From an optimization exercise on the open Yosys and OpenROAD flow, aimed at small area; shortcuts taken in it are not production practice.
In this exercise RTL edits were held to simulation tests only and were not proved equivalent to the original.
Not every run is shown, and edits may drop behaviour that the tests do not exercise.
Power is estimated from default activity; no workload was simulated.

File: flow/run.sh
#!/bin/bash
# synth_recipe.tcl (not shown) runs the flow's synth.tcl, then flattens the netlist and writes it again
# the make line also repeats each setting of config.mk as NAME=value (left out here)
make -C /OpenROAD-flow-scripts/flow DESIGN_CONFIG=/design/flow/config.mk WORK_HOME=/design/flow/orfs CLKGATE_MAP_FILE= SYNTH_SCRIPT=/design/flow/synth_recipe.tcl finish
File: flow/design.v
module conv_neuron
  #
  (
   parameter FEATURE_WIDTH    = 8,
   parameter WEIGHT_WIDTH     = 8,
   parameter WEIGHT_MEM_ORDER = 5,
   parameter OUTPUT_WIDTH     = 8,
   parameter OUTPUT_SHIFT     = 0,
   parameter BIAS_SHIFT       = 0,
   parameter ReLU             = "TRUE"
   )   
  (
   input logic                     clk,
   input logic [FEATURE_WIDTH-1:0] feature_stream,
   input logic                     feature_first,
   input logic                     feature_last,
   input logic [WEIGHT_WIDTH-1:0]  weight_stream,
   input logic                     weight_first,
   input logic                     weight_last,
   output logic [OUTPUT_WIDTH-1:0] output_stream,
   output logic                    output_valid
   );
   localparam WEIGHT_MEM_SIZE = 2**WEIGHT_MEM_ORDER;
   localparam ACC_SIZE        = FEATURE_WIDTH + WEIGHT_WIDTH + WEIGHT_MEM_ORDER;
   localparam P_SIZE          = FEATURE_WIDTH + WEIGHT_WIDTH + 1;
   logic [WEIGHT_MEM_SIZE-1:0][WEIGHT_WIDTH-1:0] wmem;
   logic [WEIGHT_MEM_ORDER-1:0] 		 wmem_waddr;
   logic [WEIGHT_MEM_ORDER-1:0] 		 wmem_raddr;
   logic [WEIGHT_WIDTH-1:0] 			 bias;
   logic 					 wmem_writing;
   logic signed [P_SIZE-1:0] 			 p;
   logic [3:0][FEATURE_WIDTH-1:0] 		 feature_stream_reg;
   logic [2:0][WEIGHT_WIDTH-1:0] 		 weight_reg;
   logic signed [ACC_SIZE-1:0] 			 acc;
   logic [4:0] 					 feature_first_reg;
   logic [6:0] 					 feature_last_reg;
   logic signed [ACC_SIZE-1:0] 			 acc_slv;
   always @(posedge clk) begin
      if (weight_first) begin
         wmem_writing <= '1;
         wmem_waddr   <= '0;
         bias         <= weight_stream;
      end else if (wmem_writing) begin
         if (weight_last) wmem_writing <= '0;
         wmem[wmem_waddr] <= weight_stream;
         wmem_waddr       <= wmem_waddr + 1'b1;
      end
      for (int i = 0; i < 3; i++) begin
	 if (i == 0) weight_reg[i] <= wmem[wmem_raddr];
	 else        weight_reg[i] <= weight_reg[i-1];
      end
      if (feature_first) 
        wmem_raddr <= '0;
      else
        wmem_raddr <= wmem_raddr + 1'b1;  
      for (int i = 0; i < 4; i++) begin
	 if (i == 0) feature_stream_reg[i] <= feature_stream;
	 else        feature_stream_reg[i] <= feature_stream_reg[i-1];
      end
      for (int i = 0; i < 5; i++) begin
	 if (i == 0) feature_first_reg[i] <= feature_first;
	 else        feature_first_reg[i] <= feature_first_reg[i-1];
      end
      for (int i = 0; i < 7; i++) begin
	 if (i == 0) feature_last_reg[i] <= feature_last;
	 else        feature_last_reg[i] <= feature_last_reg[i-1];
      end
      p <= $signed(weight_reg[2]) * $signed({1'b0, feature_stream_reg[3]});  
      if (feature_first_reg[4])      
        acc <= ($signed(bias) << BIAS_SHIFT) + $signed(p);
      else        
        acc <= acc + p;
      acc_slv <= acc;
      if (feature_last_reg[6]) begin
         if (ReLU == "TRUE") begin
            if (acc_slv[ACC_SIZE-1]) begin
               output_stream <= '0;
            end else begin
               if (ACC_SIZE == OUTPUT_WIDTH+OUTPUT_SHIFT) begin
		  output_stream <= acc_slv[ACC_SIZE-1:OUTPUT_SHIFT];
               end else begin
		  if (|acc_slv[ACC_SIZE-1:OUTPUT_WIDTH+OUTPUT_SHIFT-1]) begin
                     output_stream[OUTPUT_WIDTH-1] <= '0;
                     output_stream[OUTPUT_WIDTH-2:0] <= '1;
                  end else begin
                     output_stream <= acc_slv[OUTPUT_WIDTH+OUTPUT_SHIFT-1:OUTPUT_SHIFT];
		  end
               end
            end 
	 end else begin
            output_stream <= acc_slv[OUTPUT_WIDTH+OUTPUT_SHIFT-1:OUTPUT_SHIFT];
	 end  
         output_valid <= '1;
      end else begin
         output_valid <= '0;
      end  
   end  
endmodule  
module conv_neuron_layer_ffanout
  #
  (
   parameter LAYER_SIZE       = 10,
   parameter LAYER_SIZE_ORDER = 4,
   parameter FEATURE_WIDTH    = 8,
   parameter WEIGHT_WIDTH     = 8,
   parameter WEIGHT_MEM_ORDER = 5,
   parameter OUTPUT_WIDTH     = 8,
   parameter OUTPUT_SHIFT     = 0,
   parameter BIAS_SHIFT       = 0,
   parameter ReLU             = "TRUE"
   )
  (
   input logic                         clk,
   input logic [FEATURE_WIDTH-1:0]     feature_stream,
   input logic                         feature_first,
   input logic                         feature_last,
   input logic [WEIGHT_WIDTH-1:0]      weight_stream,
   input logic [LAYER_SIZE_ORDER-1:0]  weight_id,
   input logic                         weight_first,
   input logic                         weight_last,
   output logic [OUTPUT_WIDTH-1:0]     output_stream,
   output logic [LAYER_SIZE_ORDER-1:0] output_id,
   output logic                        output_valid
   );
  logic [0:LAYER_SIZE][FEATURE_WIDTH-1:0]    feature_fanout_sr;
  logic [0:LAYER_SIZE][WEIGHT_WIDTH-1:0]     weight_fanout_sr;
  logic [0:LAYER_SIZE][LAYER_SIZE_ORDER-1:0] weight_id_fanout_sr;
  logic [0:LAYER_SIZE][LAYER_SIZE_ORDER-1:0] output_id_fanin_sr;
  logic [0:LAYER_SIZE][OUTPUT_WIDTH-1:0]     output_fanin_sr;
  logic [0:LAYER_SIZE][OUTPUT_WIDTH-1:0]     output_sig;
  logic [LAYER_SIZE:0]                       feature_first_sr;
  logic [LAYER_SIZE:0]                       feature_last_sr;
  logic [LAYER_SIZE:0]                       weight_first_sr;
  logic [LAYER_SIZE:0]                       weight_last_sr;
  logic [LAYER_SIZE:0]                       output_valid_sr;
  logic [LAYER_SIZE:0]                       weight_first_valid;
  logic [LAYER_SIZE:0]                       weight_last_valid;
  logic [LAYER_SIZE:0]                       output_valid_sig;
  always_ff @(posedge clk) begin
    feature_fanout_sr[0]   <= feature_stream;
    feature_first_sr[0]    <= feature_first;
    feature_last_sr[0]     <= feature_last;
    weight_fanout_sr[0]    <= weight_stream;
    weight_id_fanout_sr[0] <= weight_id;
    weight_first_sr[0]     <= weight_first;
    weight_last_sr[0]      <= weight_last;
    output_valid_sr[LAYER_SIZE]    <= '0;
    output_fanin_sr[LAYER_SIZE]    <= '0;
    output_id_fanin_sr[LAYER_SIZE] <= '0;
    for (int i=1; i <= LAYER_SIZE; i++) begin
      feature_fanout_sr[i]   <= feature_fanout_sr[0];
      feature_first_sr[i]    <= feature_first_sr[0];
      feature_last_sr[i]     <= feature_last_sr[0];
      weight_fanout_sr[i]    <= weight_fanout_sr[i-1];
      weight_first_sr[i]     <= weight_first_sr[i-1];
      weight_last_sr[i]      <= weight_last_sr[i-1];
      weight_id_fanout_sr[i] <= weight_id_fanout_sr[i-1];
      if (weight_id_fanout_sr[i-1] == i) begin
        weight_first_valid[i] <= weight_first_sr[i-1];
        weight_last_valid[i]  <= weight_last_sr[i-1];
      end else begin
        weight_first_valid[i] <= '0;
        weight_last_valid[i]  <= '0;
      end
      if (output_valid_sig[i]) begin
        output_valid_sr[i-1]    <= '1;
        output_fanin_sr[i-1]    <= output_sig[i];
        output_id_fanin_sr[i-1] <= i;
      end else begin
        output_valid_sr[i-1]    <= output_valid_sr[i];
        output_fanin_sr[i-1]    <= output_fanin_sr[i];
        output_id_fanin_sr[i-1] <= output_id_fanin_sr[i];
      end
    end  
  end  
  assign output_valid  = output_valid_sr[0];
  assign output_id     = output_id_fanin_sr[0];
  assign output_stream = output_fanin_sr[0];
  generate
    for (genvar i_g = 1; i_g <= LAYER_SIZE; i_g++) begin : g_NEURONS
      conv_neuron
        #
        (
         .FEATURE_WIDTH    (FEATURE_WIDTH),
         .WEIGHT_WIDTH     (WEIGHT_WIDTH),
         .WEIGHT_MEM_ORDER (WEIGHT_MEM_ORDER),
         .OUTPUT_WIDTH     (OUTPUT_WIDTH),
         .OUTPUT_SHIFT     (OUTPUT_SHIFT),
         .BIAS_SHIFT       (BIAS_SHIFT),
         .ReLU             (ReLU)
         )
      u_conv_neuron
        (
         .clk              (clk),
         .feature_stream   (feature_fanout_sr[i_g]),
         .feature_first    (feature_first_sr[i_g]),
         .feature_last     (feature_last_sr[i_g]),
         .weight_stream    (weight_fanout_sr[i_g]),
         .weight_first     (weight_first_valid[i_g]),
         .weight_last      (weight_last_valid[i_g]),
         .output_stream    (output_sig[i_g]),
         .output_valid     (output_valid_sig[i_g])
         );
    end  
  endgenerate
endmodule  
File: flow/constraint.sdc
create_clock -name core_clock -period 6.0 [get_ports {clk}]
set_input_delay 1.2000 -clock core_clock [delete_from_list [all_inputs] [get_ports {clk}]]
set_output_delay 1.2000 -clock core_clock [all_outputs]
set_load 0.01 [all_outputs]
File: flow/config.mk
export PLATFORM = sky130hd
export DESIGN_NAME = conv_neuron_layer_ffanout
export DESIGN_NICKNAME = conv_neuron_layer_ffanout
export VERILOG_FILES = /design/flow/design.v
export SDC_FILE = /design/flow/constraint.sdc
export NUM_CORES = 4
export LEC_CHECK = 0
export CAP_MARGIN = 20
export CORE_MARGIN = 2
export CORE_UTILIZATION = 40
export SLEW_MARGIN = 20
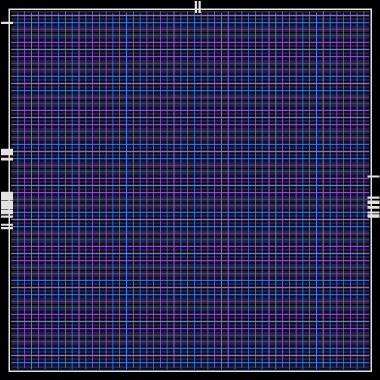
(run_1/power_grid.png)
(0.5 px per um) Pins as bars on the die edge.
[VSS] blue
[VDD] purple
met5 straps: 52
met1 rails: 264
rows: 263
worst vdd ir: 0.391 mV
die width: 721 um

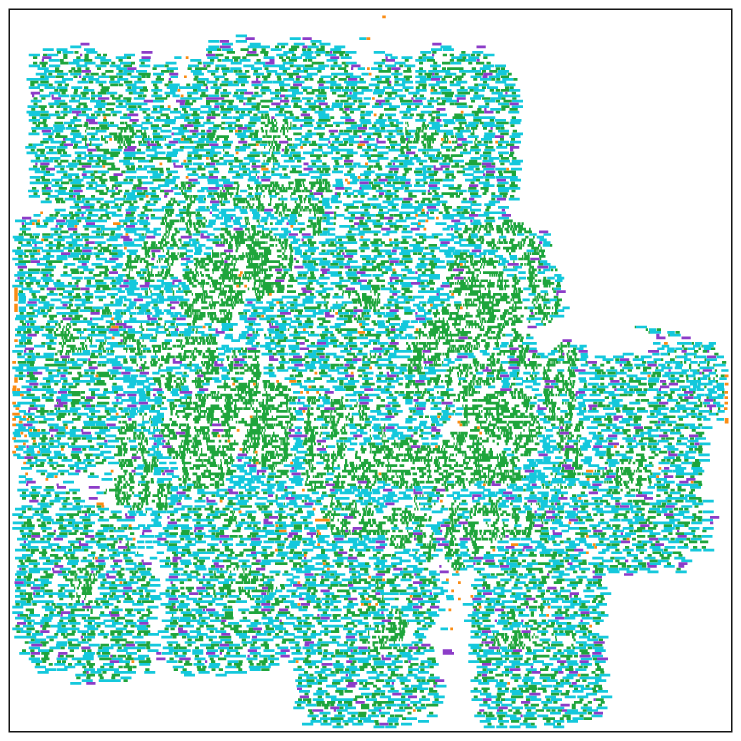
(run_1/placement_by_type.png)
(1 px per um)
[other buffers and delay cells] orange | cells: 221
[clock drivers and dummy loads] purple | cells: 818
[combinational and other logic] green | cells: 9756
[flops] cyan | cells: 4014
sequential cell area share: 47.2%
Cell Rows: 263

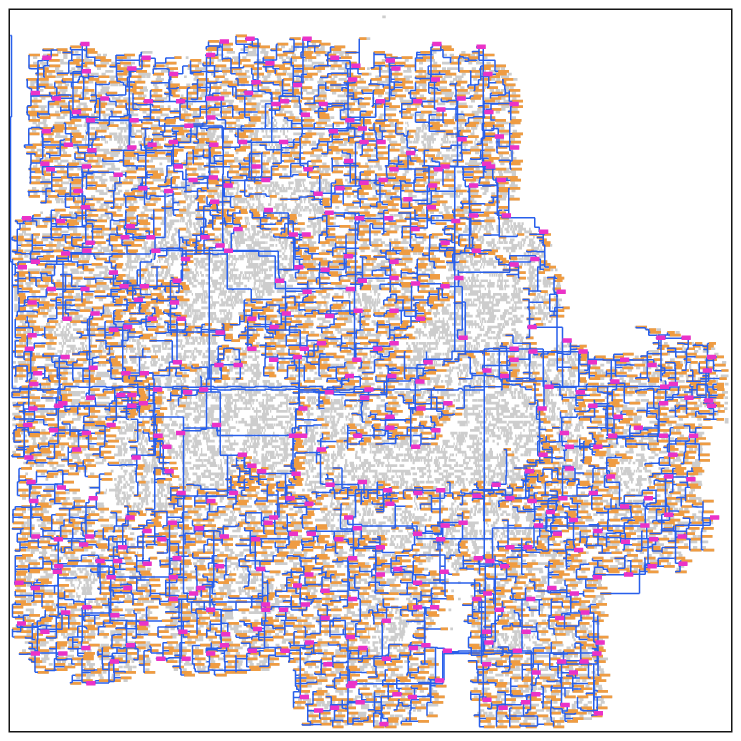
(run_1/clk_routes.png)
(1 px per um)
[clock wires] blue | length: 53.2 mm
[clock drivers] magenta | count: 433
[flip-flops] orange | count: 4014
routed clock nets: 434
flops lie: widely spread

run 1: cell families after synthesis:
kind of cell               after synthesis  synth area share [%]
muxes                                 3570                  23.9
AOI/OAI and AO/OA                     1217                  3.80
DFF                                   4014                  52.3
other                                    1               0.00182
buffers and inverters                 1425                  2.71
xor gates and xnor gates               458                  1.95
adders and majority gates             1230                  8.91
and+or+nand+nor                       2572                  6.38
run 1: metrics by stage:
step / TNS [ps] / hold slack (ps) / power [mW] / cell area, sq um
after CTS: 0 / 265 / 128 / 228000
after global routing: 0 / 277 / 136 / 228000
after floorplan: -1758740 / 310 / 87.3 / 206000
after global placement: 0 / 310 / 99.1 / 213000
after detailed placement: 0 / 312 / 99.8 / 213000
final: 0 / 274 / 126 / 228000
run 1: metal layers:
metal / track usage [%] / up-vias / part of all wire [%]
met5: 0 / - / 0.0015
met4: 3.80 / 2 / 2.1
met2: 28.1 / 1972 / 47
met1: 24.5 / 59239 / 47
met3: 1.92 / 578 / 3.8
li1: - / 53938 / -
run 1: power breakdown:
part	internal (mW)	total, mW	switching (mW)
combinational	25.2	52.6	27.4
clock	16.0	27.5	11.5
sequential	41.2	46.4	5.22
==> flow_metrics.env, run 1 <==
export IMPL_p_per_area_nw_per_um2=555
export IMPL_path_cells="nand2b_1, fa_1, fa_1, inv_1, fa_1, inv_1, fa_1, inv_1, ha_1, o21ai_0, a21boi_0, o21ai_0, a21boi_0, o21bai_1, a21boi_0, nor4_1, a311oi_1"
export IMPL_clk_pin_slew_worst_paths_ps=60
export IMPL_drive_above_1_share_pct=31.6
export IMPL_timing_rr_end="g_NEURONS[9].u_conv_neuron.p[16]$_DFF_P_"
export IMPL_dp_cells=20748
export IMPL_grt_ovfl_total=0
export IMPL_clk_latency_ps=1000
export IMPL_clockNetworkAreaShare_pct=6.52
export IMPL_ys_seq_area_share_pct=52.3
export IMPL_largest_reg_flops=2560
export IMPL_nWellTaps=6757
export IMPL_multi_input_area_sq_um=92500
export IMPL_synth_area_leaders="edfxtp_1 40%, mux2_2 15%, dfxtp_1 13%"
export IMPL_final_common_cell="mux2_2"
export IMPL_final_util_pct=44.5
export IMPL_finClkSkew_ps=100
export IMPL_grt_max_degree=191
export IMPL_buffer_area_share_pct=0.834
export IMPL_crit_buf_inv=3
export IMPL_maxCapViolCount=0
export IMPL_layout_setup_ws_ps=629
export IMPL_worst_pin_slew_ps=1270
export IMPL_via_per_inst=5.37
export IMPL_grt_pass1_wl_um=709000
export IMPL_core_area_sq_um=512000
export IMPL_synth_cells=14487
export IMPL_status="timing/DRC/antenna clean"
export IMPL_drc_errors=0
export IMPL_post_route_min_period_ps=5370
export IMPL_crit_required_ps=6850
export IMPL_buffers=221
export IMPL_synth_commonest_cells="2723 x mux2_2, 2720 x edfxtp_1, 1294 x dfxtp_1"
export IMPL_cpPeakStageDelay_ps=880
export IMPL_startpoint_type="register"
export IMPL_final_cell_mix="2723 x mux2_2, 2720 x edfxtp_1, 1262 x dfxtp_1, 840 x ha_1, 800 x mux4_2"
export IMPL_synth_warnings=2
export IMPL_startpoint="g_NEURONS[10].u_conv_neuron.feature_stream_reg[24]$_DFF_P_"
export IMPL_yosys_cell_types_count=106
export IMPL_ant_nets=0
export IMPL_synth_top_area_share_pct=39.7
export IMPL_synth_area_sq_um=206000
export IMPL_end_kind="register"
--- run 2 (changed files replaced; the others as in run 1) ---
==> flow/design.v <==
module conv_neuron
  (
   input  logic        clk,
   input  logic [7:0]  wdx,         
   input  logic [7:0]  wdy,         
   input  logic [7:0]  ins_x,       
   input  logic [7:0]  ins_y,       
   input  logic [7:0]  ins_k,       
   input  logic [7:0]  bdata,       
   input  logic        bias_we,     
   input  logic [31:0] rsel,        
   input  logic        rpol,        
   input  logic [7:0]  feat,        
   input  logic        first,       
   output logic [6:0]  result       
   );
   logic [31:0][7:0] ring;      
   logic [7:0]       bias;
   logic [7:0]       w, w_r;
   logic [20:0]      acc, ain, sum;
   logic [1:0]       cr, cin, cout;
   logic [13:0]      acc_hi;
   always_ff @(posedge clk)
      if (bias_we) bias <= bdata;
   genvar gr;
   generate
      for (gr = 0; gr < 8; gr++) begin : g_RING
         always_ff @(posedge clk) begin
            ring[4*gr+0] <= ring[4*gr+1];
            ring[4*gr+1] <= ring[4*gr+2];
            ring[4*gr+2] <= ring[4*gr+3];
            ring[4*gr+3] <= ~(({8{ins_x[gr]}} & wdx) | ({8{ins_y[gr]}} & wdy) |
                             ({8{ins_k[gr]}} & ring[4*gr+0]));
         end
      end
   endgenerate
   always_comb begin
      w = '0;
      for (int k = 0; k < 32; k++)
        w = w | (ring[k] & {8{rsel[k]}});
   end
   assign ain = first ? {{13{bias[7]}}, bias} : acc;
   assign cin = first ? 2'b00 : cr;
   conv_mac u_mac (.w(w_r), .f(feat), .ain(ain), .cin(cin), .sum(sum), .cout(cout));
   always_ff @(posedge clk) begin
      w_r <= w ^ {8{rpol}};
      acc <= sum;
      cr  <= cout;
   end
   assign acc_hi = acc[20:7] + {cr[1], 4'd0, cr[0], 1'b0};
   assign result = acc_hi[13] ? 7'd0 : (|acc_hi) ? 7'h7f : acc[6:0];
endmodule  
module conv_mac (
  input  logic [7:0]  w,
  input  logic [7:0]  f,
  input  logic [20:0] ain,
  input  logic [1:0]  cin,
  output logic [20:0] sum,
  output logic [1:0]  cout);
  logic t1;
  logic t2;
  logic t3;
  logic t4;
  logic t5;
  logic t6;
  logic t7;
  logic t8;
  logic t9;
  logic t10;
  logic t11;
  logic t12;
  logic t13;
  logic t14;
  logic t15;
  logic t16;
  logic t17;
  logic t18;
  logic t19;
  logic t20;
  logic t21;
  logic t22;
  logic t23;
  logic t24;
  logic t25;
  logic t26;
  logic t27;
  logic t28;
  logic t29;
  logic t30;
  logic t31;
  logic t32;
  logic t33;
  logic t34;
  logic t35;
  logic t36;
  logic t37;
  logic t38;
  logic t39;
  logic t40;
  logic t41;
  logic t42;
  logic t43;
  logic t44;
  logic t45;
  logic t46;
  logic t47;
  logic t48;
  logic t49;
  logic t50;
  logic t51;
  logic t52;
  logic t53;
  logic t54;
  logic t55;
  logic t56;
  logic t57;
  logic t58;
  logic t59;
  logic t60;
  logic t61;
  logic t62;
  logic t63;
  logic t64;
  logic t65;
  logic t66;
  logic t67;
  logic t68;
  logic t69;
  logic t70;
  logic t71;
  logic t72;
  logic t73;
  logic t74;
  logic t75;
  logic t76;
  logic t77;
  logic t78;
  logic t79;
  logic t80;
  logic t81;
  logic t82;
  logic t83;
  logic t84;
  logic t85;
  logic t86;
  logic t87;
  logic t88;
  logic t89;
  logic t90;
  logic t91;
  logic t92;
  logic t93;
  logic t94;
  logic t95;
  logic t96;
  logic t97;
  logic t98;
  logic t99;
  logic t100;
  logic t101;
  logic t102;
  logic t103;
  logic t104;
  logic t105;
  logic t106;
  logic t107;
  logic t108;
  logic t109;
  logic t110;
  logic t111;
  logic t112;
  logic t113;
  logic t114;
  logic t115;
  logic t116;
  logic t117;
  logic t118;
  logic t119;
  logic t120;
  logic t121;
  logic t122;
  logic t123;
  logic t124;
  logic t125;
  logic t126;
  logic t127;
  logic t128;
  logic t129;
  logic t130;
  logic t131;
  logic t132;
  logic t133;
  logic t134;
  logic t135;
  logic t136;
  logic t137;
  logic t138;
  logic t139;
  logic t140;
  logic t141;
  logic t142;
  logic t143;
  logic t144;
  logic t145;
  logic t146;
  logic t147;
  logic t148;
  logic t149;
  logic t150;
  logic t151;
  logic t152;
  logic t153;
  logic t154;
  logic t155;
  logic t156;
  logic t157;
  logic t158;
  logic t159;
  logic t160;
  logic t161;
  logic t162;
  logic t163;
  logic t164;
  logic t165;
  logic t166;
  conv_ha u_t1 (.a(ain[0]), .b((w[0] & f[0])), .s(t1), .co(t2));
  assign sum[0] = t1;
  conv_fa u_t3 (.a(ain[1]), .b((w[0] & f[1])), .c((w[1] & f[0])), .s(t3), .co(t4));
  conv_ha u_t5 (.a(t2), .b(t3), .s(t5), .co(t6));
  assign sum[1] = t5;
  conv_fa u_t7 (.a(ain[2]), .b((w[0] & f[2])), .c((w[1] & f[1])), .s(t7), .co(t8));
  conv_fa u_t9 (.a((w[2] & f[0])), .b(t4), .c(t7), .s(t9), .co(t10));
  conv_ha u_t11 (.a(t6), .b(t9), .s(t11), .co(t12));
  assign sum[2] = t11;
  conv_fa u_t13 (.a(ain[3]), .b((w[0] & f[3])), .c((w[1] & f[2])), .s(t13), .co(t14));
  conv_fa u_t15 (.a((w[2] & f[1])), .b((w[3] & f[0])), .c(t8), .s(t15), .co(t16));
  conv_fa u_t17 (.a(t13), .b(t10), .c(t15), .s(t17), .co(t18));
  conv_ha u_t19 (.a(t12), .b(t17), .s(t19), .co(t20));
  assign sum[3] = t19;
  conv_fa u_t21 (.a(ain[4]), .b((w[0] & f[4])), .c((w[1] & f[3])), .s(t21), .co(t22));
  conv_fa u_t23 (.a((w[2] & f[2])), .b((w[3] & f[1])), .c((w[4] & f[0])), .s(t23), .co(t24));
  conv_fa u_t25 (.a(t14), .b(t21), .c(t23), .s(t25), .co(t26));
  conv_fa u_t27 (.a(t16), .b(t25), .c(t18), .s(t27), .co(t28));
  conv_ha u_t29 (.a(t20), .b(t27), .s(t29), .co(t30));
  assign sum[4] = t29;
  conv_fa u_t31 (.a(ain[5]), .b((w[0] & f[5])), .c((w[1] & f[4])), .s(t31), .co(t32));
  conv_fa u_t33 (.a((w[2] & f[3])), .b((w[3] & f[2])), .c((w[4] & f[1])), .s(t33), .co(t34));
  conv_fa u_t35 (.a((w[5] & f[0])), .b(t22), .c(t24), .s(t35), .co(t36));
  conv_fa u_t37 (.a(t31), .b(t33), .c(t26), .s(t37), .co(t38));
  conv_fa u_t39 (.a(t35), .b(t37), .c(t28), .s(t39), .co(t40));
  conv_ha u_t41 (.a(t30), .b(t39), .s(t41), .co(t42));
  assign sum[5] = t41;
  conv_fa u_t43 (.a(ain[6]), .b((w[0] & f[6])), .c((w[1] & f[5])), .s(t43), .co(t44));
  conv_fa u_t45 (.a((w[2] & f[4])), .b((w[3] & f[3])), .c((w[4] & f[2])), .s(t45), .co(t46));
  conv_fa u_t47 (.a((w[5] & f[1])), .b((w[6] & f[0])), .c(t32), .s(t47), .co(t48));
  conv_fa u_t49 (.a(t34), .b(t43), .c(t45), .s(t49), .co(t50));
  conv_fa u_t51 (.a(t36), .b(t47), .c(t49), .s(t51), .co(t52));
  conv_fa u_t53 (.a(t38), .b(t51), .c(t40), .s(t53), .co(t54));
  conv_ha u_t55 (.a(t42), .b(t53), .s(t55), .co(t56));
  assign sum[6] = t55;
  conv_fa u_t57 (.a(ain[7]), .b(w[7]), .c((w[0] & f[7])), .s(t57), .co(t58));
  conv_fa u_t59 (.a((w[1] & f[6])), .b((w[2] & f[5])), .c((w[3] & f[4])), .s(t59), .co(t60));
  conv_fa u_t61 (.a((w[4] & f[3])), .b((w[5] & f[2])), .c((w[6] & f[1])), .s(t61), .co(t62));
  conv_fa u_t63 (.a((w[7] & ~f[0])), .b(t44), .c(t46), .s(t63), .co(t64));
  conv_fa u_t65 (.a(t57), .b(t59), .c(t61), .s(t65), .co(t66));
  conv_fa u_t67 (.a(t48), .b(t50), .c(t63), .s(t67), .co(t68));
  conv_fa u_t69 (.a(t65), .b(t52), .c(t67), .s(t69), .co(t70));
  conv_fa u_t71 (.a(t69), .b(t54), .c(t56), .s(t71), .co(t72));
  assign sum[7] = t71;
  conv_fa u_t73 (.a(cin[0]), .b(ain[8]), .c((w[1] & f[7])), .s(t73), .co(t74));
  conv_fa u_t75 (.a((w[2] & f[6])), .b((w[3] & f[5])), .c((w[4] & f[4])), .s(t75), .co(t76));
  conv_fa u_t77 (.a((w[5] & f[3])), .b((w[6] & f[2])), .c((w[7] & ~f[1])), .s(t77), .co(t78));
  conv_fa u_t79 (.a(t58), .b(t60), .c(t62), .s(t79), .co(t80));
  conv_fa u_t81 (.a(t73), .b(t75), .c(t77), .s(t81), .co(t82));
  conv_fa u_t83 (.a(t64), .b(t66), .c(t79), .s(t83), .co(t84));
  conv_fa u_t85 (.a(t81), .b(t68), .c(t83), .s(t85), .co(t86));
  conv_ha u_t87 (.a(t70), .b(t85), .s(t87), .co(t88));
  assign sum[8] = t87;
  conv_fa u_t89 (.a(ain[9]), .b((w[2] & f[7])), .c((w[3] & f[6])), .s(t89), .co(t90));
  conv_fa u_t91 (.a((w[4] & f[5])), .b((w[5] & f[4])), .c((w[6] & f[3])), .s(t91), .co(t92));
  conv_fa u_t93 (.a((w[7] & ~f[2])), .b(t74), .c(t76), .s(t93), .co(t94));
  conv_fa u_t95 (.a(t78), .b(t89), .c(t91), .s(t95), .co(t96));
  conv_fa u_t97 (.a(t80), .b(t82), .c(t93), .s(t97), .co(t98));
  conv_fa u_t99 (.a(t95), .b(t84), .c(t97), .s(t99), .co(t100));
  conv_fa u_t101 (.a(t86), .b(t99), .c(t88), .s(t101), .co(t102));
  assign sum[9] = t101;
  conv_fa u_t103 (.a(ain[10]), .b((w[3] & f[7])), .c((w[4] & f[6])), .s(t103), .co(t104));
  conv_fa u_t105 (.a((w[5] & f[5])), .b((w[6] & f[4])), .c((w[7] & ~f[3])), .s(t105), .co(t106));
  conv_fa u_t107 (.a(t90), .b(t92), .c(t103), .s(t107), .co(t108));
  conv_fa u_t109 (.a(t105), .b(t94), .c(t96), .s(t109), .co(t110));
  conv_fa u_t111 (.a(t107), .b(t98), .c(t109), .s(t111), .co(t112));
  conv_fa u_t113 (.a(t100), .b(t111), .c(t102), .s(t113), .co(t114));
  assign sum[10] = t113;
  conv_fa u_t115 (.a(ain[11]), .b((w[4] & f[7])), .c((w[5] & f[6])), .s(t115), .co(t116));
  conv_fa u_t117 (.a((w[6] & f[5])), .b((w[7] & ~f[4])), .c(t104), .s(t117), .co(t118));
  conv_fa u_t119 (.a(t106), .b(t115), .c(t108), .s(t119), .co(t120));
  conv_fa u_t121 (.a(t117), .b(t110), .c(t119), .s(t121), .co(t122));
  conv_fa u_t123 (.a(t112), .b(t121), .c(t114), .s(t123), .co(t124));
  assign sum[11] = t123;
  conv_fa u_t125 (.a(ain[12]), .b((w[5] & f[7])), .c((w[6] & f[6])), .s(t125), .co(t126));
  conv_fa u_t127 (.a((w[7] & ~f[5])), .b(t116), .c(t125), .s(t127), .co(t128));
  conv_fa u_t129 (.a(t118), .b(t127), .c(t120), .s(t129), .co(t130));
  conv_fa u_t131 (.a(t122), .b(t129), .c(t124), .s(t131), .co(t132));
  assign sum[12] = t131;
  conv_fa u_t133 (.a(cin[1]), .b(ain[13]), .c((w[6] & f[7])), .s(t133), .co(t134));
  conv_fa u_t135 (.a((w[7] & ~f[6])), .b(t126), .c(t133), .s(t135), .co(t136));
  conv_fa u_t137 (.a(t128), .b(t135), .c(t130), .s(t137), .co(t138));
  assign sum[13] = t137;
  conv_fa u_t139 (.a(ain[14]), .b((w[7] & ~f[7])), .c(t134), .s(t139), .co(t140));
  conv_fa u_t141 (.a(t136), .b(t139), .c(t138), .s(t141), .co(t142));
  assign sum[14] = t141;
  conv_fa u_t143 (.a(ain[15]), .b(w[7]), .c(t140), .s(t143), .co(t144));
  conv_ha u_t145 (.a(t143), .b(t142), .s(t145), .co(t146));
  assign sum[15] = t145;
  conv_fa u_t147 (.a(ain[16]), .b(w[7]), .c(t144), .s(t147), .co(t148));
  conv_ha u_t149 (.a(t147), .b(t146), .s(t149), .co(t150));
  assign sum[16] = t149;
  conv_fa u_t151 (.a(ain[17]), .b(w[7]), .c(t148), .s(t151), .co(t152));
  conv_ha u_t153 (.a(t151), .b(t150), .s(t153), .co(t154));
  assign sum[17] = t153;
  conv_fa u_t155 (.a(ain[18]), .b(w[7]), .c(t152), .s(t155), .co(t156));
  conv_ha u_t157 (.a(t155), .b(t154), .s(t157), .co(t158));
  assign sum[18] = t157;
  conv_fa u_t159 (.a(ain[19]), .b(w[7]), .c(t156), .s(t159), .co(t160));
  conv_ha u_t161 (.a(t159), .b(t158), .s(t161), .co(t162));
  assign sum[19] = t161;
  conv_fa u_t163 (.a(ain[20]), .b(w[7]), .c(t160), .s(t163), .co(t164));
  conv_ha u_t165 (.a(t163), .b(t162), .s(t165), .co(t166));
  assign sum[20] = t165;
  assign cout[0] = t72;
  assign cout[1] = t132;
endmodule
module conv_fa (input logic a, b, c, output logic s, co);
  assign s  = a ^ b ^ c;
  assign co = (a & b) | (a & c) | (b & c);
endmodule
module conv_ha (input logic a, b, output logic s, co);
  assign s  = a ^ b;
  assign co = a & b;
endmodule
module conv_neuron_layer_ffanout
  #
  (
   parameter LAYER_SIZE       = 10,
   parameter LAYER_SIZE_ORDER = 4,
   parameter FEATURE_WIDTH    = 8,
   parameter WEIGHT_WIDTH     = 8,
   parameter WEIGHT_MEM_ORDER = 5,
   parameter OUTPUT_WIDTH     = 8,
   parameter OUTPUT_SHIFT     = 0,
   parameter BIAS_SHIFT       = 0,
   parameter ReLU             = "TRUE"
   )
  (
   input logic                         clk,
   input logic [FEATURE_WIDTH-1:0]     feature_stream,
   input logic                         feature_first,
   input logic                         feature_last,
   input logic [WEIGHT_WIDTH-1:0]      weight_stream,
   input logic [LAYER_SIZE_ORDER-1:0]  weight_id,
   input logic                         weight_first,
   input logic                         weight_last,
   output logic [OUTPUT_WIDTH-1:0]     output_stream,
   output logic [LAYER_SIZE_ORDER-1:0] output_id,
   output logic                        output_valid
   );
  logic [2:0]  tc;                    
  logic [1:0]  ph;
  logic        ld_active;
  logic        word_v;
  logic        bcur;                  
  logic [3:0]  tv, tb;                
  logic [3:0][7:0] td;                
  logic [1:0]  xd, yd;                
  logic [3:0]  xid, yid;              
  logic [4:0]  xk, yk;                
  logic        xv, yv;                
  logic [7:0]  xdat, ydat;
  logic [LAYER_SIZE:1] xn, yn;        
  logic [7:0]  xr, yr;                
  logic        yfirst;                
  logic        clash;                 
  logic        xw, yw;                
  assign ph     = tc[1:0];
  assign word_v = ld_active && !weight_first;
  always_comb begin
    tv[0] = word_v;
    tb[0] = bcur;
    td[0] = weight_stream;
  end
  always_ff @(posedge clk) begin
    tc <= tc + 1'b1;
    if (weight_first) begin
      ld_active <= 1'b1;
      bcur      <= !bcur;
      if (bcur) begin
        xd  <= 2'd3 - ph;
        xid <= weight_id;
      end else begin
        yd  <= 2'd3 - ph;
        yid <= weight_id;
      end
    end else if (ld_active && weight_last) begin
      ld_active <= 1'b0;
    end
    for (int i = 1; i < 4; i++) begin
      tv[i] <= tv[i-1];
      tb[i] <= tb[i-1];
      td[i] <= td[i-1];
    end
    if (weight_first && bcur) xk <= '0;
    else if (xv)              xk <= xk + 1'b1;
    if (weight_first && !bcur) yk <= '0;
    else if (yv)               yk <= yk + 1'b1;
  end
  assign xv   = tv[xd] && !tb[xd];
  assign yv   = tv[yd] &&  tb[yd];
  assign xdat = td[xd] ^ {8{tc[2]}};
  assign ydat = td[yd] ^ {8{tc[2]}};
  assign yfirst = bcur;
  assign clash = xv && yv && (xid == yid) && (xk[4:2] == yk[4:2]);
  assign xw = xv && !(clash && yfirst);
  assign yw = yv && !(clash && !yfirst);
  always_comb begin
    for (int n = 1; n <= LAYER_SIZE; n++) begin
      xn[n] = xw && (xid == n);
      yn[n] = yw && (yid == n);
    end
    for (int r = 0; r < 8; r++) begin
      xr[r] = (xk[4:2] == r);
      yr[r] = (yk[4:2] == r);
    end
  end
  logic [7:0]  feat_r;
  logic        first_r, last_r, last_r2;
  logic [4:0]  rcnt, raddr;
  logic [1:0]  rpos;
  logic [2:0]  rpt;
  logic        rpol;
  logic [31:0] rsel;
  assign raddr = feature_first ? 5'd0 : rcnt;
  assign rpos  = raddr[1:0] - ph;
  assign rpt   = tc + {1'b0, rpos};
  assign rpol  = rpt[2];
  always_ff @(posedge clk) begin
    feat_r  <= feature_stream;
    first_r <= feature_first;
    last_r  <= feature_last;
    last_r2 <= last_r;
    rcnt    <= raddr + 1'b1;
  end
  always_comb
    for (int r = 0; r < 8; r++)
      for (int p = 0; p < 4; p++)
        rsel[4*r+p] = (raddr[4:2] == r) && (rpos == p);
  logic [7*LAYER_SIZE-1:0] result;
  genvar gi;
  generate
    for (gi = 1; gi <= LAYER_SIZE; gi++) begin : g_NEURONS
      logic [7:0] hx, hy;
      assign hx = {8{xn[gi]}} & xr;
      assign hy = {8{yn[gi]}} & yr;
      conv_neuron u_conv_neuron
        (
         .clk     (clk),
         .wdx     (xdat),
         .wdy     (ydat),
         .ins_x   (hx),
         .ins_y   (hy),
         .ins_k   (~(hx | hy)),
         .bdata   (weight_stream),
         .bias_we (weight_first && weight_id == gi),
         .rsel    (rsel),
         .rpol    (rpol),
         .feat    (feat_r),
         .first   (first_r),
         .result  (result[7*(gi-1) +: 7])
         );
    end
  endgenerate
  logic [6:0] out_sr [1:LAYER_SIZE];
  logic [3:0]               out_id;
  logic                     out_valid;
  always_ff @(posedge clk) begin
    if (last_r2) begin
      for (int j = 1; j <= LAYER_SIZE; j++) out_sr[j] <= result[7*(j-1) +: 7];
      out_id    <= 4'd1;
      out_valid <= 1'b1;
    end else begin
      for (int j = 1; j < LAYER_SIZE; j++) out_sr[j] <= out_sr[j+1];
      out_sr[LAYER_SIZE] <= result[7*(LAYER_SIZE-1) +: 7];
      if (out_valid) begin
        out_id <= out_id + 1'b1;
        if (out_id == LAYER_SIZE) out_valid <= 1'b0;
      end
    end
  end
  assign output_stream = {1'b0, out_sr[1]};
  assign output_id     = out_id;
  assign output_valid  = out_valid;
endmodule  
==> flow/config.mk <==
export PLATFORM = sky130hd
export DESIGN_NAME = conv_neuron_layer_ffanout
export DESIGN_NICKNAME = conv_neuron_layer_ffanout
export VERILOG_FILES = /design/flow/design.v
export SDC_FILE = /design/flow/constraint.sdc
export NUM_CORES = 4
export LEC_CHECK = 0
export CAP_MARGIN = 20
export CORE_MARGIN = 2
export CORE_UTILIZATION = 40
export CTS_BUF_LIST = sky130_fd_sc_hd__clkbuf_8
export CTS_CLUSTER_DIAMETER = 50
export CTS_CLUSTER_SIZE = 16
export SLEW_MARGIN = 20
export SYNTH_HIERARCHICAL = 1
export SYNTH_MINIMUM_KEEP_SIZE = 0
==> run 2 against run 1 <==
Global-route usage is 11 points higher. Largest cell class unchanged. Still clean. Synthesized area is 43% lower. Combinational power is 79% lower.
==> flow_metrics.env, run 2 <==
export IMPL_status="timing/DRC/antenna clean"
export IMPL_worst_ir_drop_vdd_mv=0.254
export IMPL_avgRoutedWirePerCell_um=32.7
export IMPL_via_per_inst=6.43
export IMPL_crit_buf_inv=1
export IMPL_crit_required_ps=6830
export IMPL_dpl_cell_area_sq_um=123000
export IMPL_finClkSkew_ps=132
export IMPL_grt_ovfl_total=0
export IMPL_crit_end="g_NEURONS[5].u_conv_neuron.acc[12]$_DFF_P_"
export IMPL_grt_pass1_wl_um=620000
export IMPL_cts_root_buf="clkbuf_8"
export IMPL_use_met3_pct=8.78
export IMPL_use_met1_pct=37.1
export IMPL_synth_top_area_share_pct=51.6
export IMPL_wl_met3_um=58900
export IMPL_cts_hold_fix_buffers=0
export IMPL_post_route_period_util_pct=91.2
export IMPL_wl_met1_um=165000
export IMPL_dieWidth_um=544
export IMPL_synth_area_sq_um=117000
export IMPL_whs_ps=284
export IMPL_startpoint_type="register"
export IMPL_synth_ff_type="dfxtp_1"
export IMPL_largest_reg_flops=2560
export IMPL_startpoint="first_r$_DFF_P_"
export IMPL_multi_input_area_sq_um=49600
export IMPL_synth_area_leaders="dfxtp_1 52%, fa_1 12%, a222oi_1 5.5%"
export IMPL_power_leakage_nw=49.7
export IMPL_worst_pin_slew_ps=1310
export IMPL_regMostFlops="g_NEURONS.u_conv_neuron.ring"
export IMPL_post_route_min_period_ps=5470
export IMPL_tns_ps=0
export IMPL_drc_errors=0
export IMPL_fin_area_sq_um=130000
export IMPL_synth_cells=9333
export IMPL_end_kind="register"
export IMPL_top_usage_layer="met2"
export IMPL_clk_latency_ps=1060
export IMPL_max_freq_mhz=183
export IMPL_drive_above_1_share_pct=15.7
export IMPL_synth_warnings=9
export IMPL_final_common_cell="dfxtp_1"
export IMPL_path_cells="buf_4, nand2_1, o21ai_0, fa_1, fa_1, fa_1, fa_1, ha_1, fa_1, fa_1, fa_1, fa_1"
export IMPL_ys_seq_area_share_pct=54.0
export IMPL_final_cell_mix="2993 x dfxtp_1, 690 x fa_1, 640 x a222oi_1, 640 x a22oi_1, 523 x and2_1"
export IMPL_timing_rr_end="g_NEURONS[5].u_conv_neuron.acc[12]$_DFF_P_"
export IMPL_clk_pin_slew_worst_paths_ps=100
export IMPL_synth_commonest_cells="3005 x dfxtp_1, 744 x clkbuf_1, 690 x fa_1"
export IMPL_top_layer="met5"
export IMPL_grt_max_degree=81
export IMPL_met2_length_um=182000
export IMPL_dpl_worst_slack_ps=640
export IMPL_final_util_pct=44.7
export IMPL_ant_nets=0
export IMPL_syn_to_final_growth_pct=11.2
export IMPL_cpPeakStageDelay_ps=610
export IMPL_maxCapViolCount=0
export IMPL_cts_num_sinks=3098
export IMPL_yosys_cell_types_count=66
export IMPL_fp_row_count=198
export IMPL_dp_cells=12715
export IMPL_layout_setup_ws_ps=528
-- run 2: worst reg2reg max path, delay by kind of cell, from the launching register on --
family                     cells  cell delay (ps)
adders and majority gates      9             3760
DFF                            1              610
buffers and inverters          1              390
and+or+nand+nor                1              310
AOI/OAI and AO/OA              1              220
-- run 2: power breakdown --
| part | internal, mW | total, mW | switching [mW] |
|---|---|---|---|
| clock | 6.44 | 14.5 | 8.01 |
| sequential | 22.5 | 24.3 | 1.86 |
| combinational | 4.99 | 10.8 | 5.77 |
| total | 33.9 | 49.6 | 15.6 |
-- run 2: cell type report --
cell class                 count  share of cell area (%)
timing repair buffer         556                    3.86
tap                         3900                    3.76
clock inverter               182                    1.58
clock buffer                 328                    3.48
sequential                  3098                    48.6
multi-input combinational   5002                    38.3
antenna                       10                  0.0193
inverter                     159                   0.460
-- run 2: logic make-up after synthesis --
family / synth area share [%]
xor+xnor: 1.29
simple gates: 7.78
compound gates: 16.6
buf+inv: 4.79
mux: 1.72
other cells: 0.00322
fa+ha+maj: 13.8
flops: 54.0
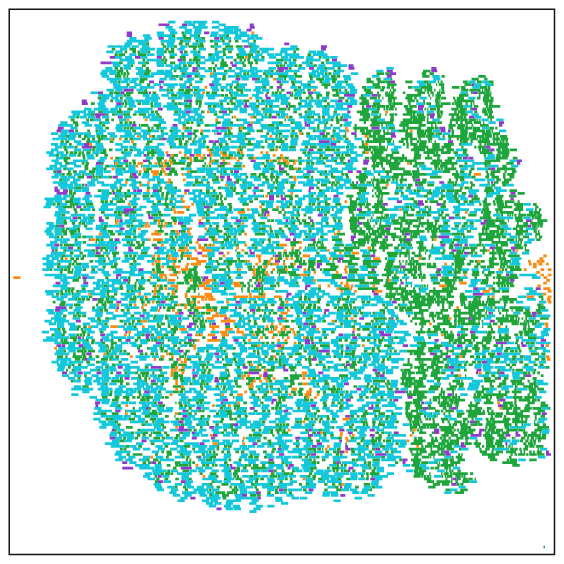
(run_2/placement_by_type.png)
(1 px per um)
core area: 290000 sq um
sequential cell area share: 48.6%

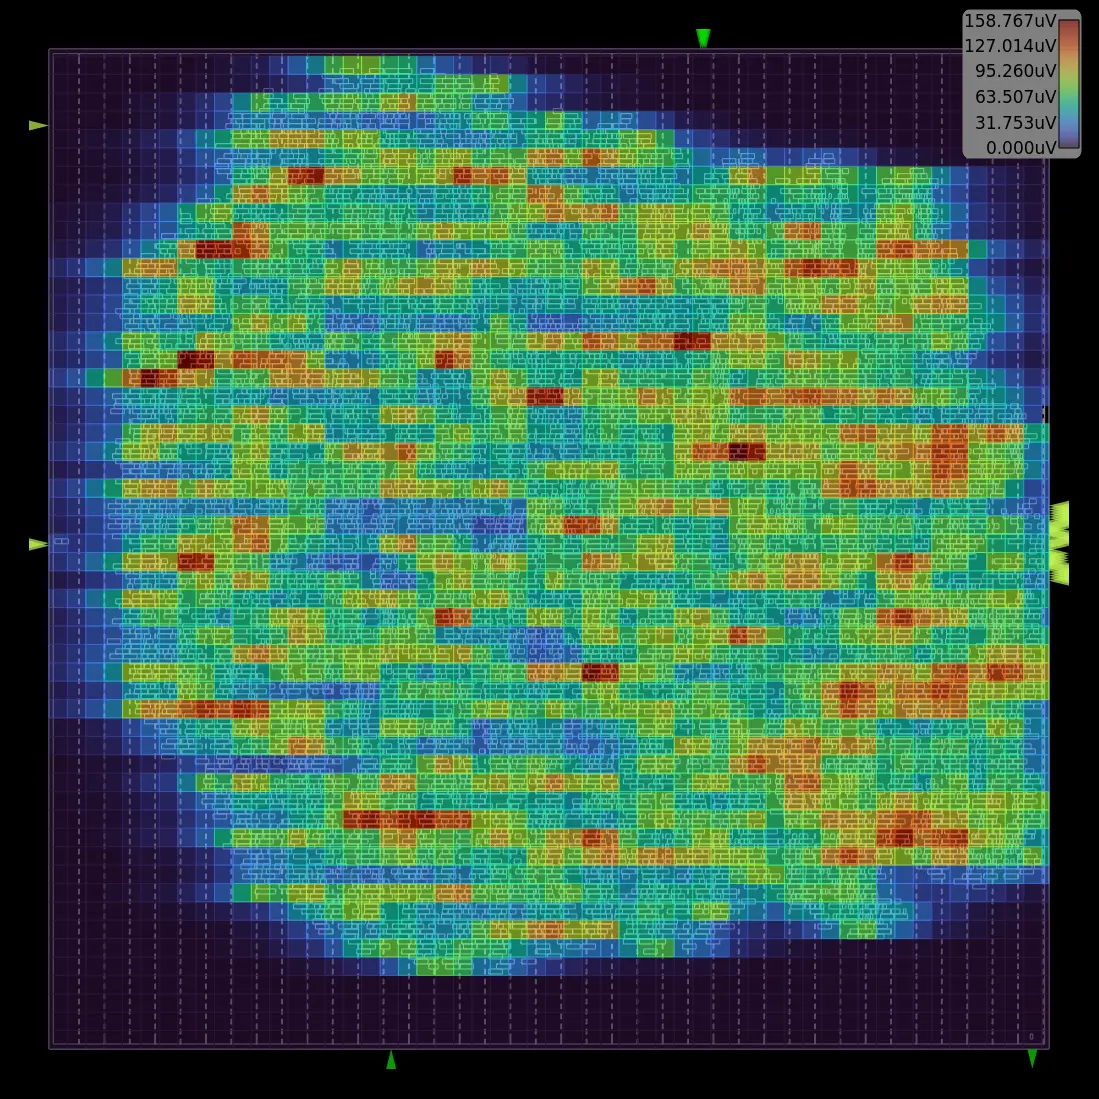
(run_2/ir_drop.png)
PD cells: 382 nW/um^2
Tot Pwr: 49.6 mW
Pint: 33.9 mW
P_sw: 15.6 mW

==> inputs of run 3 (changes only) <==
--- a/flow/config.mk
+++ b/flow/config.mk
@@ -10,5 +10,5 @@
 export CORE_UTILIZATION = 40
-export CTS_BUF_LIST = sky130_fd_sc_hd__clkbuf_8
-export CTS_CLUSTER_DIAMETER = 50
-export CTS_CLUSTER_SIZE = 16
+export CTS_BUF_LIST = sky130_fd_sc_hd__clkbuf_16
+export CTS_CLUSTER_DIAMETER = 80
+export CTS_CLUSTER_SIZE = 30
 export SLEW_MARGIN = 20
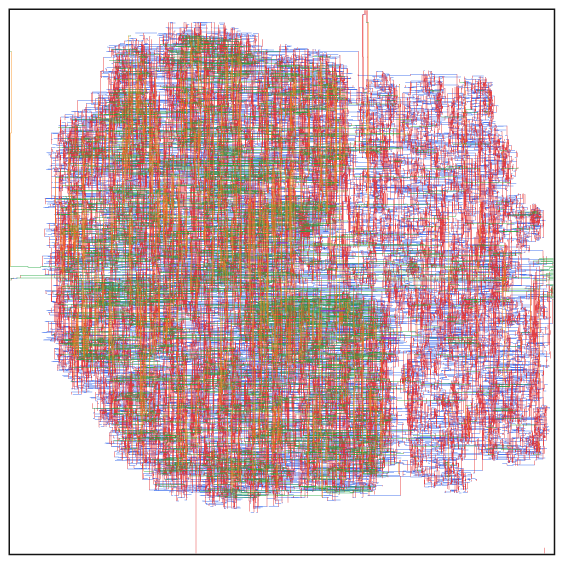
(run_3/wires.png)
(1 px per um)
[metal 3] green | wire length: 56.7 mm
[metal 2] red | wire length: 182 mm
[metal 4] orange | wire length: 24.7 mm
[metal 5] purple | wire length: 46.9 um
[metal 1] blue | wire length: 165 mm
routed via count: 83951
drt total wl: 428000 um
gr usage total: 28.3%
routed len/inst: 33.1 um

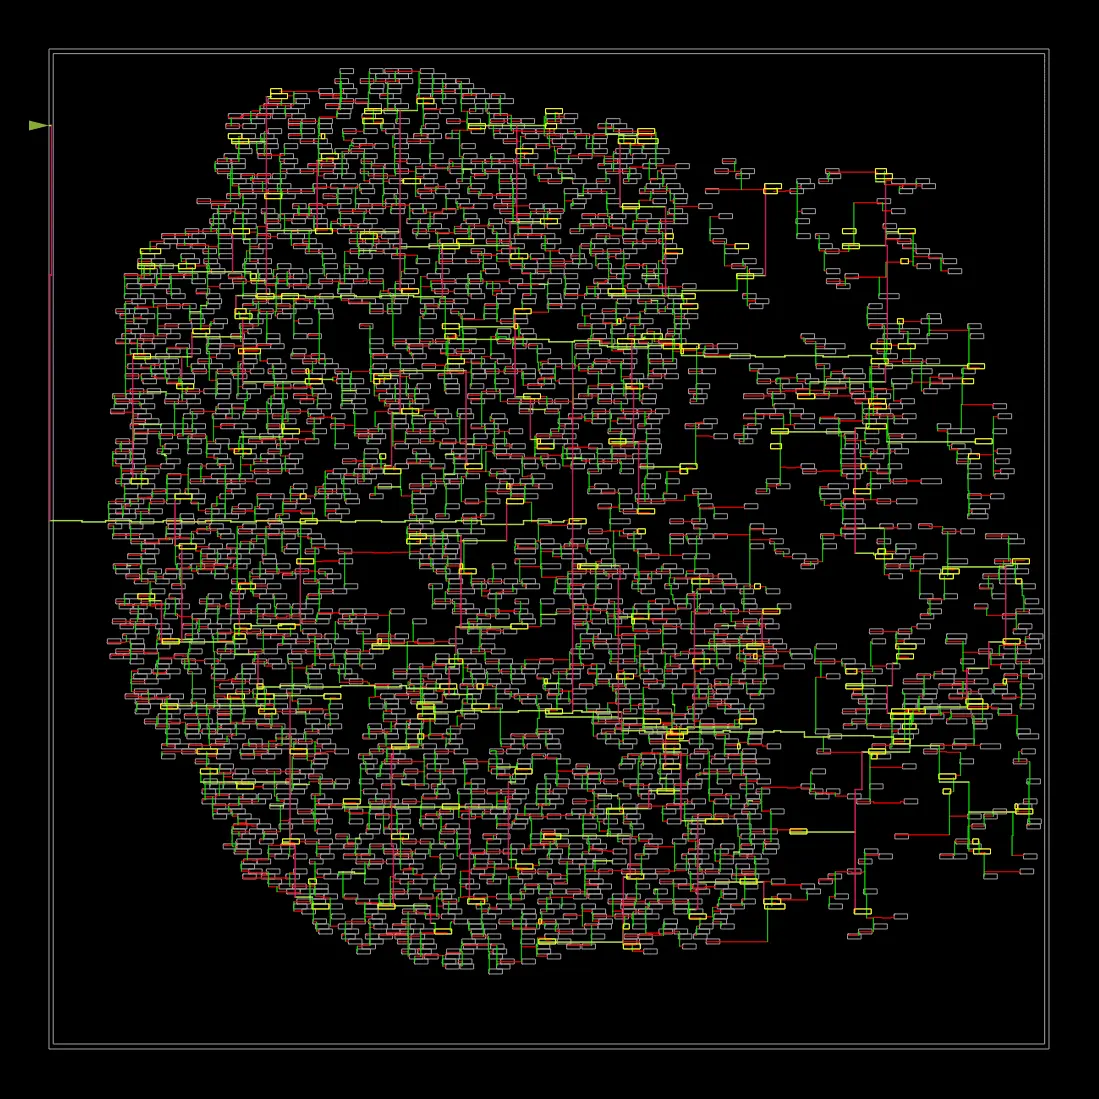
(run_3/clocks.png)
Power Clock: 11.9 mW
Clock buffer cells: 145
TritonCTS buffer count: 143
# clock sinks: 3098

==> run 3 against run 2 <==
Sequential share of layout area grew 0.76 points. Largest power group unchanged. Utilization shrank 0.69 points. Worst setup slack gained 39 ps. Clock skew shrank 58 ps. Via count shrank 1.3%. Sequential power is essentially flat. Clock power shrank 18%. Register-to-register slack gained 40 ps. Maximum frequency grew 0.71%. Critical path depth is the same. Combinational power is essentially flat. Die area is the same.
==> flow_metrics.env, run 3 <==
export IMPL_status="timing/DRC/antenna clean"
export IMPL_cts_root_buf="clkbuf_16"
export IMPL_yosys_cell_types_count=66
export IMPL_whs_ps=326
export IMPL_path_cells="buf_4, nand2_1, o21ai_0, fa_1, fa_1, fa_1, fa_1, ha_1, fa_1, fa_1, fa_1, fa_1"
export IMPL_multi_input_area_sq_um=49600
export IMPL_crit_buf_inv=1
export IMPL_multi_input_comb_cells=5002
export IMPL_crit_end="g_NEURONS[5].u_conv_neuron.acc[12]$_DFF_P_"
export IMPL_synth_compound_gate_area_share_pct=16.6
export IMPL_finClkSkew_ps=73.5
export IMPL_tns_ps=0
export IMPL_multi_input_area_share_pct=38.8
export IMPL_power_top_group="registers"
export IMPL_power_frac_seq_pct=51.8
export IMPL_pwr_group_combinational_mw=10.7
export IMPL_drive_above_1_share_pct=13.1
export IMPL_synth_area_sq_um=117000
export IMPL_worst_ir_drop_vdd_mv=0.319
export IMPL_synth_top_area_share_pct=51.6
export IMPL_maxCapViolCount=0
export IMPL_power_frac_clock_pct=25.4
export IMPL_intPower_mw=32.3
export IMPL_finalPower_mw=47.0
export IMPL_buffer_area_share_pct=3.92
export IMPL_syn_to_final_growth_pct=9.54
export IMPL_crit_required_ps=6700
export IMPL_clockNetworkAreaShare_pct=3.59
export IMPL_grt_ovfl_total=0
export IMPL_diodes=8
export IMPL_fin_area_sq_um=128000
export IMPL_via_per_inst=6.49
export IMPL_timing_rr_end="g_NEURONS[5].u_conv_neuron.acc[12]$_DFF_P_"
export IMPL_dieWidth_um=544
export IMPL_final_common_cell="dfxtp_1"
export IMPL_worst_pin_slew_ps=1320
export IMPL_buffers=556
export IMPL_cpPeakStageDelay_ps=620
export IMPL_post_route_period_util_pct=90.6
export IMPL_startpoint_type="register"
==> run 3: changes by cell type in the layout (fill, tap and decap cells not counted), sizes merged <==
cell	change
bufinv	-23
inv	-46
clkbuf	-183
clkinvlp	-20
diode	-2
clkinv	-23
==> run 3: logic make-up (layout without fill, tap and decap cells) <==
kind of cell	after synthesis	count (layout)
AOI/OAI and AO/OA	2274	2274
muxes	161	161
adders and majority gates	869	869
other	1	9
xor gates and xnor gates	171	171
and+or+nand+nor	1526	1526
buffers and inverters	1233	930
DFF	3098	3098
==> run 3: per-layer routing <==
layer	track usage, %	up-vias	part of all wire (%)
li1	-	33899	-
met4	13.7	6	5.8
met3	8.18	1504	13
met2	42.5	6265	42
met5	0	-	0.011
met1	37.4	42277	38
==> run 3: Yosys stat by module (local to each module, per instance) <==
module / cells / area, sq um
conv_neuron_layer_ffanout: 793 / 7410
conv_ha: 1 / 12.5
conv_fa: 1 / 20.0
conv_neuron: 684 / 8780
conv_mac: 87 / 579
--- run 4 (changed files replaced; the others as in run 3) ---
==> flow/design.v <==
module conv_neuron
  (
   input  logic        clk,
   input  logic [7:0]  wdx,         
   input  logic [7:0]  wdy,         
   input  logic [7:0]  ins_x,       
   input  logic [7:0]  ins_y,       
   input  logic [7:0]  ins_k,       
   input  logic [7:0]  bdata,       
   input  logic        bias_we,     
   input  logic [31:0] rsel,        
   input  logic        rpol,        
   input  logic [7:0]  feat,        
   input  logic [7:0]  feat_n,      
   input  logic        first,       
   output logic [6:0]  result       
   );
   logic [31:0][7:0] ring;      
   logic [7:0]       bias;
   logic [7:0]       w, w_rn;
   logic [20:0]      acc, ain, sum;
   logic [1:0]       cr, cin, cout;
   logic [13:0]      acc_hi;
   always_ff @(posedge clk)
      if (bias_we) bias <= bdata;
   genvar gr;
   generate
      for (gr = 0; gr < 8; gr++) begin : g_RING
         always_ff @(posedge clk) begin
            ring[4*gr+0] <= ring[4*gr+1];
            ring[4*gr+1] <= ring[4*gr+2];
            ring[4*gr+2] <= ring[4*gr+3];
            ring[4*gr+3] <= ~(({8{ins_x[gr]}} & wdx) | ({8{ins_y[gr]}} & wdy) |
                             ({8{ins_k[gr]}} & ring[4*gr+0]));
         end
      end
   endgenerate
   always_comb begin
      w = '0;
      for (int k = 0; k < 32; k++)
        w = w | (ring[k] & {8{rsel[k]}});
   end
   assign ain = first ? {{13{bias[7]}}, bias} : acc;
   assign cin = first ? 2'b00 : cr;
   conv_mac u_mac (.wn(w_rn), .f(feat), .fn(feat_n), .ain(ain), .cin(cin), .sum(sum), .cout(cout));
   always_ff @(posedge clk) begin
      w_rn <= ~(w ^ {8{rpol}});
      acc <= sum;
      cr  <= cout;
   end
   assign acc_hi = acc[20:7] + {cr[1], 4'd0, cr[0], 1'b0};
   assign result = acc_hi[13] ? 7'd0 : (|acc_hi) ? 7'h7f : acc[6:0];
endmodule  
module conv_mac (
  input  logic [7:0]  wn,      
  input  logic [7:0]  f,       
  input  logic [7:0]  fn,      
  input  logic [20:0] ain,
  input  logic [1:0]  cin,
  output logic [20:0] sum,
  output logic [1:0]  cout);
  logic w7;
  logic t1;
  logic t2;
  logic t3;
  logic t4;
  logic t5;
  logic t6;
  logic t7;
  logic t8;
  logic t9;
  logic t10;
  logic t11;
  logic t12;
  logic t13;
  logic t14;
  logic t15;
  logic t16;
  logic t17;
  logic t18;
  logic t19;
  logic t20;
  logic t21;
  logic t22;
  logic t23;
  logic t24;
  logic t25;
  logic t26;
  logic t27;
  logic t28;
  logic t29;
  logic t30;
  logic t31;
  logic t32;
  logic t33;
  logic t34;
  logic t35;
  logic t36;
  logic t37;
  logic t38;
  logic t39;
  logic t40;
  logic t41;
  logic t42;
  logic t43;
  logic t44;
  logic t45;
  logic t46;
  logic t47;
  logic t48;
  logic t49;
  logic t50;
  logic t51;
  logic t52;
  logic t53;
  logic t54;
  logic t55;
  logic t56;
  logic t57;
  logic t58;
  logic t59;
  logic t60;
  logic t61;
  logic t62;
  logic t63;
  logic t64;
  logic t65;
  logic t66;
  logic t67;
  logic t68;
  logic t69;
  logic t70;
  logic t71;
  logic t72;
  logic t73;
  logic t74;
  logic t75;
  logic t76;
  logic t77;
  logic t78;
  logic t79;
  logic t80;
  logic t81;
  logic t82;
  logic t83;
  logic t84;
  logic t85;
  logic t86;
  logic t87;
  logic t88;
  logic t89;
  logic t90;
  logic t91;
  logic t92;
  logic t93;
  logic t94;
  logic t95;
  logic t96;
  logic t97;
  logic t98;
  logic t99;
  logic t100;
  logic t101;
  logic t102;
  logic t103;
  logic t104;
  logic t105;
  logic t106;
  logic t107;
  logic t108;
  logic t109;
  logic t110;
  logic t111;
  logic t112;
  logic t113;
  logic t114;
  logic t115;
  logic t116;
  logic t117;
  logic t118;
  logic t119;
  logic t120;
  logic t121;
  logic t122;
  logic t123;
  logic t124;
  logic t125;
  logic t126;
  logic t127;
  logic t128;
  logic t129;
  logic t130;
  logic t131;
  logic t132;
  logic t133;
  logic t134;
  logic t135;
  logic t136;
  logic t137;
  logic t138;
  logic t139;
  logic t140;
  logic t141;
  logic t142;
  logic t143;
  logic t144;
  logic t145;
  logic t146;
  logic t147;
  logic t148;
  logic t149;
  logic t150;
  logic t151;
  logic t152;
  logic t153;
  logic t154;
  logic t155;
  logic t156;
  logic t157;
  logic t158;
  logic t159;
  logic t160;
  logic t161;
  logic t162;
  logic t163;
  logic t164;
  logic t165;
  logic t166;
  assign w7 = ~wn[7];
  conv_ha u_t1 (.a(ain[0]), .b(~(wn[0] | fn[0])), .s(t1), .co(t2));
  assign sum[0] = t1;
  conv_fa u_t3 (.a(ain[1]), .b(~(wn[0] | fn[1])), .c(~(wn[1] | fn[0])), .s(t3), .co(t4));
  conv_ha u_t5 (.a(t2), .b(t3), .s(t5), .co(t6));
  assign sum[1] = t5;
  conv_fa u_t7 (.a(ain[2]), .b(~(wn[0] | fn[2])), .c(~(wn[1] | fn[1])), .s(t7), .co(t8));
  conv_fa u_t9 (.a(~(wn[2] | fn[0])), .b(t4), .c(t7), .s(t9), .co(t10));
  conv_ha u_t11 (.a(t6), .b(t9), .s(t11), .co(t12));
  assign sum[2] = t11;
  conv_fa u_t13 (.a(ain[3]), .b(~(wn[0] | fn[3])), .c(~(wn[1] | fn[2])), .s(t13), .co(t14));
  conv_fa u_t15 (.a(~(wn[2] | fn[1])), .b(~(wn[3] | fn[0])), .c(t8), .s(t15), .co(t16));
  conv_fa u_t17 (.a(t13), .b(t10), .c(t15), .s(t17), .co(t18));
  conv_ha u_t19 (.a(t12), .b(t17), .s(t19), .co(t20));
  assign sum[3] = t19;
  conv_fa u_t21 (.a(ain[4]), .b(~(wn[0] | fn[4])), .c(~(wn[1] | fn[3])), .s(t21), .co(t22));
  conv_fa u_t23 (.a(~(wn[2] | fn[2])), .b(~(wn[3] | fn[1])), .c(~(wn[4] | fn[0])), .s(t23), .co(t24));
  conv_fa u_t25 (.a(t14), .b(t21), .c(t23), .s(t25), .co(t26));
  conv_fa u_t27 (.a(t16), .b(t25), .c(t18), .s(t27), .co(t28));
  conv_ha u_t29 (.a(t20), .b(t27), .s(t29), .co(t30));
  assign sum[4] = t29;
  conv_fa u_t31 (.a(ain[5]), .b(~(wn[0] | fn[5])), .c(~(wn[1] | fn[4])), .s(t31), .co(t32));
  conv_fa u_t33 (.a(~(wn[2] | fn[3])), .b(~(wn[3] | fn[2])), .c(~(wn[4] | fn[1])), .s(t33), .co(t34));
  conv_fa u_t35 (.a(~(wn[5] | fn[0])), .b(t22), .c(t24), .s(t35), .co(t36));
  conv_fa u_t37 (.a(t31), .b(t33), .c(t26), .s(t37), .co(t38));
  conv_fa u_t39 (.a(t35), .b(t37), .c(t28), .s(t39), .co(t40));
  conv_ha u_t41 (.a(t30), .b(t39), .s(t41), .co(t42));
  assign sum[5] = t41;
  conv_fa u_t43 (.a(ain[6]), .b(~(wn[0] | fn[6])), .c(~(wn[1] | fn[5])), .s(t43), .co(t44));
  conv_fa u_t45 (.a(~(wn[2] | fn[4])), .b(~(wn[3] | fn[3])), .c(~(wn[4] | fn[2])), .s(t45), .co(t46));
  conv_fa u_t47 (.a(~(wn[5] | fn[1])), .b(~(wn[6] | fn[0])), .c(t32), .s(t47), .co(t48));
  conv_fa u_t49 (.a(t34), .b(t43), .c(t45), .s(t49), .co(t50));
  conv_fa u_t51 (.a(t36), .b(t47), .c(t49), .s(t51), .co(t52));
  conv_fa u_t53 (.a(t38), .b(t51), .c(t40), .s(t53), .co(t54));
  conv_ha u_t55 (.a(t42), .b(t53), .s(t55), .co(t56));
  assign sum[6] = t55;
  conv_fa u_t57 (.a(ain[7]), .b(w7), .c(~(wn[0] | fn[7])), .s(t57), .co(t58));
  conv_fa u_t59 (.a(~(wn[1] | fn[6])), .b(~(wn[2] | fn[5])), .c(~(wn[3] | fn[4])), .s(t59), .co(t60));
  conv_fa u_t61 (.a(~(wn[4] | fn[3])), .b(~(wn[5] | fn[2])), .c(~(wn[6] | fn[1])), .s(t61), .co(t62));
  conv_fa u_t63 (.a(~(wn[7] | f[0])), .b(t44), .c(t46), .s(t63), .co(t64));
  conv_fa u_t65 (.a(t57), .b(t59), .c(t61), .s(t65), .co(t66));
  conv_fa u_t67 (.a(t48), .b(t50), .c(t63), .s(t67), .co(t68));
  conv_fa u_t69 (.a(t65), .b(t52), .c(t67), .s(t69), .co(t70));
  conv_fa u_t71 (.a(t69), .b(t54), .c(t56), .s(t71), .co(t72));
  assign sum[7] = t71;
  conv_fa u_t73 (.a(cin[0]), .b(ain[8]), .c(~(wn[1] | fn[7])), .s(t73), .co(t74));
  conv_fa u_t75 (.a(~(wn[2] | fn[6])), .b(~(wn[3] | fn[5])), .c(~(wn[4] | fn[4])), .s(t75), .co(t76));
  conv_fa u_t77 (.a(~(wn[5] | fn[3])), .b(~(wn[6] | fn[2])), .c(~(wn[7] | f[1])), .s(t77), .co(t78));
  conv_fa u_t79 (.a(t58), .b(t60), .c(t62), .s(t79), .co(t80));
  conv_fa u_t81 (.a(t73), .b(t75), .c(t77), .s(t81), .co(t82));
  conv_fa u_t83 (.a(t64), .b(t66), .c(t79), .s(t83), .co(t84));
  conv_fa u_t85 (.a(t81), .b(t68), .c(t83), .s(t85), .co(t86));
  conv_ha u_t87 (.a(t70), .b(t85), .s(t87), .co(t88));
  assign sum[8] = t87;
  conv_fa u_t89 (.a(ain[9]), .b(~(wn[2] | fn[7])), .c(~(wn[3] | fn[6])), .s(t89), .co(t90));
  conv_fa u_t91 (.a(~(wn[4] | fn[5])), .b(~(wn[5] | fn[4])), .c(~(wn[6] | fn[3])), .s(t91), .co(t92));
  conv_fa u_t93 (.a(~(wn[7] | f[2])), .b(t74), .c(t76), .s(t93), .co(t94));
  conv_fa u_t95 (.a(t78), .b(t89), .c(t91), .s(t95), .co(t96));
  conv_fa u_t97 (.a(t80), .b(t82), .c(t93), .s(t97), .co(t98));
  conv_fa u_t99 (.a(t95), .b(t84), .c(t97), .s(t99), .co(t100));
  conv_fa u_t101 (.a(t86), .b(t99), .c(t88), .s(t101), .co(t102));
  assign sum[9] = t101;
  conv_fa u_t103 (.a(ain[10]), .b(~(wn[3] | fn[7])), .c(~(wn[4] | fn[6])), .s(t103), .co(t104));
  conv_fa u_t105 (.a(~(wn[5] | fn[5])), .b(~(wn[6] | fn[4])), .c(~(wn[7] | f[3])), .s(t105), .co(t106));
  conv_fa u_t107 (.a(t90), .b(t92), .c(t103), .s(t107), .co(t108));
  conv_fa u_t109 (.a(t105), .b(t94), .c(t96), .s(t109), .co(t110));
  conv_fa u_t111 (.a(t107), .b(t98), .c(t109), .s(t111), .co(t112));
  conv_fa u_t113 (.a(t100), .b(t111), .c(t102), .s(t113), .co(t114));
  assign sum[10] = t113;
  conv_fa u_t115 (.a(ain[11]), .b(~(wn[4] | fn[7])), .c(~(wn[5] | fn[6])), .s(t115), .co(t116));
  conv_fa u_t117 (.a(~(wn[6] | fn[5])), .b(~(wn[7] | f[4])), .c(t104), .s(t117), .co(t118));
  conv_fa u_t119 (.a(t106), .b(t115), .c(t108), .s(t119), .co(t120));
  conv_fa u_t121 (.a(t117), .b(t110), .c(t119), .s(t121), .co(t122));
  conv_fa u_t123 (.a(t112), .b(t121), .c(t114), .s(t123), .co(t124));
  assign sum[11] = t123;
  conv_fa u_t125 (.a(ain[12]), .b(~(wn[5] | fn[7])), .c(~(wn[6] | fn[6])), .s(t125), .co(t126));
  conv_fa u_t127 (.a(~(wn[7] | f[5])), .b(t116), .c(t125), .s(t127), .co(t128));
  conv_fa u_t129 (.a(t118), .b(t127), .c(t120), .s(t129), .co(t130));
  conv_fa u_t131 (.a(t122), .b(t129), .c(t124), .s(t131), .co(t132));
  assign sum[12] = t131;
  conv_fa u_t133 (.a(cin[1]), .b(ain[13]), .c(~(wn[6] | fn[7])), .s(t133), .co(t134));
  conv_fa u_t135 (.a(~(wn[7] | f[6])), .b(t126), .c(t133), .s(t135), .co(t136));
  conv_fa u_t137 (.a(t128), .b(t135), .c(t130), .s(t137), .co(t138));
  assign sum[13] = t137;
  conv_fa u_t139 (.a(ain[14]), .b(~(wn[7] | f[7])), .c(t134), .s(t139), .co(t140));
  conv_fa u_t141 (.a(t136), .b(t139), .c(t138), .s(t141), .co(t142));
  assign sum[14] = t141;
  conv_fa u_t143 (.a(ain[15]), .b(w7), .c(t140), .s(t143), .co(t144));
  conv_ha u_t145 (.a(t143), .b(t142), .s(t145), .co(t146));
  assign sum[15] = t145;
  conv_fa u_t147 (.a(ain[16]), .b(w7), .c(t144), .s(t147), .co(t148));
  conv_ha u_t149 (.a(t147), .b(t146), .s(t149), .co(t150));
  assign sum[16] = t149;
  conv_fa u_t151 (.a(ain[17]), .b(w7), .c(t148), .s(t151), .co(t152));
  conv_ha u_t153 (.a(t151), .b(t150), .s(t153), .co(t154));
  assign sum[17] = t153;
  conv_fa u_t155 (.a(ain[18]), .b(w7), .c(t152), .s(t155), .co(t156));
  conv_ha u_t157 (.a(t155), .b(t154), .s(t157), .co(t158));
  assign sum[18] = t157;
  conv_fa u_t159 (.a(ain[19]), .b(w7), .c(t156), .s(t159), .co(t160));
  conv_ha u_t161 (.a(t159), .b(t158), .s(t161), .co(t162));
  assign sum[19] = t161;
  conv_fa u_t163 (.a(ain[20]), .b(w7), .c(t160), .s(t163), .co(t164));
  conv_ha u_t165 (.a(t163), .b(t162), .s(t165), .co(t166));
  assign sum[20] = t165;
  assign cout[0] = t72;
  assign cout[1] = t132;
endmodule
module conv_fa (input logic a, b, c, output logic s, co);
  assign s  = a ^ b ^ c;
  assign co = (a & b) | (a & c) | (b & c);
endmodule
module conv_ha (input logic a, b, output logic s, co);
  assign s  = a ^ b;
  assign co = a & b;
endmodule
module conv_neuron_layer_ffanout
  #
  (
   parameter LAYER_SIZE       = 10,
   parameter LAYER_SIZE_ORDER = 4,
   parameter FEATURE_WIDTH    = 8,
   parameter WEIGHT_WIDTH     = 8,
   parameter WEIGHT_MEM_ORDER = 5,
   parameter OUTPUT_WIDTH     = 8,
   parameter OUTPUT_SHIFT     = 0,
   parameter BIAS_SHIFT       = 0,
   parameter ReLU             = "TRUE"
   )
  (
   input logic                         clk,
   input logic [FEATURE_WIDTH-1:0]     feature_stream,
   input logic                         feature_first,
   input logic                         feature_last,
   input logic [WEIGHT_WIDTH-1:0]      weight_stream,
   input logic [LAYER_SIZE_ORDER-1:0]  weight_id,
   input logic                         weight_first,
   input logic                         weight_last,
   output logic [OUTPUT_WIDTH-1:0]     output_stream,
   output logic [LAYER_SIZE_ORDER-1:0] output_id,
   output logic                        output_valid
   );
  logic [2:0]  tc;                    
  logic [1:0]  ph;
  logic        ld_active;
  logic        word_v;
  logic        bcur;                  
  logic [3:0]  tv, tb;                
  logic [3:0][7:0] td;                
  logic [1:0]  xd, yd;                
  logic [3:0]  xid, yid;              
  logic [4:0]  xk, yk;                
  logic        xv, yv;                
  logic [7:0]  xdat, ydat;
  logic [LAYER_SIZE:1] xn, yn;        
  logic [7:0]  xr, yr;                
  logic        yfirst;                
  logic        clash;                 
  logic        xw, yw;                
  assign ph     = tc[1:0];
  assign word_v = ld_active && !weight_first;
  always_comb begin
    tv[0] = word_v;
    tb[0] = bcur;
    td[0] = weight_stream;
  end
  always_ff @(posedge clk) begin
    tc <= tc + 1'b1;
    if (weight_first) begin
      ld_active <= 1'b1;
      bcur      <= !bcur;
      if (bcur) begin
        xd  <= 2'd3 - ph;
        xid <= weight_id;
      end else begin
        yd  <= 2'd3 - ph;
        yid <= weight_id;
      end
    end else if (ld_active && weight_last) begin
      ld_active <= 1'b0;
    end
    for (int i = 1; i < 4; i++) begin
      tv[i] <= tv[i-1];
      tb[i] <= tb[i-1];
      td[i] <= td[i-1];
    end
    if (weight_first && bcur) xk <= '0;
    else if (xv)              xk <= xk + 1'b1;
    if (weight_first && !bcur) yk <= '0;
    else if (yv)               yk <= yk + 1'b1;
  end
  assign xv   = tv[xd] && !tb[xd];
  assign yv   = tv[yd] &&  tb[yd];
  assign xdat = td[xd] ^ {8{tc[2]}};
  assign ydat = td[yd] ^ {8{tc[2]}};
  assign yfirst = bcur;
  assign clash = xv && yv && (xid == yid) && (xk[4:2] == yk[4:2]);
  assign xw = xv && !(clash && yfirst);
  assign yw = yv && !(clash && !yfirst);
  always_comb begin
    for (int n = 1; n <= LAYER_SIZE; n++) begin
      xn[n] = xw && (xid == n);
      yn[n] = yw && (yid == n);
    end
    for (int r = 0; r < 8; r++) begin
      xr[r] = (xk[4:2] == r);
      yr[r] = (yk[4:2] == r);
    end
  end
  logic [7:0]  feat_r, feat_rn;
  logic        first_r, last_r, last_r2;
  logic [4:0]  rcnt, raddr;
  logic [1:0]  rpos;
  logic [2:0]  rpt;
  logic        rpol;
  logic [31:0] rsel;
  assign raddr = feature_first ? 5'd0 : rcnt;
  assign rpos  = raddr[1:0] - ph;
  assign rpt   = tc + {1'b0, rpos};
  assign rpol  = rpt[2];
  always_ff @(posedge clk) begin
    feat_r  <= feature_stream;
    feat_rn <= ~feature_stream;
    first_r <= feature_first;
    last_r  <= feature_last;
    last_r2 <= last_r;
    rcnt    <= raddr + 1'b1;
  end
  always_comb
    for (int r = 0; r < 8; r++)
      for (int p = 0; p < 4; p++)
        rsel[4*r+p] = (raddr[4:2] == r) && (rpos == p);
  logic [7*LAYER_SIZE-1:0] result;
  genvar gi;
  generate
    for (gi = 1; gi <= LAYER_SIZE; gi++) begin : g_NEURONS
      logic [7:0] hx, hy;
      assign hx = {8{xn[gi]}} & xr;
      assign hy = {8{yn[gi]}} & yr;
      conv_neuron u_conv_neuron
        (
         .clk     (clk),
         .wdx     (xdat),
         .wdy     (ydat),
         .ins_x   (hx),
         .ins_y   (hy),
         .ins_k   (~(hx | hy)),
         .bdata   (weight_stream),
         .bias_we (weight_first && weight_id == gi),
         .rsel    (rsel),
         .rpol    (rpol),
         .feat    (feat_r),
         .feat_n  (feat_rn),
         .first   (first_r),
         .result  (result[7*(gi-1) +: 7])
         );
    end
  endgenerate
  logic [6:0] out_sr [1:LAYER_SIZE];
  logic [3:0]               out_id;
  logic                     out_valid;
  always_ff @(posedge clk) begin
    if (last_r2) begin
      for (int j = 1; j <= LAYER_SIZE; j++) out_sr[j] <= result[7*(j-1) +: 7];
      out_id    <= 4'd1;
      out_valid <= 1'b1;
    end else begin
      for (int j = 1; j < LAYER_SIZE; j++) out_sr[j] <= out_sr[j+1];
      out_sr[LAYER_SIZE] <= result[7*(LAYER_SIZE-1) +: 7];
      if (out_valid) begin
        out_id <= out_id + 1'b1;
        if (out_id == LAYER_SIZE) out_valid <= 1'b0;
      end
    end
  end
  assign output_stream = {1'b0, out_sr[1]};
  assign output_id     = out_id;
  assign output_valid  = out_valid;
endmodule  
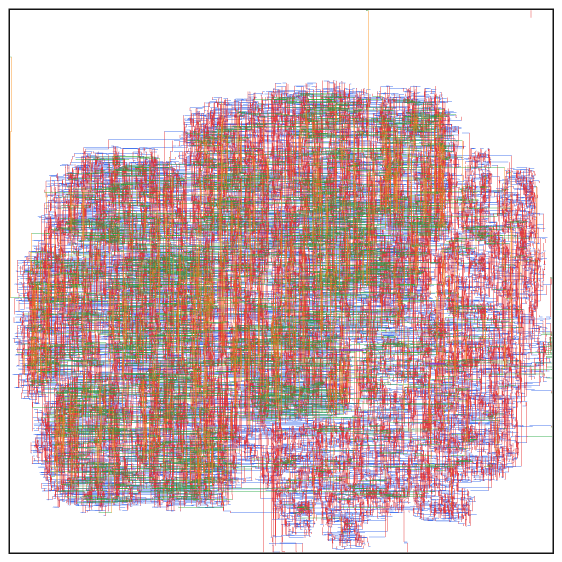
(run_4/wires.png)
(1 px per um)
[metal 5] purple | wire length: 35.0 um
[metal 3] green | wire length: 60.5 mm
[metal 2] red | wire length: 186 mm
[metal 1] blue | wire length: 163 mm
[metal 4] orange | wire length: 26.2 mm

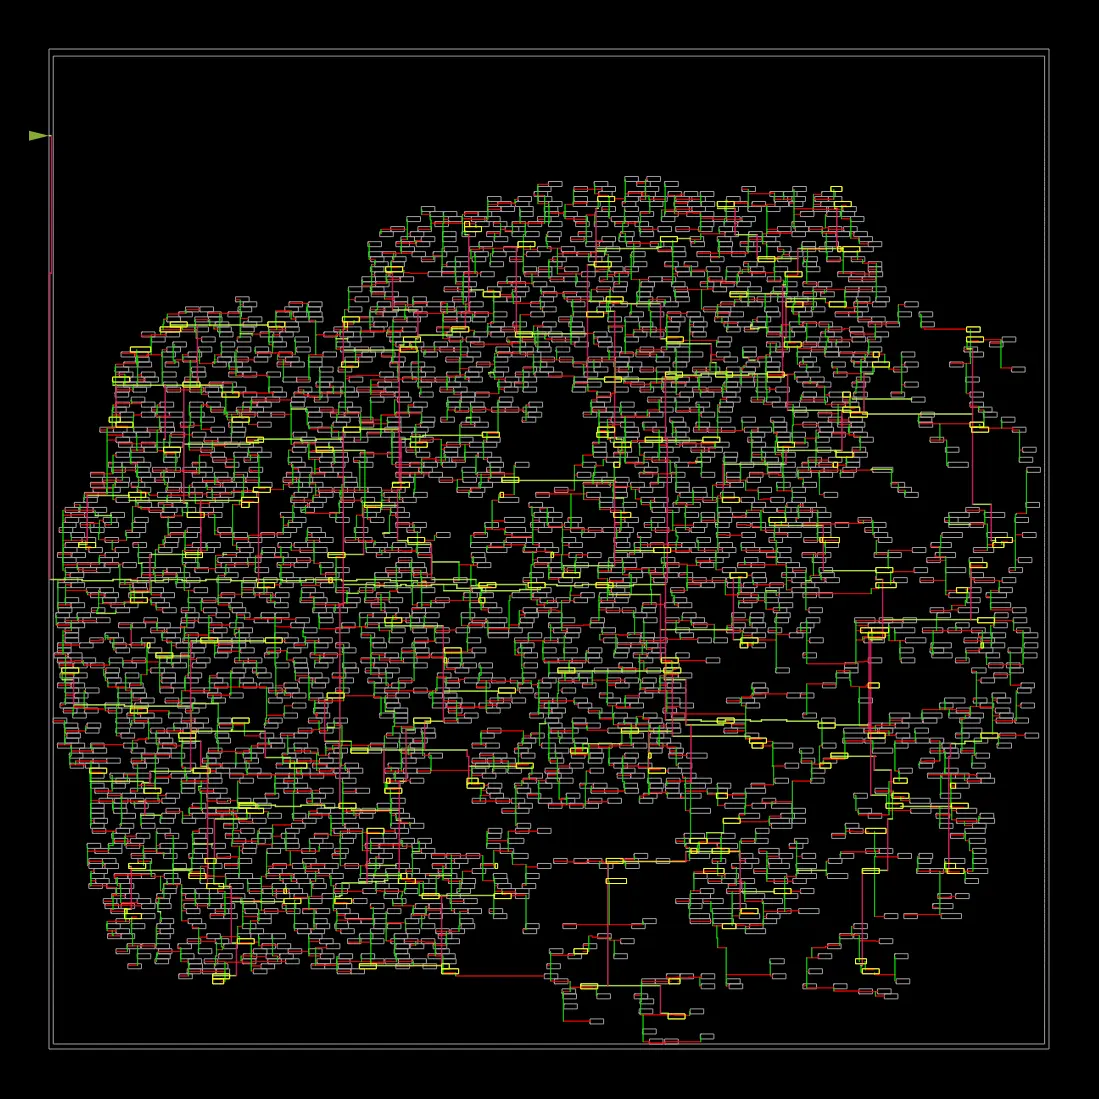
(run_4/clocks.png)
Seq Cell Count: 3106
# clock sinks: 3106

==> run 4 against run 3 <==
Non-clock buffer count shrank 22. Critical path depth grew 3. Sequential power shrank 2%. Clock skew grew 6.8 ps. Via count grew 0.72%. Wire length grew 1.7%. Worst setup slack gained 150 ps. Synthesized area shrank 0.51%. Register-to-register slack gained 150 ps. Final cell count shrank 0.91%. Power shrank 3.6%. Synthesized cell count grew 1.2%. Critical path type unchanged. Largest power group unchanged.
==> flow_metrics.env, run 4 <==
export IMPL_status="timing/DRC/antenna clean"
export IMPL_met2_length_um=186000
export IMPL_synth_area_sq_um=116000
export IMPL_layout_nets=9871
export IMPL_dr_total_vias=84557
export IMPL_drc_errors=0
export IMPL_grt_util_met2_pct=43.6
export IMPL_path_cells="buf_12, nand2_1, o21ai_0, fa_1, fa_1, fa_1, fa_1, fa_1, fa_1, ha_1, ha_1, ha_1, ha_1, ha_1, ha_1"
export IMPL_rsz0062_at_grt="false"
export IMPL_finClkSkew_ps=80.3
export IMPL_dpl_worst_slack_ps=649
export IMPL_yosys_cell_types_count=55
export IMPL_worst_path_stages=15
export IMPL_cts_root_buf="clkbuf_16"
export IMPL_top_usage_layer="met2"
export IMPL_grt_max_degree=88
export IMPL_final_common_cell="dfxtp_1"
export IMPL_via_per_inst=6.60
export IMPL_grt_total_usage_pct=28.8
export IMPL_p_per_area_nw_per_um2=360
export IMPL_cts_hold_fix_buffers=0
export IMPL_post_cts_buffers=0
export IMPL_synth_top_area_cell="dfxtp_1"
export IMPL_dieWidth_um=542
export IMPL_dp_cells=12611
export IMPL_synth_top_area_share_pct=52.0
export IMPL_tns_ps=0
export IMPL_crit_end="g_NEURONS[5].u_conv_neuron.acc[20]$_DFF_P_"
export IMPL_use_met3_pct=8.79
export IMPL_worst_pin_slew_ps=1280
export IMPL_synth_area_leaders="dfxtp_1 52%, fa_1 12%, a222oi_1 5.5%"
export IMPL_grt_ovfl_total=0
export IMPL_drive_above_1_share_pct=12.2
export IMPL_clk_pin_slew_worst_paths_ps=120
export IMPL_max_freq_mhz=189
export IMPL_r2r_slack_ps=710
export IMPL_avgRoutedWirePerCell_um=34.0
export IMPL_whs_ps=306
export IMPL_wl_met1_um=163000
export IMPL_timing_rr_end="g_NEURONS[5].u_conv_neuron.acc[20]$_DFF_P_"
export IMPL_min_to="g_NEURONS[6].u_conv_neuron.ring[201]$_DFF_P_"
export IMPL_clk_latency_ps=910
export IMPL_maxCapViolCount=0
export IMPL_synth_cells=9448
export IMPL_syn_to_final_growth_pct=8.57
export IMPL_layout_setup_ws_ps=715
export IMPL_end_kind="register"
export IMPL_top_layer="met5"
export IMPL_fin_area_sq_um=126000
export IMPL_power_leakage_nw=48.2
export IMPL_synth_commonest_cells="3013 x dfxtp_1, 802 x nor2_1, 770 x clkbuf_1"
export IMPL_post_route_period_util_pct=88.1
export IMPL_wirelength_um=435000
export IMPL_finalPower_mw=45.3
export IMPL_numCtsBuffers=145
export IMPL_fp_row_count=197
export IMPL_crit_required_ps=6740
export IMPL_post_route_min_period_ps=5290
export IMPL_ys_seq_area_share_pct=54.4
export IMPL_use_met1_pct=37.3
export IMPL_core_area_sq_um=288000
export IMPL_worst_ir_drop_vdd_mv=0.313
export IMPL_synth_edf_count=93
export IMPL_final_cell_mix="3001 x dfxtp_1, 768 x nor2_1, 690 x fa_1, 640 x a222oi_1, 620 x a22oi_1"
export IMPL_cpPeakStageDelay_ps=580
export IMPL_wl_met3_um=60500
export IMPL_ys_seq_elements=3106
export IMPL_crit_buf_inv=1
export IMPL_setup_viol=0
export IMPL_ant_nets=0
export IMPL_holdCritPathClass="register to register"
export IMPL_ctsResizeCount=0
export IMPL_grt_pass1_wl_um=619000
export IMPL_final_util_pct=43.7
export IMPL_startpoint_type="register"
export IMPL_post_dp_hpwl_um=272000
export IMPL_largest_reg_flops=2560
export IMPL_dpl_cell_area_sq_um=122000
export IMPL_startpoint="first_r$_DFF_P_"
export IMPL_synth_ff_type="dfxtp_1"
export IMPL_synth_warnings=9
export IMPL_regMostFlops="g_NEURONS.u_conv_neuron.ring"
-- run 4: changes by cell type in the layout (fill, tap and decap cells not counted), moves of 46 or more --
cell	previous run	this run
nor2_1	132	768
and2_1	523	11
xnor2_1	137	55
xor2_1	17	97
nor2b_1	113	36
and2_2	50	0
buf_4	461	415
-- run 4: kinds of logic (layout without fill, tap and decap cells) --
group,after synthesis,after routing,synth area share (%)
AOI/OAI and AO/OA,2286,2286,16.7
xor gates and xnor gates,169,169,1.28
adders and majority gates,869,869,13.8
buffers and inverters,1328,909,5.62
DFF,3106,3106,54.4
muxes,162,162,1.74
other,1,11,0.00323
and+or+nand+nor,1527,1527,6.36
-- run 4: report_power, final --
part	switching, mW	internal (mW)
Combinational	5.38	4.26
Sequential	1.55	22.3
Clock	7.06	4.75
Total	14.0	31.3
-- run 4: area by class of cell --
class                      instances  area, sq um  area share (%)
sequential                      3106        63100            50.2
multi-input combinational       5014        47800            38.0
timing repair buffer             534         5130            4.07
tap                             3781         4730            3.76
clock buffer                     146         3650            2.90
clock inverter                    53          709           0.563
inverter                         176          661           0.525
antenna                           10         25.0          0.0199
==> inputs of run 5 (changes only) <==
--- a/flow/config.mk
+++ b/flow/config.mk
@@ -7,3 +7,3 @@
 export LEC_CHECK = 0
-export CAP_MARGIN = 20
+export CAP_MARGIN = 0
 export CORE_MARGIN = 2
@@ -13,3 +13,3 @@
 export CTS_CLUSTER_SIZE = 30
-export SLEW_MARGIN = 20
+export SLEW_MARGIN = 0
 export SYNTH_HIERARCHICAL = 1
==> run 5 against run 4 <==
The layout now fails its checks (capacitance limit, slew limit). Critical path depth unchanged. First-iteration DRC count up 2.8%. Synthesized area unchanged. Largest cell class unchanged.
==> flow_metrics.env, run 5 <==
export IMPL_cts_num_sinks=3106
export IMPL_r2r_slack_ps=730
export IMPL_grt_total_usage_pct=28.9
export IMPL_syn_to_final_growth_pct=8.61
export IMPL_setup_viol=0
export IMPL_synth_area_sq_um=116000
export IMPL_multi_input_area_sq_um=47800
export IMPL_cpPeakStageDelay_ps=570
export IMPL_power_top_group="registers"
export IMPL_diodes=7
export IMPL_multi_input_comb_cells=5014
export IMPL_synth_warnings=9
export IMPL_nWellTaps=3781
export IMPL_clk_pin_slew_worst_paths_ps=120
export IMPL_cts_root_buf="clkbuf_16"
export IMPL_buffer_area_share_pct=4.06
export IMPL_tns_ps=0
export IMPL_maxCapViolCount=1
export IMPL_synth_ff_type="dfxtp_1"
export IMPL_finalPower_mw=45.4
export IMPL_multi_input_area_share_pct=38.0
export IMPL_ant_nets=0
export IMPL_layout_nets=9872
export IMPL_violations="capacitance limit, slew limit"
export IMPL_crit_end="g_NEURONS[5].u_conv_neuron.acc[20]$_DFF_P_"
export IMPL_grt_pass1_wl_um=620000
export IMPL_ys_seq_elements=3106
export IMPL_post_route_period_util_pct=87.8
export IMPL_status="finished with violations"
export IMPL_power_frac_seq_pct=52.5
export IMPL_buffers=533
export IMPL_holdCritPathClass="register to register"
export IMPL_rsz0062_at_grt="false"
export IMPL_path_cells="buf_12, nand2_1, o21ai_0, fa_1, fa_1, fa_1, fa_1, fa_1, fa_1, ha_1, ha_1, ha_1, ha_1, ha_1, ha_1"
export IMPL_dieWidth_um=542
export IMPL_largest_reg_flops=2560
export IMPL_non_clock_inverter_count=176
export IMPL_worst_path_stages=15
export IMPL_post_dp_hpwl_um=272000
export IMPL_end_kind="register"
export IMPL_synth_edf_count=93
export IMPL_clockNetworkAreaShare_pct=3.53
export IMPL_grt_ovfl_total=0
export IMPL_post_cts_buffers=0
export IMPL_clock_power_mw=11.9
export IMPL_min_to="g_NEURONS[1].u_conv_neuron.ring[205]$_DFF_P_"
export IMPL_synth_top_area_cell="dfxtp_1"
export IMPL_worst_pin_slew_ps=1520
export IMPL_maxSlewViolCount=9
export IMPL_cts_hold_fix_buffers=0
export IMPL_max_freq_mhz=190
export IMPL_regMostFlops="g_NEURONS.u_conv_neuron.ring"
export IMPL_grt_max_degree=88
export IMPL_nClkBuffers=151
export IMPL_via_per_inst=6.60
export IMPL_wirelength_um=436000
export IMPL_whs_ps=309
export IMPL_power_frac_clock_pct=26.3
export IMPL_finClkSkew_ps=79.7
export IMPL_final_common_cell="dfxtp_1"
export IMPL_startpoint_type="register"
export IMPL_ctsResizeCount=0
export IMPL_crit_required_ps=6770
export IMPL_drive_above_1_share_pct=12.2
export IMPL_synth_top_area_share_pct=52.0
run 5: worst register-to-register path, stage by stage, from the launching register on:
cell and delay, ps:
dfxtp_4 570, buf_12 270, nand2_1 300, o21ai_0 260, fa_1 470, fa_1 410, fa_1 400, fa_1 430
fa_1 410, fa_1 420, ha_1 200, ha_1 180, ha_1 190, ha_1 180, ha_1 190, ha_1 270
run 5: layer usage:
metal  vias to the layer above  wire length (um)  track usage, %  part of all wire, %
met1                     42509            163000            37.5                   37
met4                        10             27900            14.7                  6.4
met5                         -                78               0                0.018
met2                      6576            184000            43.3                   42
li1                      33849                 -               -                    -
met3                      1673             60700            8.63                   14
run 5: logic make-up after synthesis:
kind of cell | Yosys count | synth area share [%]
buffers and inverters | 1328 | 5.62
AND/OR/NAND/NOR | 1527 | 6.36
AO/OA/AOI/OAI | 2286 | 16.7
XOR/XNOR | 169 | 1.28
multiplexers | 162 | 1.74
flip-flops | 3106 | 54.4
adder cells (fa/ha/maj) | 869 | 13.8
other | 1 | 0.00323
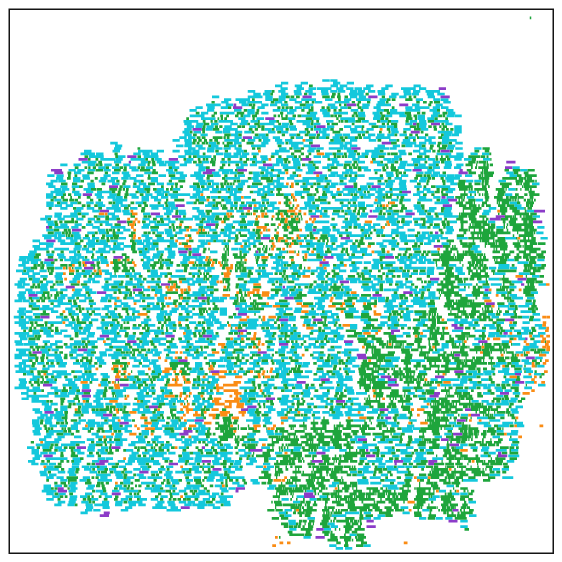
(run_5/placement_by_type.png)
(1 px per um)
[other buffers and delay cells] orange | cells: 533
[clock drivers and dummy loads] purple | cells: 200
[combinational and other logic] green | cells: 5190
[flops] cyan | cells: 3106
final instance area: 126000 sq um
Cell Rows: 197
sequential cell area share: 50.1%

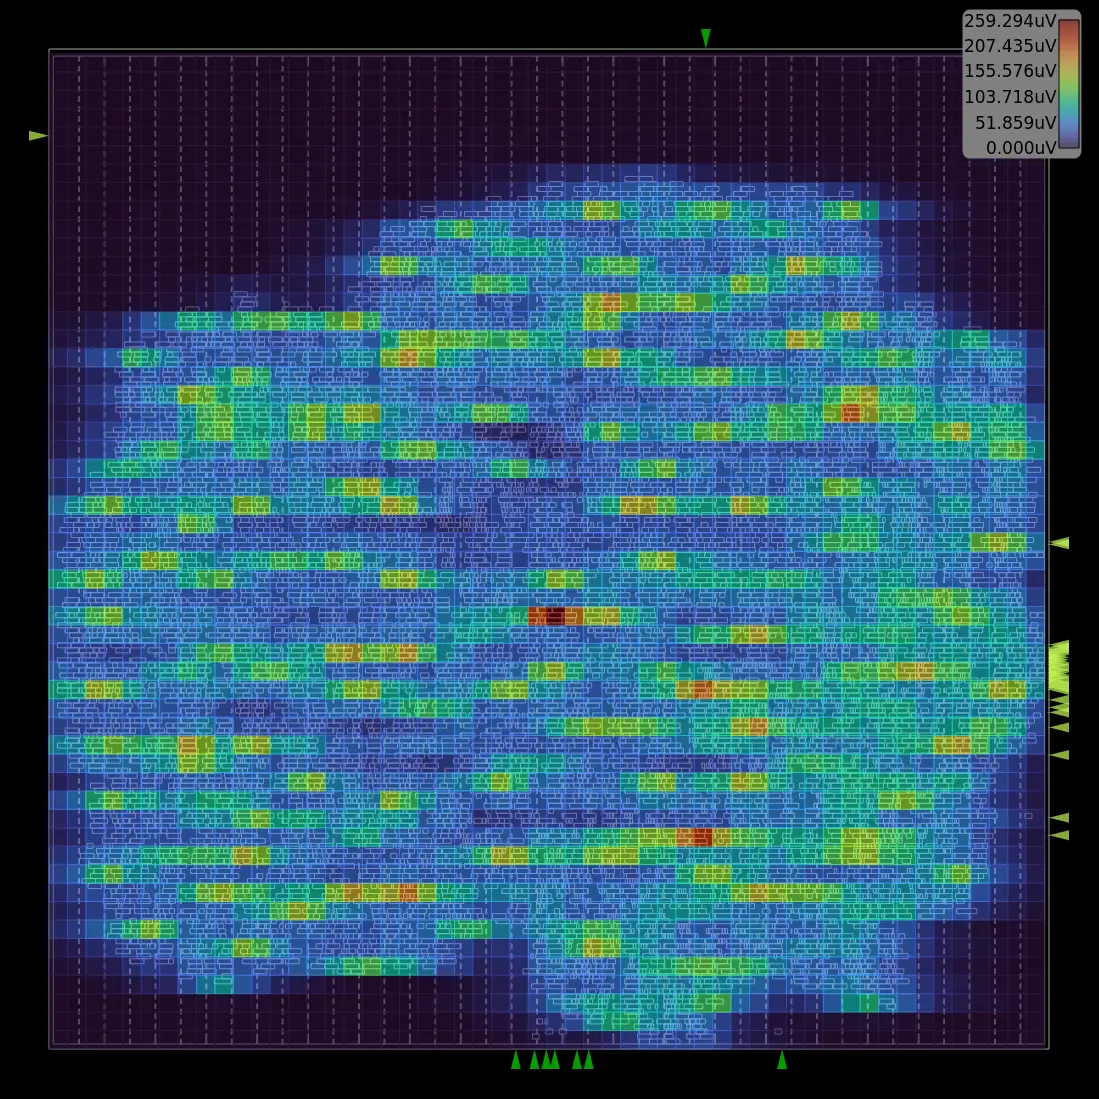
(run_5/ir_drop.png)
Pint: 31.4 mW
P_sw: 14.1 mW
PD cells: 361 nW/um^2

==> inputs of run 6 (changes only) <==
--- a/flow/design.v
+++ b/flow/design.v
@@ -37,7 +37,20 @@
    endgenerate
-   always_comb begin
-      w = '0;
-      for (int k = 0; k < 32; k++)
-        w = w | (ring[k] & {8{rsel[k]}});
-   end
+   logic [7:0][10:0] grp_n;
+   genvar gb, gg;
+   generate
+      for (gb = 0; gb < 8; gb++) begin : g_RBIT
+         for (gg = 0; gg < 10; gg++) begin : g_RGRP
+            conv_aoi222 u_aoi
+              (.a1(rsel[3*gg]),   .b1(ring[3*gg][gb]),
+               .a2(rsel[3*gg+1]), .b2(ring[3*gg+1][gb]),
+               .a3(rsel[3*gg+2]), .b3(ring[3*gg+2][gb]),
+               .y(grp_n[gb][gg]));
+         end
+         conv_aoi22 u_aoi_last
+           (.a1(rsel[30]), .b1(ring[30][gb]),
+            .a2(rsel[31]), .b2(ring[31][gb]),
+            .y(grp_n[gb][10]));
+         assign w[gb] = ~&grp_n[gb];
+      end
+   endgenerate
    assign ain = first ? {{13{bias[7]}}, bias} : acc;
@@ -53,2 +66,8 @@
 endmodule  
+module conv_aoi222 (input logic a1, b1, a2, b2, a3, b3, output logic y);
+  assign y = ~((a1 & b1) | (a2 & b2) | (a3 & b3));
+endmodule
+module conv_aoi22 (input logic a1, b1, a2, b2, output logic y);
+  assign y = ~((a1 & b1) | (a2 & b2));
+endmodule
 module conv_mac (
@@ -384,2 +403,4 @@
   logic [7:0]  xr, yr;                
+  logic [LAYER_SIZE:1] xn_n, yn_n;
+  logic [7:0]  xr_n, yr_n;
   logic        yfirst;                
@@ -437,2 +458,6 @@
   end
+  assign xn_n = ~xn;
+  assign yn_n = ~yn;
+  assign xr_n = ~xr;
+  assign yr_n = ~yr;
   logic [7:0]  feat_r, feat_rn;
@@ -464,5 +489,8 @@
     for (gi = 1; gi <= LAYER_SIZE; gi++) begin : g_NEURONS
-      logic [7:0] hx, hy;
-      assign hx = {8{xn[gi]}} & xr;
-      assign hy = {8{yn[gi]}} & yr;
+      logic [7:0] hx, hy, hk;
+      for (genvar r = 0; r < 8; r++) begin : g_INS
+        conv_nor2 u_hx (.a(xn_n[gi]), .b(xr_n[r]), .y(hx[r]));
+        conv_nor2 u_hy (.a(yn_n[gi]), .b(yr_n[r]), .y(hy[r]));
+        conv_nor2 u_hk (.a(hx[r]),    .b(hy[r]),   .y(hk[r]));
+      end
       conv_neuron u_conv_neuron
@@ -474,3 +502,3 @@
          .ins_y   (hy),
-         .ins_k   (~(hx | hy)),
+         .ins_k   (hk),
          .bdata   (weight_stream),
@@ -507 +535,4 @@
 endmodule  
+module conv_nor2 (input logic a, b, output logic y);
+  assign y = ~(a | b);
+endmodule
--- a/flow/config.mk
+++ b/flow/config.mk
@@ -7,3 +7,3 @@
 export LEC_CHECK = 0
-export CAP_MARGIN = 0
+export CAP_MARGIN = 20
 export CORE_MARGIN = 2
@@ -13,3 +13,3 @@
 export CTS_CLUSTER_SIZE = 30
-export SLEW_MARGIN = 0
+export SLEW_MARGIN = 20
 export SYNTH_HIERARCHICAL = 1
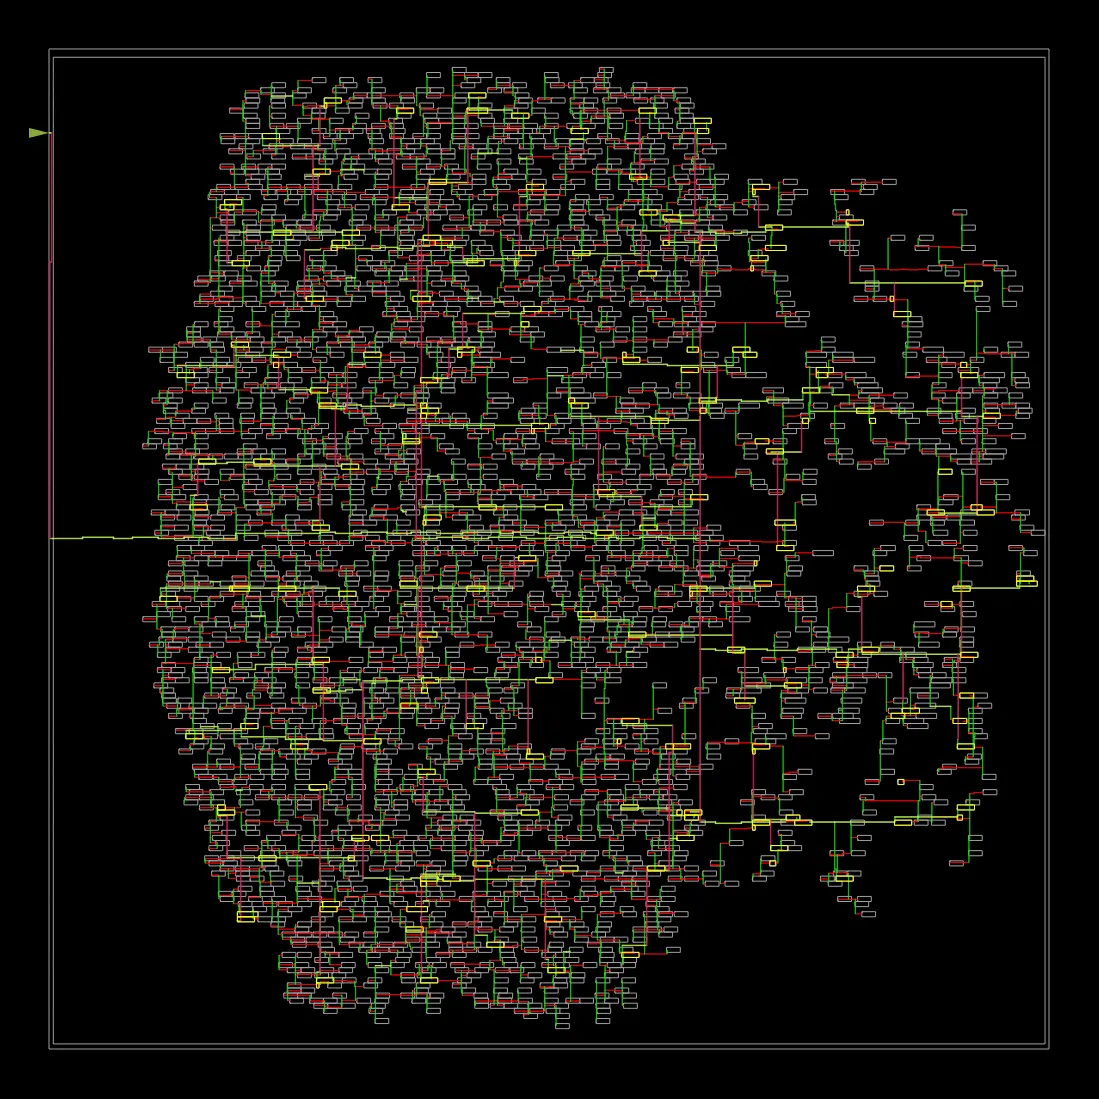
(run_6/clocks.png)
TritonCTS buffer count: 141
Power Clock: 11.5 mW
Clock buffer cells: 142
Setup Skew: 82.5 ps

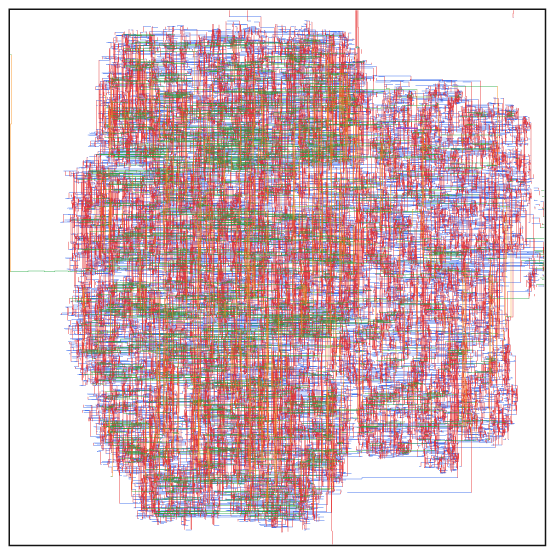
(run_6/wires.png)
(1 px per um)
[metal 5] purple | wire length: 20.2 um
[metal 1] blue | wire length: 145 mm
[metal 3] green | wire length: 42.9 mm
[metal 4] orange | wire length: 17300 um
[metal 2] red | wire length: 168 mm
routed len/inst: 30.2 um
gr usage total: 25.4%
drt total wl: 373000 um
routed via count: 79235

==> run 6 against run 5 <==
The run now finishes clean. Clock power fell by 3%. Synthesized cell count fell by 6.6%. Highest routed layer unchanged. Non-clock buffer count fell by 136. Clock skew rose by 2.8 ps. Sequential share of layout area rose by 1.7 points. Global-route usage fell by 3.4 points. Worst setup slack got worse by 310 ps. Via count fell by 6.4%. Synthesized area fell by 2.8%. Sequential power barely moved. Die area fell by 2.8%. Critical path depth fell by 1.
==> flow_metrics.env, run 6 <==
export IMPL_synth_simple_gate_area_share_pct=6.64
export IMPL_via_per_inst=6.41
export IMPL_synth_top_area_cell="dfxtp_1"
export IMPL_timing_rr_end="g_NEURONS[6].u_conv_neuron.acc[20]$_DFF_P_"
export IMPL_post_route_min_period_ps=5580
export IMPL_multi_input_area_sq_um=44800
export IMPL_clockNetworkAreaShare_pct=3.56
export IMPL_final_cell_mix="3001 x dfxtp_1, 1440 x a222oi_1, 910 x nor2_1, 690 x fa_1, 298 x buf_4"
export IMPL_synth_area_leaders="dfxtp_1 54%, a222oi_1 13%, fa_1 12%"
export IMPL_grt_ovfl_total=0
export IMPL_dp_cells=12153
export IMPL_power_frac_seq_pct=53.3
export IMPL_largest_class="registers"
export IMPL_clk_pin_slew_worst_paths_ps=110
export IMPL_end_kind="register"
export IMPL_synth_mux_area_share_pct=1.06
export IMPL_maxSlewViolCount=0
export IMPL_synth_cells=8821
export IMPL_startpoint_type="register"
export IMPL_buffers=397
export IMPL_seq_cell_count=3106
export IMPL_final_common_cell="dfxtp_1"
export IMPL_cts_num_sinks=3106
export IMPL_dpl_cell_area_sq_um=117000
export IMPL_cts_root_buf="clkbuf_16"
export IMPL_intPower_mw=30.8
export IMPL_ys_seq_area_share_pct=56.0
export IMPL_synth_commonest_cells="3013 x dfxtp_1, 1440 x a222oi_1, 944 x nor2_1"
export IMPL_syn_to_final_growth_pct=8.02
export IMPL_grt_pass1_wl_um=545000
export IMPL_final_util_pct=43.5
export IMPL_tns_ps=0
export IMPL_power_switching_mw=13.6
export IMPL_fin_area_sq_um=122000
export IMPL_fp_row_count=194
export IMPL_drc_errors=0
export IMPL_synth_warnings=9
export IMPL_status="timing/DRC/antenna clean"
export IMPL_power_leakage_nw=47.7
export IMPL_ant_nets=0
export IMPL_rsz0062_at_grt="false"
export IMPL_seq_area_share_pct=51.9
export IMPL_worst_pin_slew_ps=1250
export IMPL_worst_path_stages=14
export IMPL_holdCritPathClass="register to register"
export IMPL_crit_buf_inv=0
export IMPL_max_freq_mhz=179
export IMPL_crit_end="g_NEURONS[6].u_conv_neuron.acc[20]$_DFF_P_"
## run 6: changes by cell type in the layout (fill, tap and decap cells not counted), sizes merged, moves of 76 or more
| cell | before | now |
|---|---|---|
| a22o | 330 | 0 |
| a221oi | 330 | 0 |
| a222oi | 640 | 1440 |
| o21ai | 153 | 235 |
| nor4 | 139 | 22 |
| nand3 | 46 | 132 |
| nand2 | 54 | 130 |
| inv | 207 | 285 |
| a22oi | 620 | 80 |
| nor2 | 802 | 944 |
| buf | 497 | 361 |
## run 6: cell families after synthesis
family,Yosys count
xor gates and xnor gates,143
DFF,3106
AOI/OAI and AO/OA,1934
muxes,90
adders and majority gates,869
and+or+nand+nor,1639
buffers and inverters,1039
other,1
## run 6: power by group through the flow
stage | sequential, mW | combinational (mW) | clock (mW)
global placement | 24.0 | 8.91 | 0
floorplan | 23.4 | 9.69 | 0
CTS | 23.6 | 9.29 | 11.7
finish | 23.7 | 9.19 | 11.5
detailed placement | 24.1 | 9.21 | 0
global route | 23.8 | 10.6 | 12.4
## run 6: metrics by stage
step                setup slack [ps]  total power, mW
finish                           424             44.4
global route                     173             46.7
CTS                              417             44.6
detailed placement               472             33.3
global placement                 509             32.9
floorplan                        233             33.1
==> inputs of run 7 (changes only) <==
--- a/flow/design.v
+++ b/flow/design.v
@@ -24,3 +24,3 @@
    always_ff @(posedge clk)
-      if (bias_we) bias <= bdata;
+      if (bias_we) bias <= bdata ^ 8'h80;    
    genvar gr;
@@ -55,3 +55,3 @@
    endgenerate
-   assign ain = first ? {{13{bias[7]}}, bias} : acc;
+   assign ain = first ? {13'd0, bias} : acc;
    assign cin = first ? 2'b00 : cr;
@@ -64,3 +64,4 @@
    assign acc_hi = acc[20:7] + {cr[1], 4'd0, cr[0], 1'b0};
-   assign result = acc_hi[13] ? 7'd0 : (|acc_hi) ? 7'h7f : acc[6:0];
+   assign result = (acc_hi[13] || acc_hi == 14'd0) ? 7'd0 :
+                   (acc_hi != 14'd1) ? 7'h7f : acc[6:0];
 endmodule  
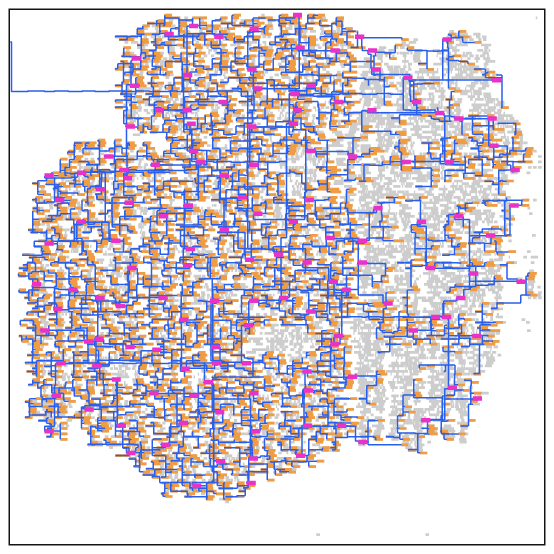
(run_7/clk_routes.png)
(1 px per um)
[flip-flops] orange | count: 3106
[clock drivers] magenta | count: 141
[clock wires] blue | length: 30.2 mm
flops lie: widely spread
routed clock nets: 142
Power Clock: 11.7 mW
power share of the clock group: 26.4%

==> run 7 against run 6 <==
Critical endpoint is now g_NEURONS[2].u_conv_neuron.acc[12]$_DFF_P_. Still clean on timing, DRC and antenna. Non-clock buffer count grew 8. Sequential cell count did not move. Largest power group unchanged. Sequential power hardly changed.
==> flow_metrics.env, run 7 <==
export IMPL_crit_buf_inv=1
export IMPL_ys_seq_elements=3106
export IMPL_worst_pin_slew_ps=1290
export IMPL_maxSlewViolCount=0
export IMPL_synth_area_sq_um=112000
export IMPL_r2r_slack_ps=700
export IMPL_drc_errors=0
export IMPL_synth_top_area_share_pct=53.7
export IMPL_crit_end="g_NEURONS[2].u_conv_neuron.acc[12]$_DFF_P_"
export IMPL_layout_nets=9245
export IMPL_ys_seq_area_share_pct=56.1
export IMPL_power_frac_seq_pct=54.0
export IMPL_ctsResizeCount=0
export IMPL_use_met1_pct=33.9
export IMPL_fp_row_count=194
export IMPL_use_met3_pct=6.76
export IMPL_grt_max_degree=81
export IMPL_core_area_sq_um=279000
export IMPL_synth_edf_count=93
export IMPL_post_dp_hpwl_um=240000
export IMPL_power_leakage_nw=47.3
export IMPL_wl_met3_um=44700
export IMPL_whs_ps=306
export IMPL_worst_ir_drop_vdd_mv=0.283
export IMPL_intPower_mw=30.9
export IMPL_final_util_pct=43.5
export IMPL_synth_cells=8582
export IMPL_maxCapViolCount=0
export IMPL_numCtsBuffers=141
export IMPL_cts_root_buf="clkbuf_16"
export IMPL_synth_xor_area_share_pct=1.11
export IMPL_synth_top_area_cell="dfxtp_1"
export IMPL_synth_commonest_cells="3013 x dfxtp_1, 1440 x a222oi_1, 944 x nor2_1"
export IMPL_power_switching_mw=13.3
export IMPL_end_kind="register"
export IMPL_post_cts_buffers=0
export IMPL_startpoint="first_r$_DFF_P_"
export IMPL_wl_met1_um=147000
export IMPL_synth_ff_type="dfxtp_1"
export IMPL_clk_pin_slew_worst_paths_ps=110
export IMPL_p_per_area_nw_per_um2=363
export IMPL_finClkSkew_ps=65.0
export IMPL_post_route_min_period_ps=5300
export IMPL_top_usage_layer="met2"
export IMPL_largest_reg_flops=2560
export IMPL_dpl_worst_slack_ps=517
export IMPL_status="timing/DRC/antenna clean"
export IMPL_crit_required_ps=6690
export IMPL_worst_path_stages=11
export IMPL_final_common_cell="dfxtp_1"
export IMPL_min_to="g_NEURONS[4].u_conv_neuron.ring[43]$_DFF_P_"
export IMPL_syn_to_final_growth_pct=8.24
export IMPL_max_freq_mhz=189
export IMPL_cts_hold_fix_buffers=0
export IMPL_regMostFlops="g_NEURONS.u_conv_neuron.ring"
export IMPL_holdCritPathClass="register to register"
export IMPL_synth_warnings=9
export IMPL_clk_latency_ps=870
export IMPL_layout_setup_ws_ps=703
export IMPL_synth_simple_gate_area_share_pct=7.47
export IMPL_via_per_inst=6.45
export IMPL_dpl_cell_area_sq_um=117000
export IMPL_grt_util_met2_pct=39.9
export IMPL_drive_above_1_share_pct=10.9
export IMPL_timing_rr_end="g_NEURONS[2].u_conv_neuron.acc[12]$_DFF_P_"
export IMPL_grt_pass1_wl_um=550000
export IMPL_cts_num_sinks=3106
export IMPL_tns_ps=0
export IMPL_yosys_cell_types_count=62
export IMPL_dp_cells=11932
export IMPL_finalPower_mw=44.2
export IMPL_synth_compound_gate_area_share_pct=15.1
export IMPL_ant_nets=0
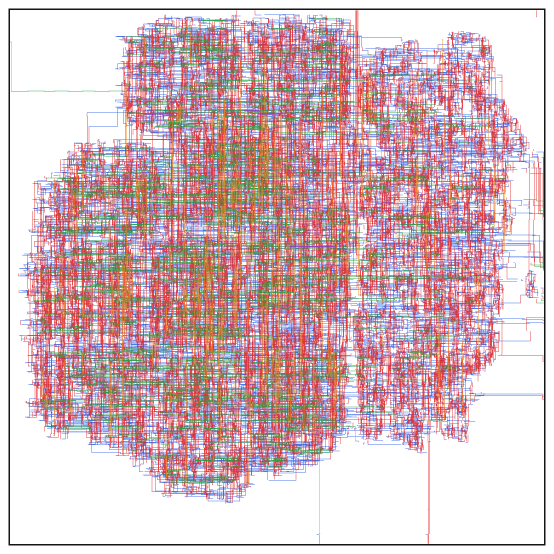
(run_7/wires.png)
(1 px per um)
[metal 2] red | wire length: 168 mm
[metal 3] green | wire length: 44.7 mm
[metal 4] orange | wire length: 18200 um
[metal 1] blue | wire length: 147 mm
[metal 5] purple | wire length: 113 um
gr usage total: 25.8%
routed len/inst: 31.2 um
drt total wl: 379000 um
routed via count: 78277

run 7: changes by cell type after synthesis, sizes merged, moves of 24 or more:
| cell | before | now |
|---|---|---|
| mux2 | 73 | 143 |
| clkbuf | 396 | 420 |
| buf | 392 | 359 |
| nand3 | 132 | 102 |
| o21ai | 235 | 15 |
| a41oi | 70 | 10 |
| inv | 251 | 51 |
| nor2b | 33 | 163 |
| a21oi | 36 | 86 |
run 7: power groups by stage:
stage | clock [mW] | sequential [mW] | combinational, mW
after floorplan | 0 | 23.4 | 9.50
after global placement | 0 | 24.2 | 8.36
after CTS | 11.8 | 23.8 | 8.77
final | 11.7 | 23.8 | 8.66
after global routing | 12.5 | 24.0 | 9.91
after detailed placement | 0 | 24.2 | 8.73
run 7: area by class of cell:
cell class / count / area (sq um)
antenna: 7 / 17.5
timing repair buffer: 405 / 3930
tap: 3724 / 4660
sequential: 3106 / 63100
clock inverter: 61 / 876
fill: 25072 / 158000
inverter: 51 / 191
clock buffer: 142 / 3550
multi-input combinational: 4646 / 45300
==> inputs of run 8 (changes only) <==
--- a/flow/design.v
+++ b/flow/design.v
@@ -48,5 +48,6 @@
          end
-         conv_aoi22 u_aoi_last
+         conv_aoi222 u_aoi_last
            (.a1(rsel[30]), .b1(ring[30][gb]),
             .a2(rsel[31]), .b2(ring[31][gb]),
+            .a3(rsel[31]), .b3(ring[31][gb]),
             .y(grp_n[gb][10]));
@@ -70,5 +71,2 @@
 endmodule
-module conv_aoi22 (input logic a1, b1, a2, b2, output logic y);
-  assign y = ~((a1 & b1) | (a2 & b2));
-endmodule
 module conv_mac (
@@ -404,4 +402,2 @@
   logic [7:0]  xr, yr;                
-  logic [LAYER_SIZE:1] xn_n, yn_n;
-  logic [7:0]  xr_n, yr_n;
   logic        yfirst;                
@@ -459,6 +455,2 @@
   end
-  assign xn_n = ~xn;
-  assign yn_n = ~yn;
-  assign xr_n = ~xr;
-  assign yr_n = ~yr;
   logic [7:0]  feat_r, feat_rn;
@@ -492,5 +484,5 @@
       for (genvar r = 0; r < 8; r++) begin : g_INS
-        conv_nor2 u_hx (.a(xn_n[gi]), .b(xr_n[r]), .y(hx[r]));
-        conv_nor2 u_hy (.a(yn_n[gi]), .b(yr_n[r]), .y(hy[r]));
-        conv_nor2 u_hk (.a(hx[r]),    .b(hy[r]),   .y(hk[r]));
+        conv_and2 u_hx (.a(xn[gi]), .b(xr[r]), .y(hx[r]));
+        conv_and2 u_hy (.a(yn[gi]), .b(yr[r]), .y(hy[r]));
+        conv_nor2 u_hk (.a(hx[r]),  .b(hy[r]), .y(hk[r]));
       end
@@ -539 +531,4 @@
 endmodule
+module conv_and2 (input logic a, b, output logic y);
+  assign y = a & b;
+endmodule
--- a/flow/config.mk
+++ b/flow/config.mk
@@ -13,2 +13,3 @@
 export CTS_CLUSTER_SIZE = 30
+export PLACE_DENSITY = 0.7
 export SLEW_MARGIN = 20
==> run 8 against run 7 <==
Clock skew rose by 8.0 ps. Critical path type unchanged. Final cell count fell by 0.65%. Wire length fell by 0.19%. Sequential share of layout area rose by 0.26 points.
==> flow_metrics.env, run 8 <==
export IMPL_ctsResizeCount=0
export IMPL_maxSlewViolCount=0
export IMPL_power_frac_seq_pct=54.2
export IMPL_ys_seq_elements=3106
export IMPL_grt_max_degree=99
export IMPL_use_met3_pct=8.30
export IMPL_yosys_cell_types_count=61
export IMPL_synth_ff_type="dfxtp_1"
export IMPL_synth_xor_area_share_pct=1.12
export IMPL_crit_buf_inv=1
export IMPL_crit_required_ps=6710
export IMPL_largest_class="registers"
export IMPL_dieWidth_um=535
export IMPL_post_route_period_util_pct=87.4
export IMPL_worst_pin_slew_ps=1370
export IMPL_regMostFlops="g_NEURONS.u_conv_neuron.ring"
export IMPL_max_freq_mhz=191
export IMPL_dp_cells=11856
export IMPL_top_layer="met5"
export IMPL_dr_total_vias=80179
export IMPL_end_kind="register"
export IMPL_nClkBuffers=135
export IMPL_met2_length_um=162000
export IMPL_switching_share_pct=30.1
export IMPL_synth_mux_area_share_pct=1.80
export IMPL_pwr_group_combinational_mw=9.22
export IMPL_ff_latch_area_sq_um=63100
export IMPL_status="timing/DRC/antenna clean"
export IMPL_grt_ovfl_total=0
export IMPL_top_usage_layer="met2"
export IMPL_synth_simple_gate_area_share_pct=7.85
export IMPL_grt_total_usage_pct=25.5
export IMPL_buffer_area_share_pct=2.87
export IMPL_buffers=331
export IMPL_fill_cells=24765
export IMPL_nWellTaps=3724
export IMPL_wl_met3_um=56900
export IMPL_grt_pass1_wl_um=549000
export IMPL_layout_setup_ws_ps=758
export IMPL_clk_pin_slew_worst_paths_ps=110
export IMPL_synth_top_area_cell="dfxtp_1"
export IMPL_maxCapViolCount=0
export IMPL_cpPeakStageDelay_ps=770
export IMPL_synth_warnings=9
export IMPL_combPwrFrac_pct=20.9
export IMPL_layout_nets=9161
export IMPL_ant_nets=0
export IMPL_synth_area_leaders="dfxtp_1 54%, a222oi_1 14%, fa_1 12%"
export IMPL_setup_viol=0
export IMPL_whs_ps=332
export IMPL_rsz0062_at_grt="false"
export IMPL_fp_row_count=194
export IMPL_holdCritPathClass="register to register"
export IMPL_final_common_cell="dfxtp_1"
export IMPL_power_leakage_nw=47.2
export IMPL_cts_hold_fix_buffers=0
export IMPL_seq_area_share_pct=52.2
export IMPL_numCtsBuffers=132
export IMPL_synth_top_area_share_pct=53.5
export IMPL_dpl_worst_slack_ps=803
export IMPL_startpoint_type="register"
export IMPL_clockNetworkAreaShare_pct=3.26
export IMPL_avgRoutedWirePerCell_um=31.3
export IMPL_tns_ps=0
export IMPL_multi_input_area_sq_um=45600
export IMPL_dpl_cell_area_sq_um=117000
export IMPL_post_cts_buffers=0
export IMPL_post_dp_hpwl_um=238000
export IMPL_synth_top_family_by_area="compound AO/OA/AOI/OAI gates"
export IMPL_ys_seq_area_share_pct=56.0
export IMPL_drc_errors=0
export IMPL_synth_cells=8581
export IMPL_synth_compound_gate_area_share_pct=14.9
export IMPL_use_met1_pct=32.4
export IMPL_multi_input_comb_cells=4647
export IMPL_core_area_sq_um=280000
export IMPL_synth_area_sq_um=113000
export IMPL_clock_power_mw=11.0
export IMPL_synth_commonest_cells="3013 x dfxtp_1, 1520 x a222oi_1, 793 x nor2_1"
export IMPL_drive_above_1_share_pct=8.83
export IMPL_diodes=27
export IMPL_multi_input_area_share_pct=37.7
export IMPL_p_seq_mw=23.9
run 8: cell count changes after synthesis, moves of 7 or more:
| cell | change |
|---|---|
| a222oi_1 | +80 |
| a22oi_2 | -80 |
| and2_1 | +159 |
| nand2b_1 | +7 |
| nand4_1 | -20 |
| nor2_1 | -151 |
| nor3b_1 | +7 |
| nor4_1 | +9 |
| xnor2_1 | +8 |
| xor2_1 | -7 |
run 8: worst paths after layout:
kind	endpoint	slack [ps]	cells after the start	from
hold / removal	g_NEURONS[2].u_conv_neuron.ring[231]$_DFF_P_	330	0	g_NEURONS[2].u_conv_neuron.ring[239]$_DFF_P_
setup / recovery	g_NEURONS[4].u_conv_neuron.acc[12]$_DFF_P_	760	10	g_NEURONS[4].u_conv_neuron.w_rn[7]$_DFF_P_
setup reg to reg	g_NEURONS[4].u_conv_neuron.acc[12]$_DFF_P_	760	10	g_NEURONS[4].u_conv_neuron.w_rn[7]$_DFF_P_
hold reg to reg	g_NEURONS[2].u_conv_neuron.ring[231]$_DFF_P_	330	0	g_NEURONS[2].u_conv_neuron.ring[239]$_DFF_P_
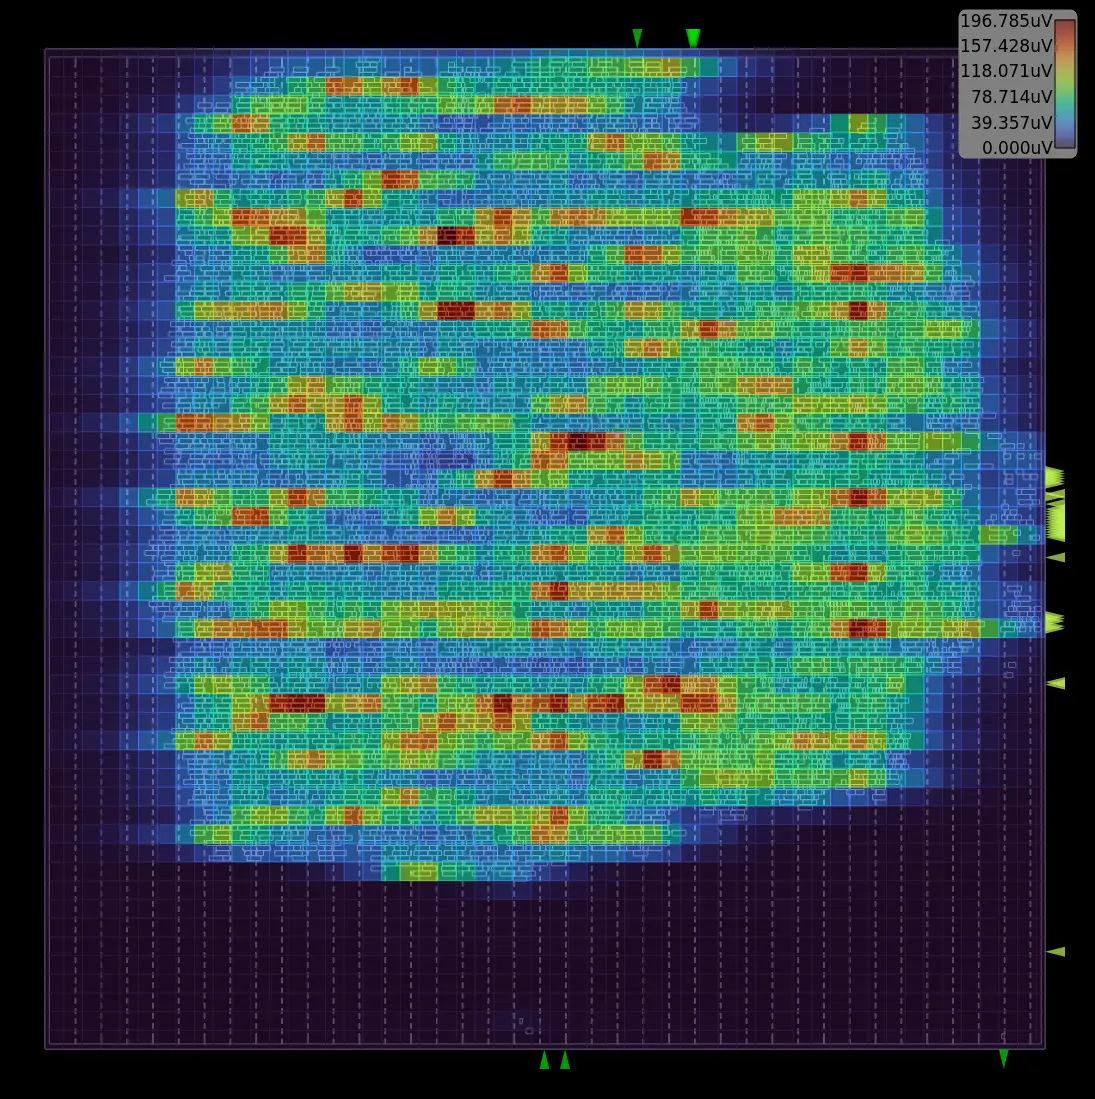
(run_8/ir_drop.png)
PD cells: 364 nW/um^2
Pint: 30.8 mW

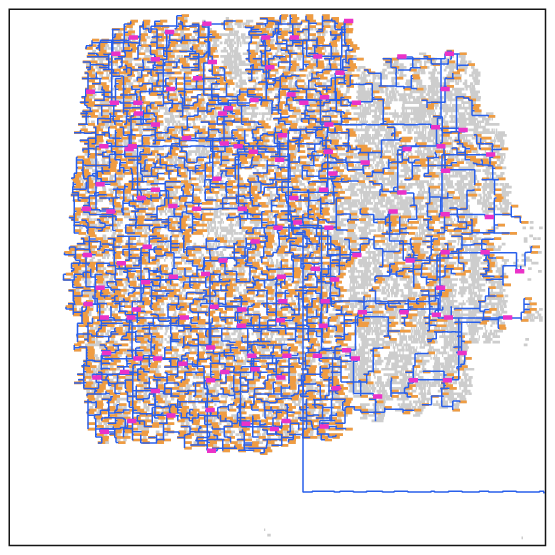
(run_8/clk_routes.png)
(1 px per um)
Setup Skew: 72.9 ps
later-pin clock latency in the skew report: 860 ps
power share of the clock group: 24.9%

==> inputs of run 9 (changes only) <==
--- a/flow/config.mk
+++ b/flow/config.mk
@@ -13,3 +13,3 @@
 export CTS_CLUSTER_SIZE = 30
-export PLACE_DENSITY = 0.7
+export PLACE_DENSITY = 0.8
 export SLEW_MARGIN = 20
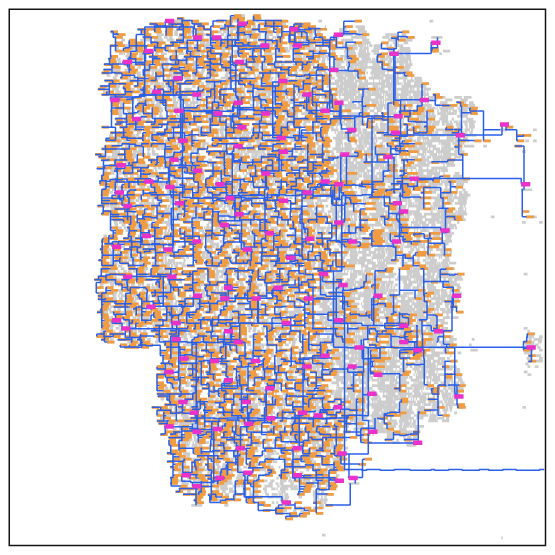
(run_9/clk_routes.png)
(1 px per um)
Power Clock: 11.2 mW
later-pin clock latency in the skew report: 880 ps

==> run 9 against run 8 <==
Worst hold slack lost 1.3 ps. Count of clock-buffer cells in the layout grew 2. Worst setup slack lost 120 ps. Maximum frequency shrank 2.2%. Power grew 0.86%. Critical path type unchanged. Synthesized cell count is the same. Non-clock buffer count shrank 15. Sequential power is essentially flat. Still clean on timing, DRC and antenna. Sequential share of layout area is essentially flat.
==> flow_metrics.env, run 9 <==
export IMPL_cts_root_buf="clkbuf_16"
export IMPL_syn_to_final_growth_pct=7.47
export IMPL_largest_reg_flops=2560
export IMPL_fp_row_count=194
export IMPL_top_layer="met5"
export IMPL_multi_input_area_share_pct=37.7
export IMPL_grt_max_degree=81
export IMPL_post_route_period_util_pct=89.4
export IMPL_largest_class="registers"
export IMPL_dieWidth_um=535
export IMPL_min_path_cells=0
export IMPL_setup_viol=0
export IMPL_met2_length_um=152000
export IMPL_cts_hold_fix_buffers=0
export IMPL_seq_cell_count=3106
export IMPL_post_dp_hpwl_um=227000
export IMPL_p_per_area_nw_per_um2=367
export IMPL_maxCapViolCount=0
export IMPL_seq_area_share_pct=52.1
export IMPL_r2r_slack_ps=640
export IMPL_cts_num_sinks=3106
export IMPL_grt_pass1_wl_um=515000
export IMPL_startpoint="g_NEURONS[6].u_conv_neuron.w_rn[7]$_DFF_P_"
export IMPL_min_delay_start="last_r$_DFF_P_"
export IMPL_synth_top_area_share_pct=53.5
export IMPL_final_common_cell="dfxtp_1"
export IMPL_status="timing/DRC/antenna clean"
export IMPL_nWellTaps=3724
export IMPL_grt_total_usage_pct=23.4
export IMPL_synth_commonest_cells="3013 x dfxtp_1, 1520 x a222oi_1, 793 x nor2_1"
export IMPL_multi_input_comb_cells=4647
export IMPL_grt_ovfl_total=0
export IMPL_drive_above_1_share_pct=8.80
export IMPL_buffers=316
export IMPL_wl_met1_um=124000
export IMPL_p_seq_mw=23.8
export IMPL_intPower_mw=30.9
export IMPL_ff_latch_area_sq_um=63100
export IMPL_post_route_min_period_ps=5360
export IMPL_final_cell_mix="3002 x dfxtp_1, 1520 x a222oi_1, 760 x nor2_1, 690 x fa_1, 226 x buf_4"
export IMPL_multi_input_area_sq_um=45600
export IMPL_via_per_inst=6.57
export IMPL_synth_edf_count=93
export IMPL_use_met3_pct=7.95
export IMPL_dp_cells=11839
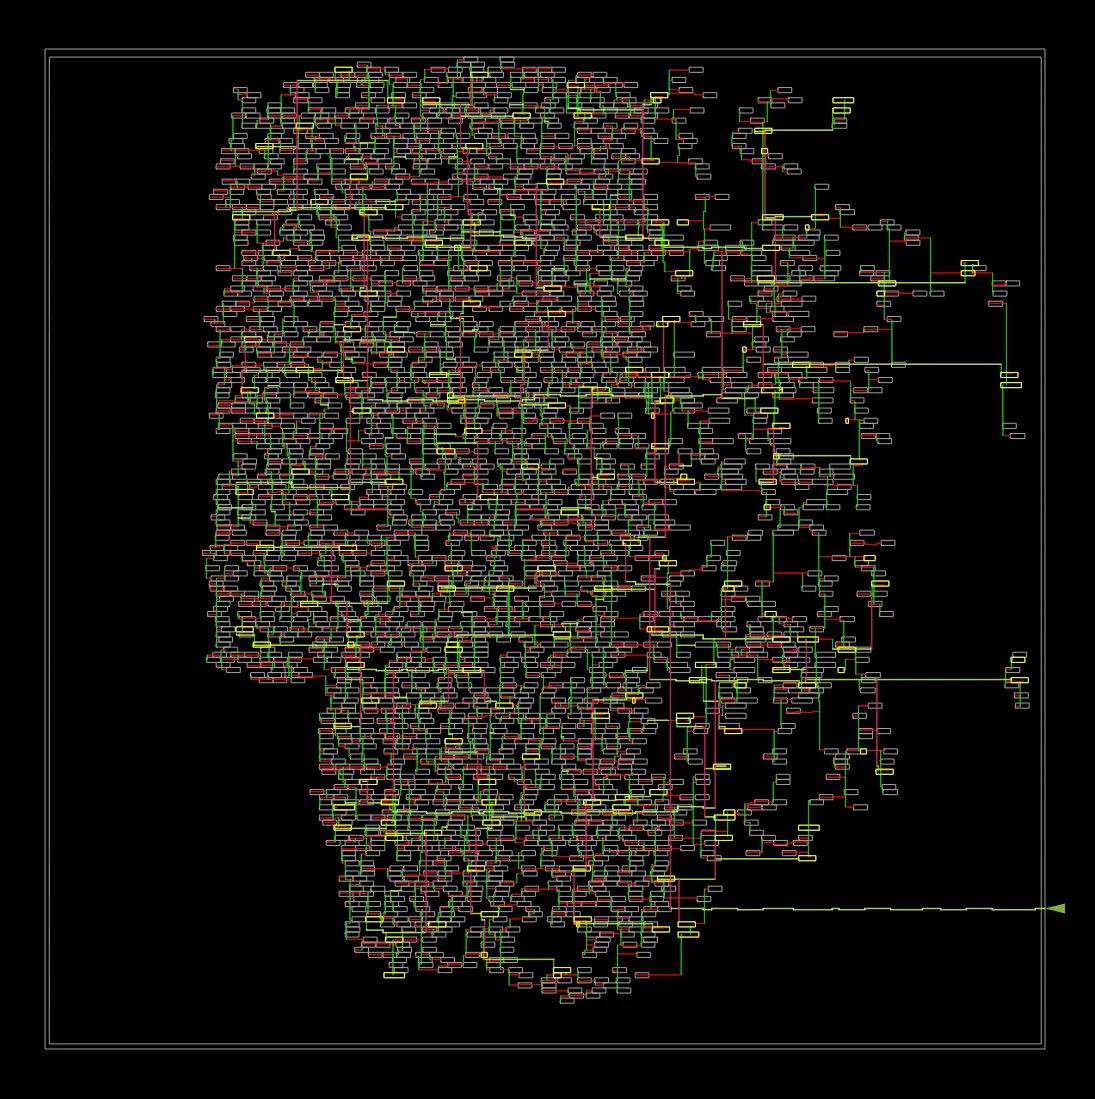
(run_9/clocks.png)
Clock buffer cells: 137
TritonCTS buffer count: 136
Setup Skew: 65.3 ps

==> run 9: worst max-delay path, cell delays in order, from the launching register on <==
cell,delay (ps)
dfxtp_1,880
inv_1,480
fa_1,610
fa_1,460
fa_1,530
fa_1,410
ha_1,200
fa_1,380
fa_1,400
fa_1,400
fa_1,440
==> run 9: kinds of logic (layout without fill, tap and decap cells) <==
kind of cell / after synthesis / count (layout) / share of synthesized area [%]
DFF: 3106 / 3106 / 56.0
and+or+nand+nor: 1754 / 1754 / 7.85
AOI/OAI and AO/OA: 1715 / 1715 / 14.9
adders and majority gates: 869 / 869 / 14.2
buffers and inverters: 828 / 550 / 4.08
muxes: 164 / 164 / 1.80
xor gates and xnor gates: 144 / 144 / 1.12
other: 1 / 43 / 0.00333
==> run 9: per-stage QoR <==
step	cell area, sq um	hold WS [ps]	power [mW]	util [%]
3_5_place_dp	117000	320	33.5	41.7
5_1_grt	121000	341	46.5	43.2
2_1_floorplan	113000	310	33.4	-
3_3_place_gp	117000	319	32.7	41.7
4_1_cts	121000	335	44.4	43.2
6_report	121000	330	44.4	43.3

-- afterwards: timing with drivers on the ports --
Ports are ideal in the flow. The routed layouts listed here were re-timed in OpenROAD.
Step 1 sets driving cells, clkbuf_16 on the clock port and buf_2 on the other inputs (assumed; they add their load-dependent delay and slew).
Step 2 moves the port delays by t, midway between the first and last clock arrival at a register: inputs arrive t later, outputs are due t later. That takes back most of the time a late clock gives input paths.
Slacks: ideal ports / drivers / drivers and shift; pairs: ideal ports / drivers.
run | t (ns) | setup slack, ns | worst data-port slew with drivers (ns) | cell pins on the clock port's net
run 1 | 1.081 | 0.629 / 0.629 / 0.629 | 0.08 | 1
run 2 | 1.083 | 0.528 / 0.528 / 0.343 | 0.23 | 1
run 3 | 0.939 | 0.566 / 0.566 / 0.389 | 0.20 | 1
run 4 | 0.966 | 0.715 / 0.715 / 0.453 | 0.20 | 1
run 5 | 0.994 | 0.734 / 0.734 / 0.426 | 0.21 | 1
run 6 | 0.941 | 0.424 / 0.424 / 0.188 | 0.18 | 1
run 7 | 0.944 | 0.703 / 0.703 / 0.299 | 0.12 | 1
run 8 | 0.928 | 0.758 / 0.758 / 0.429 | 0.25 | 1
run 9 | 0.933 | 0.638 / 0.638 / 0.370 | 0.17 | 1
The setup slack of run 7, which loses most, moves by 0.000 ns with the drivers and by -0.404 ns with both steps.
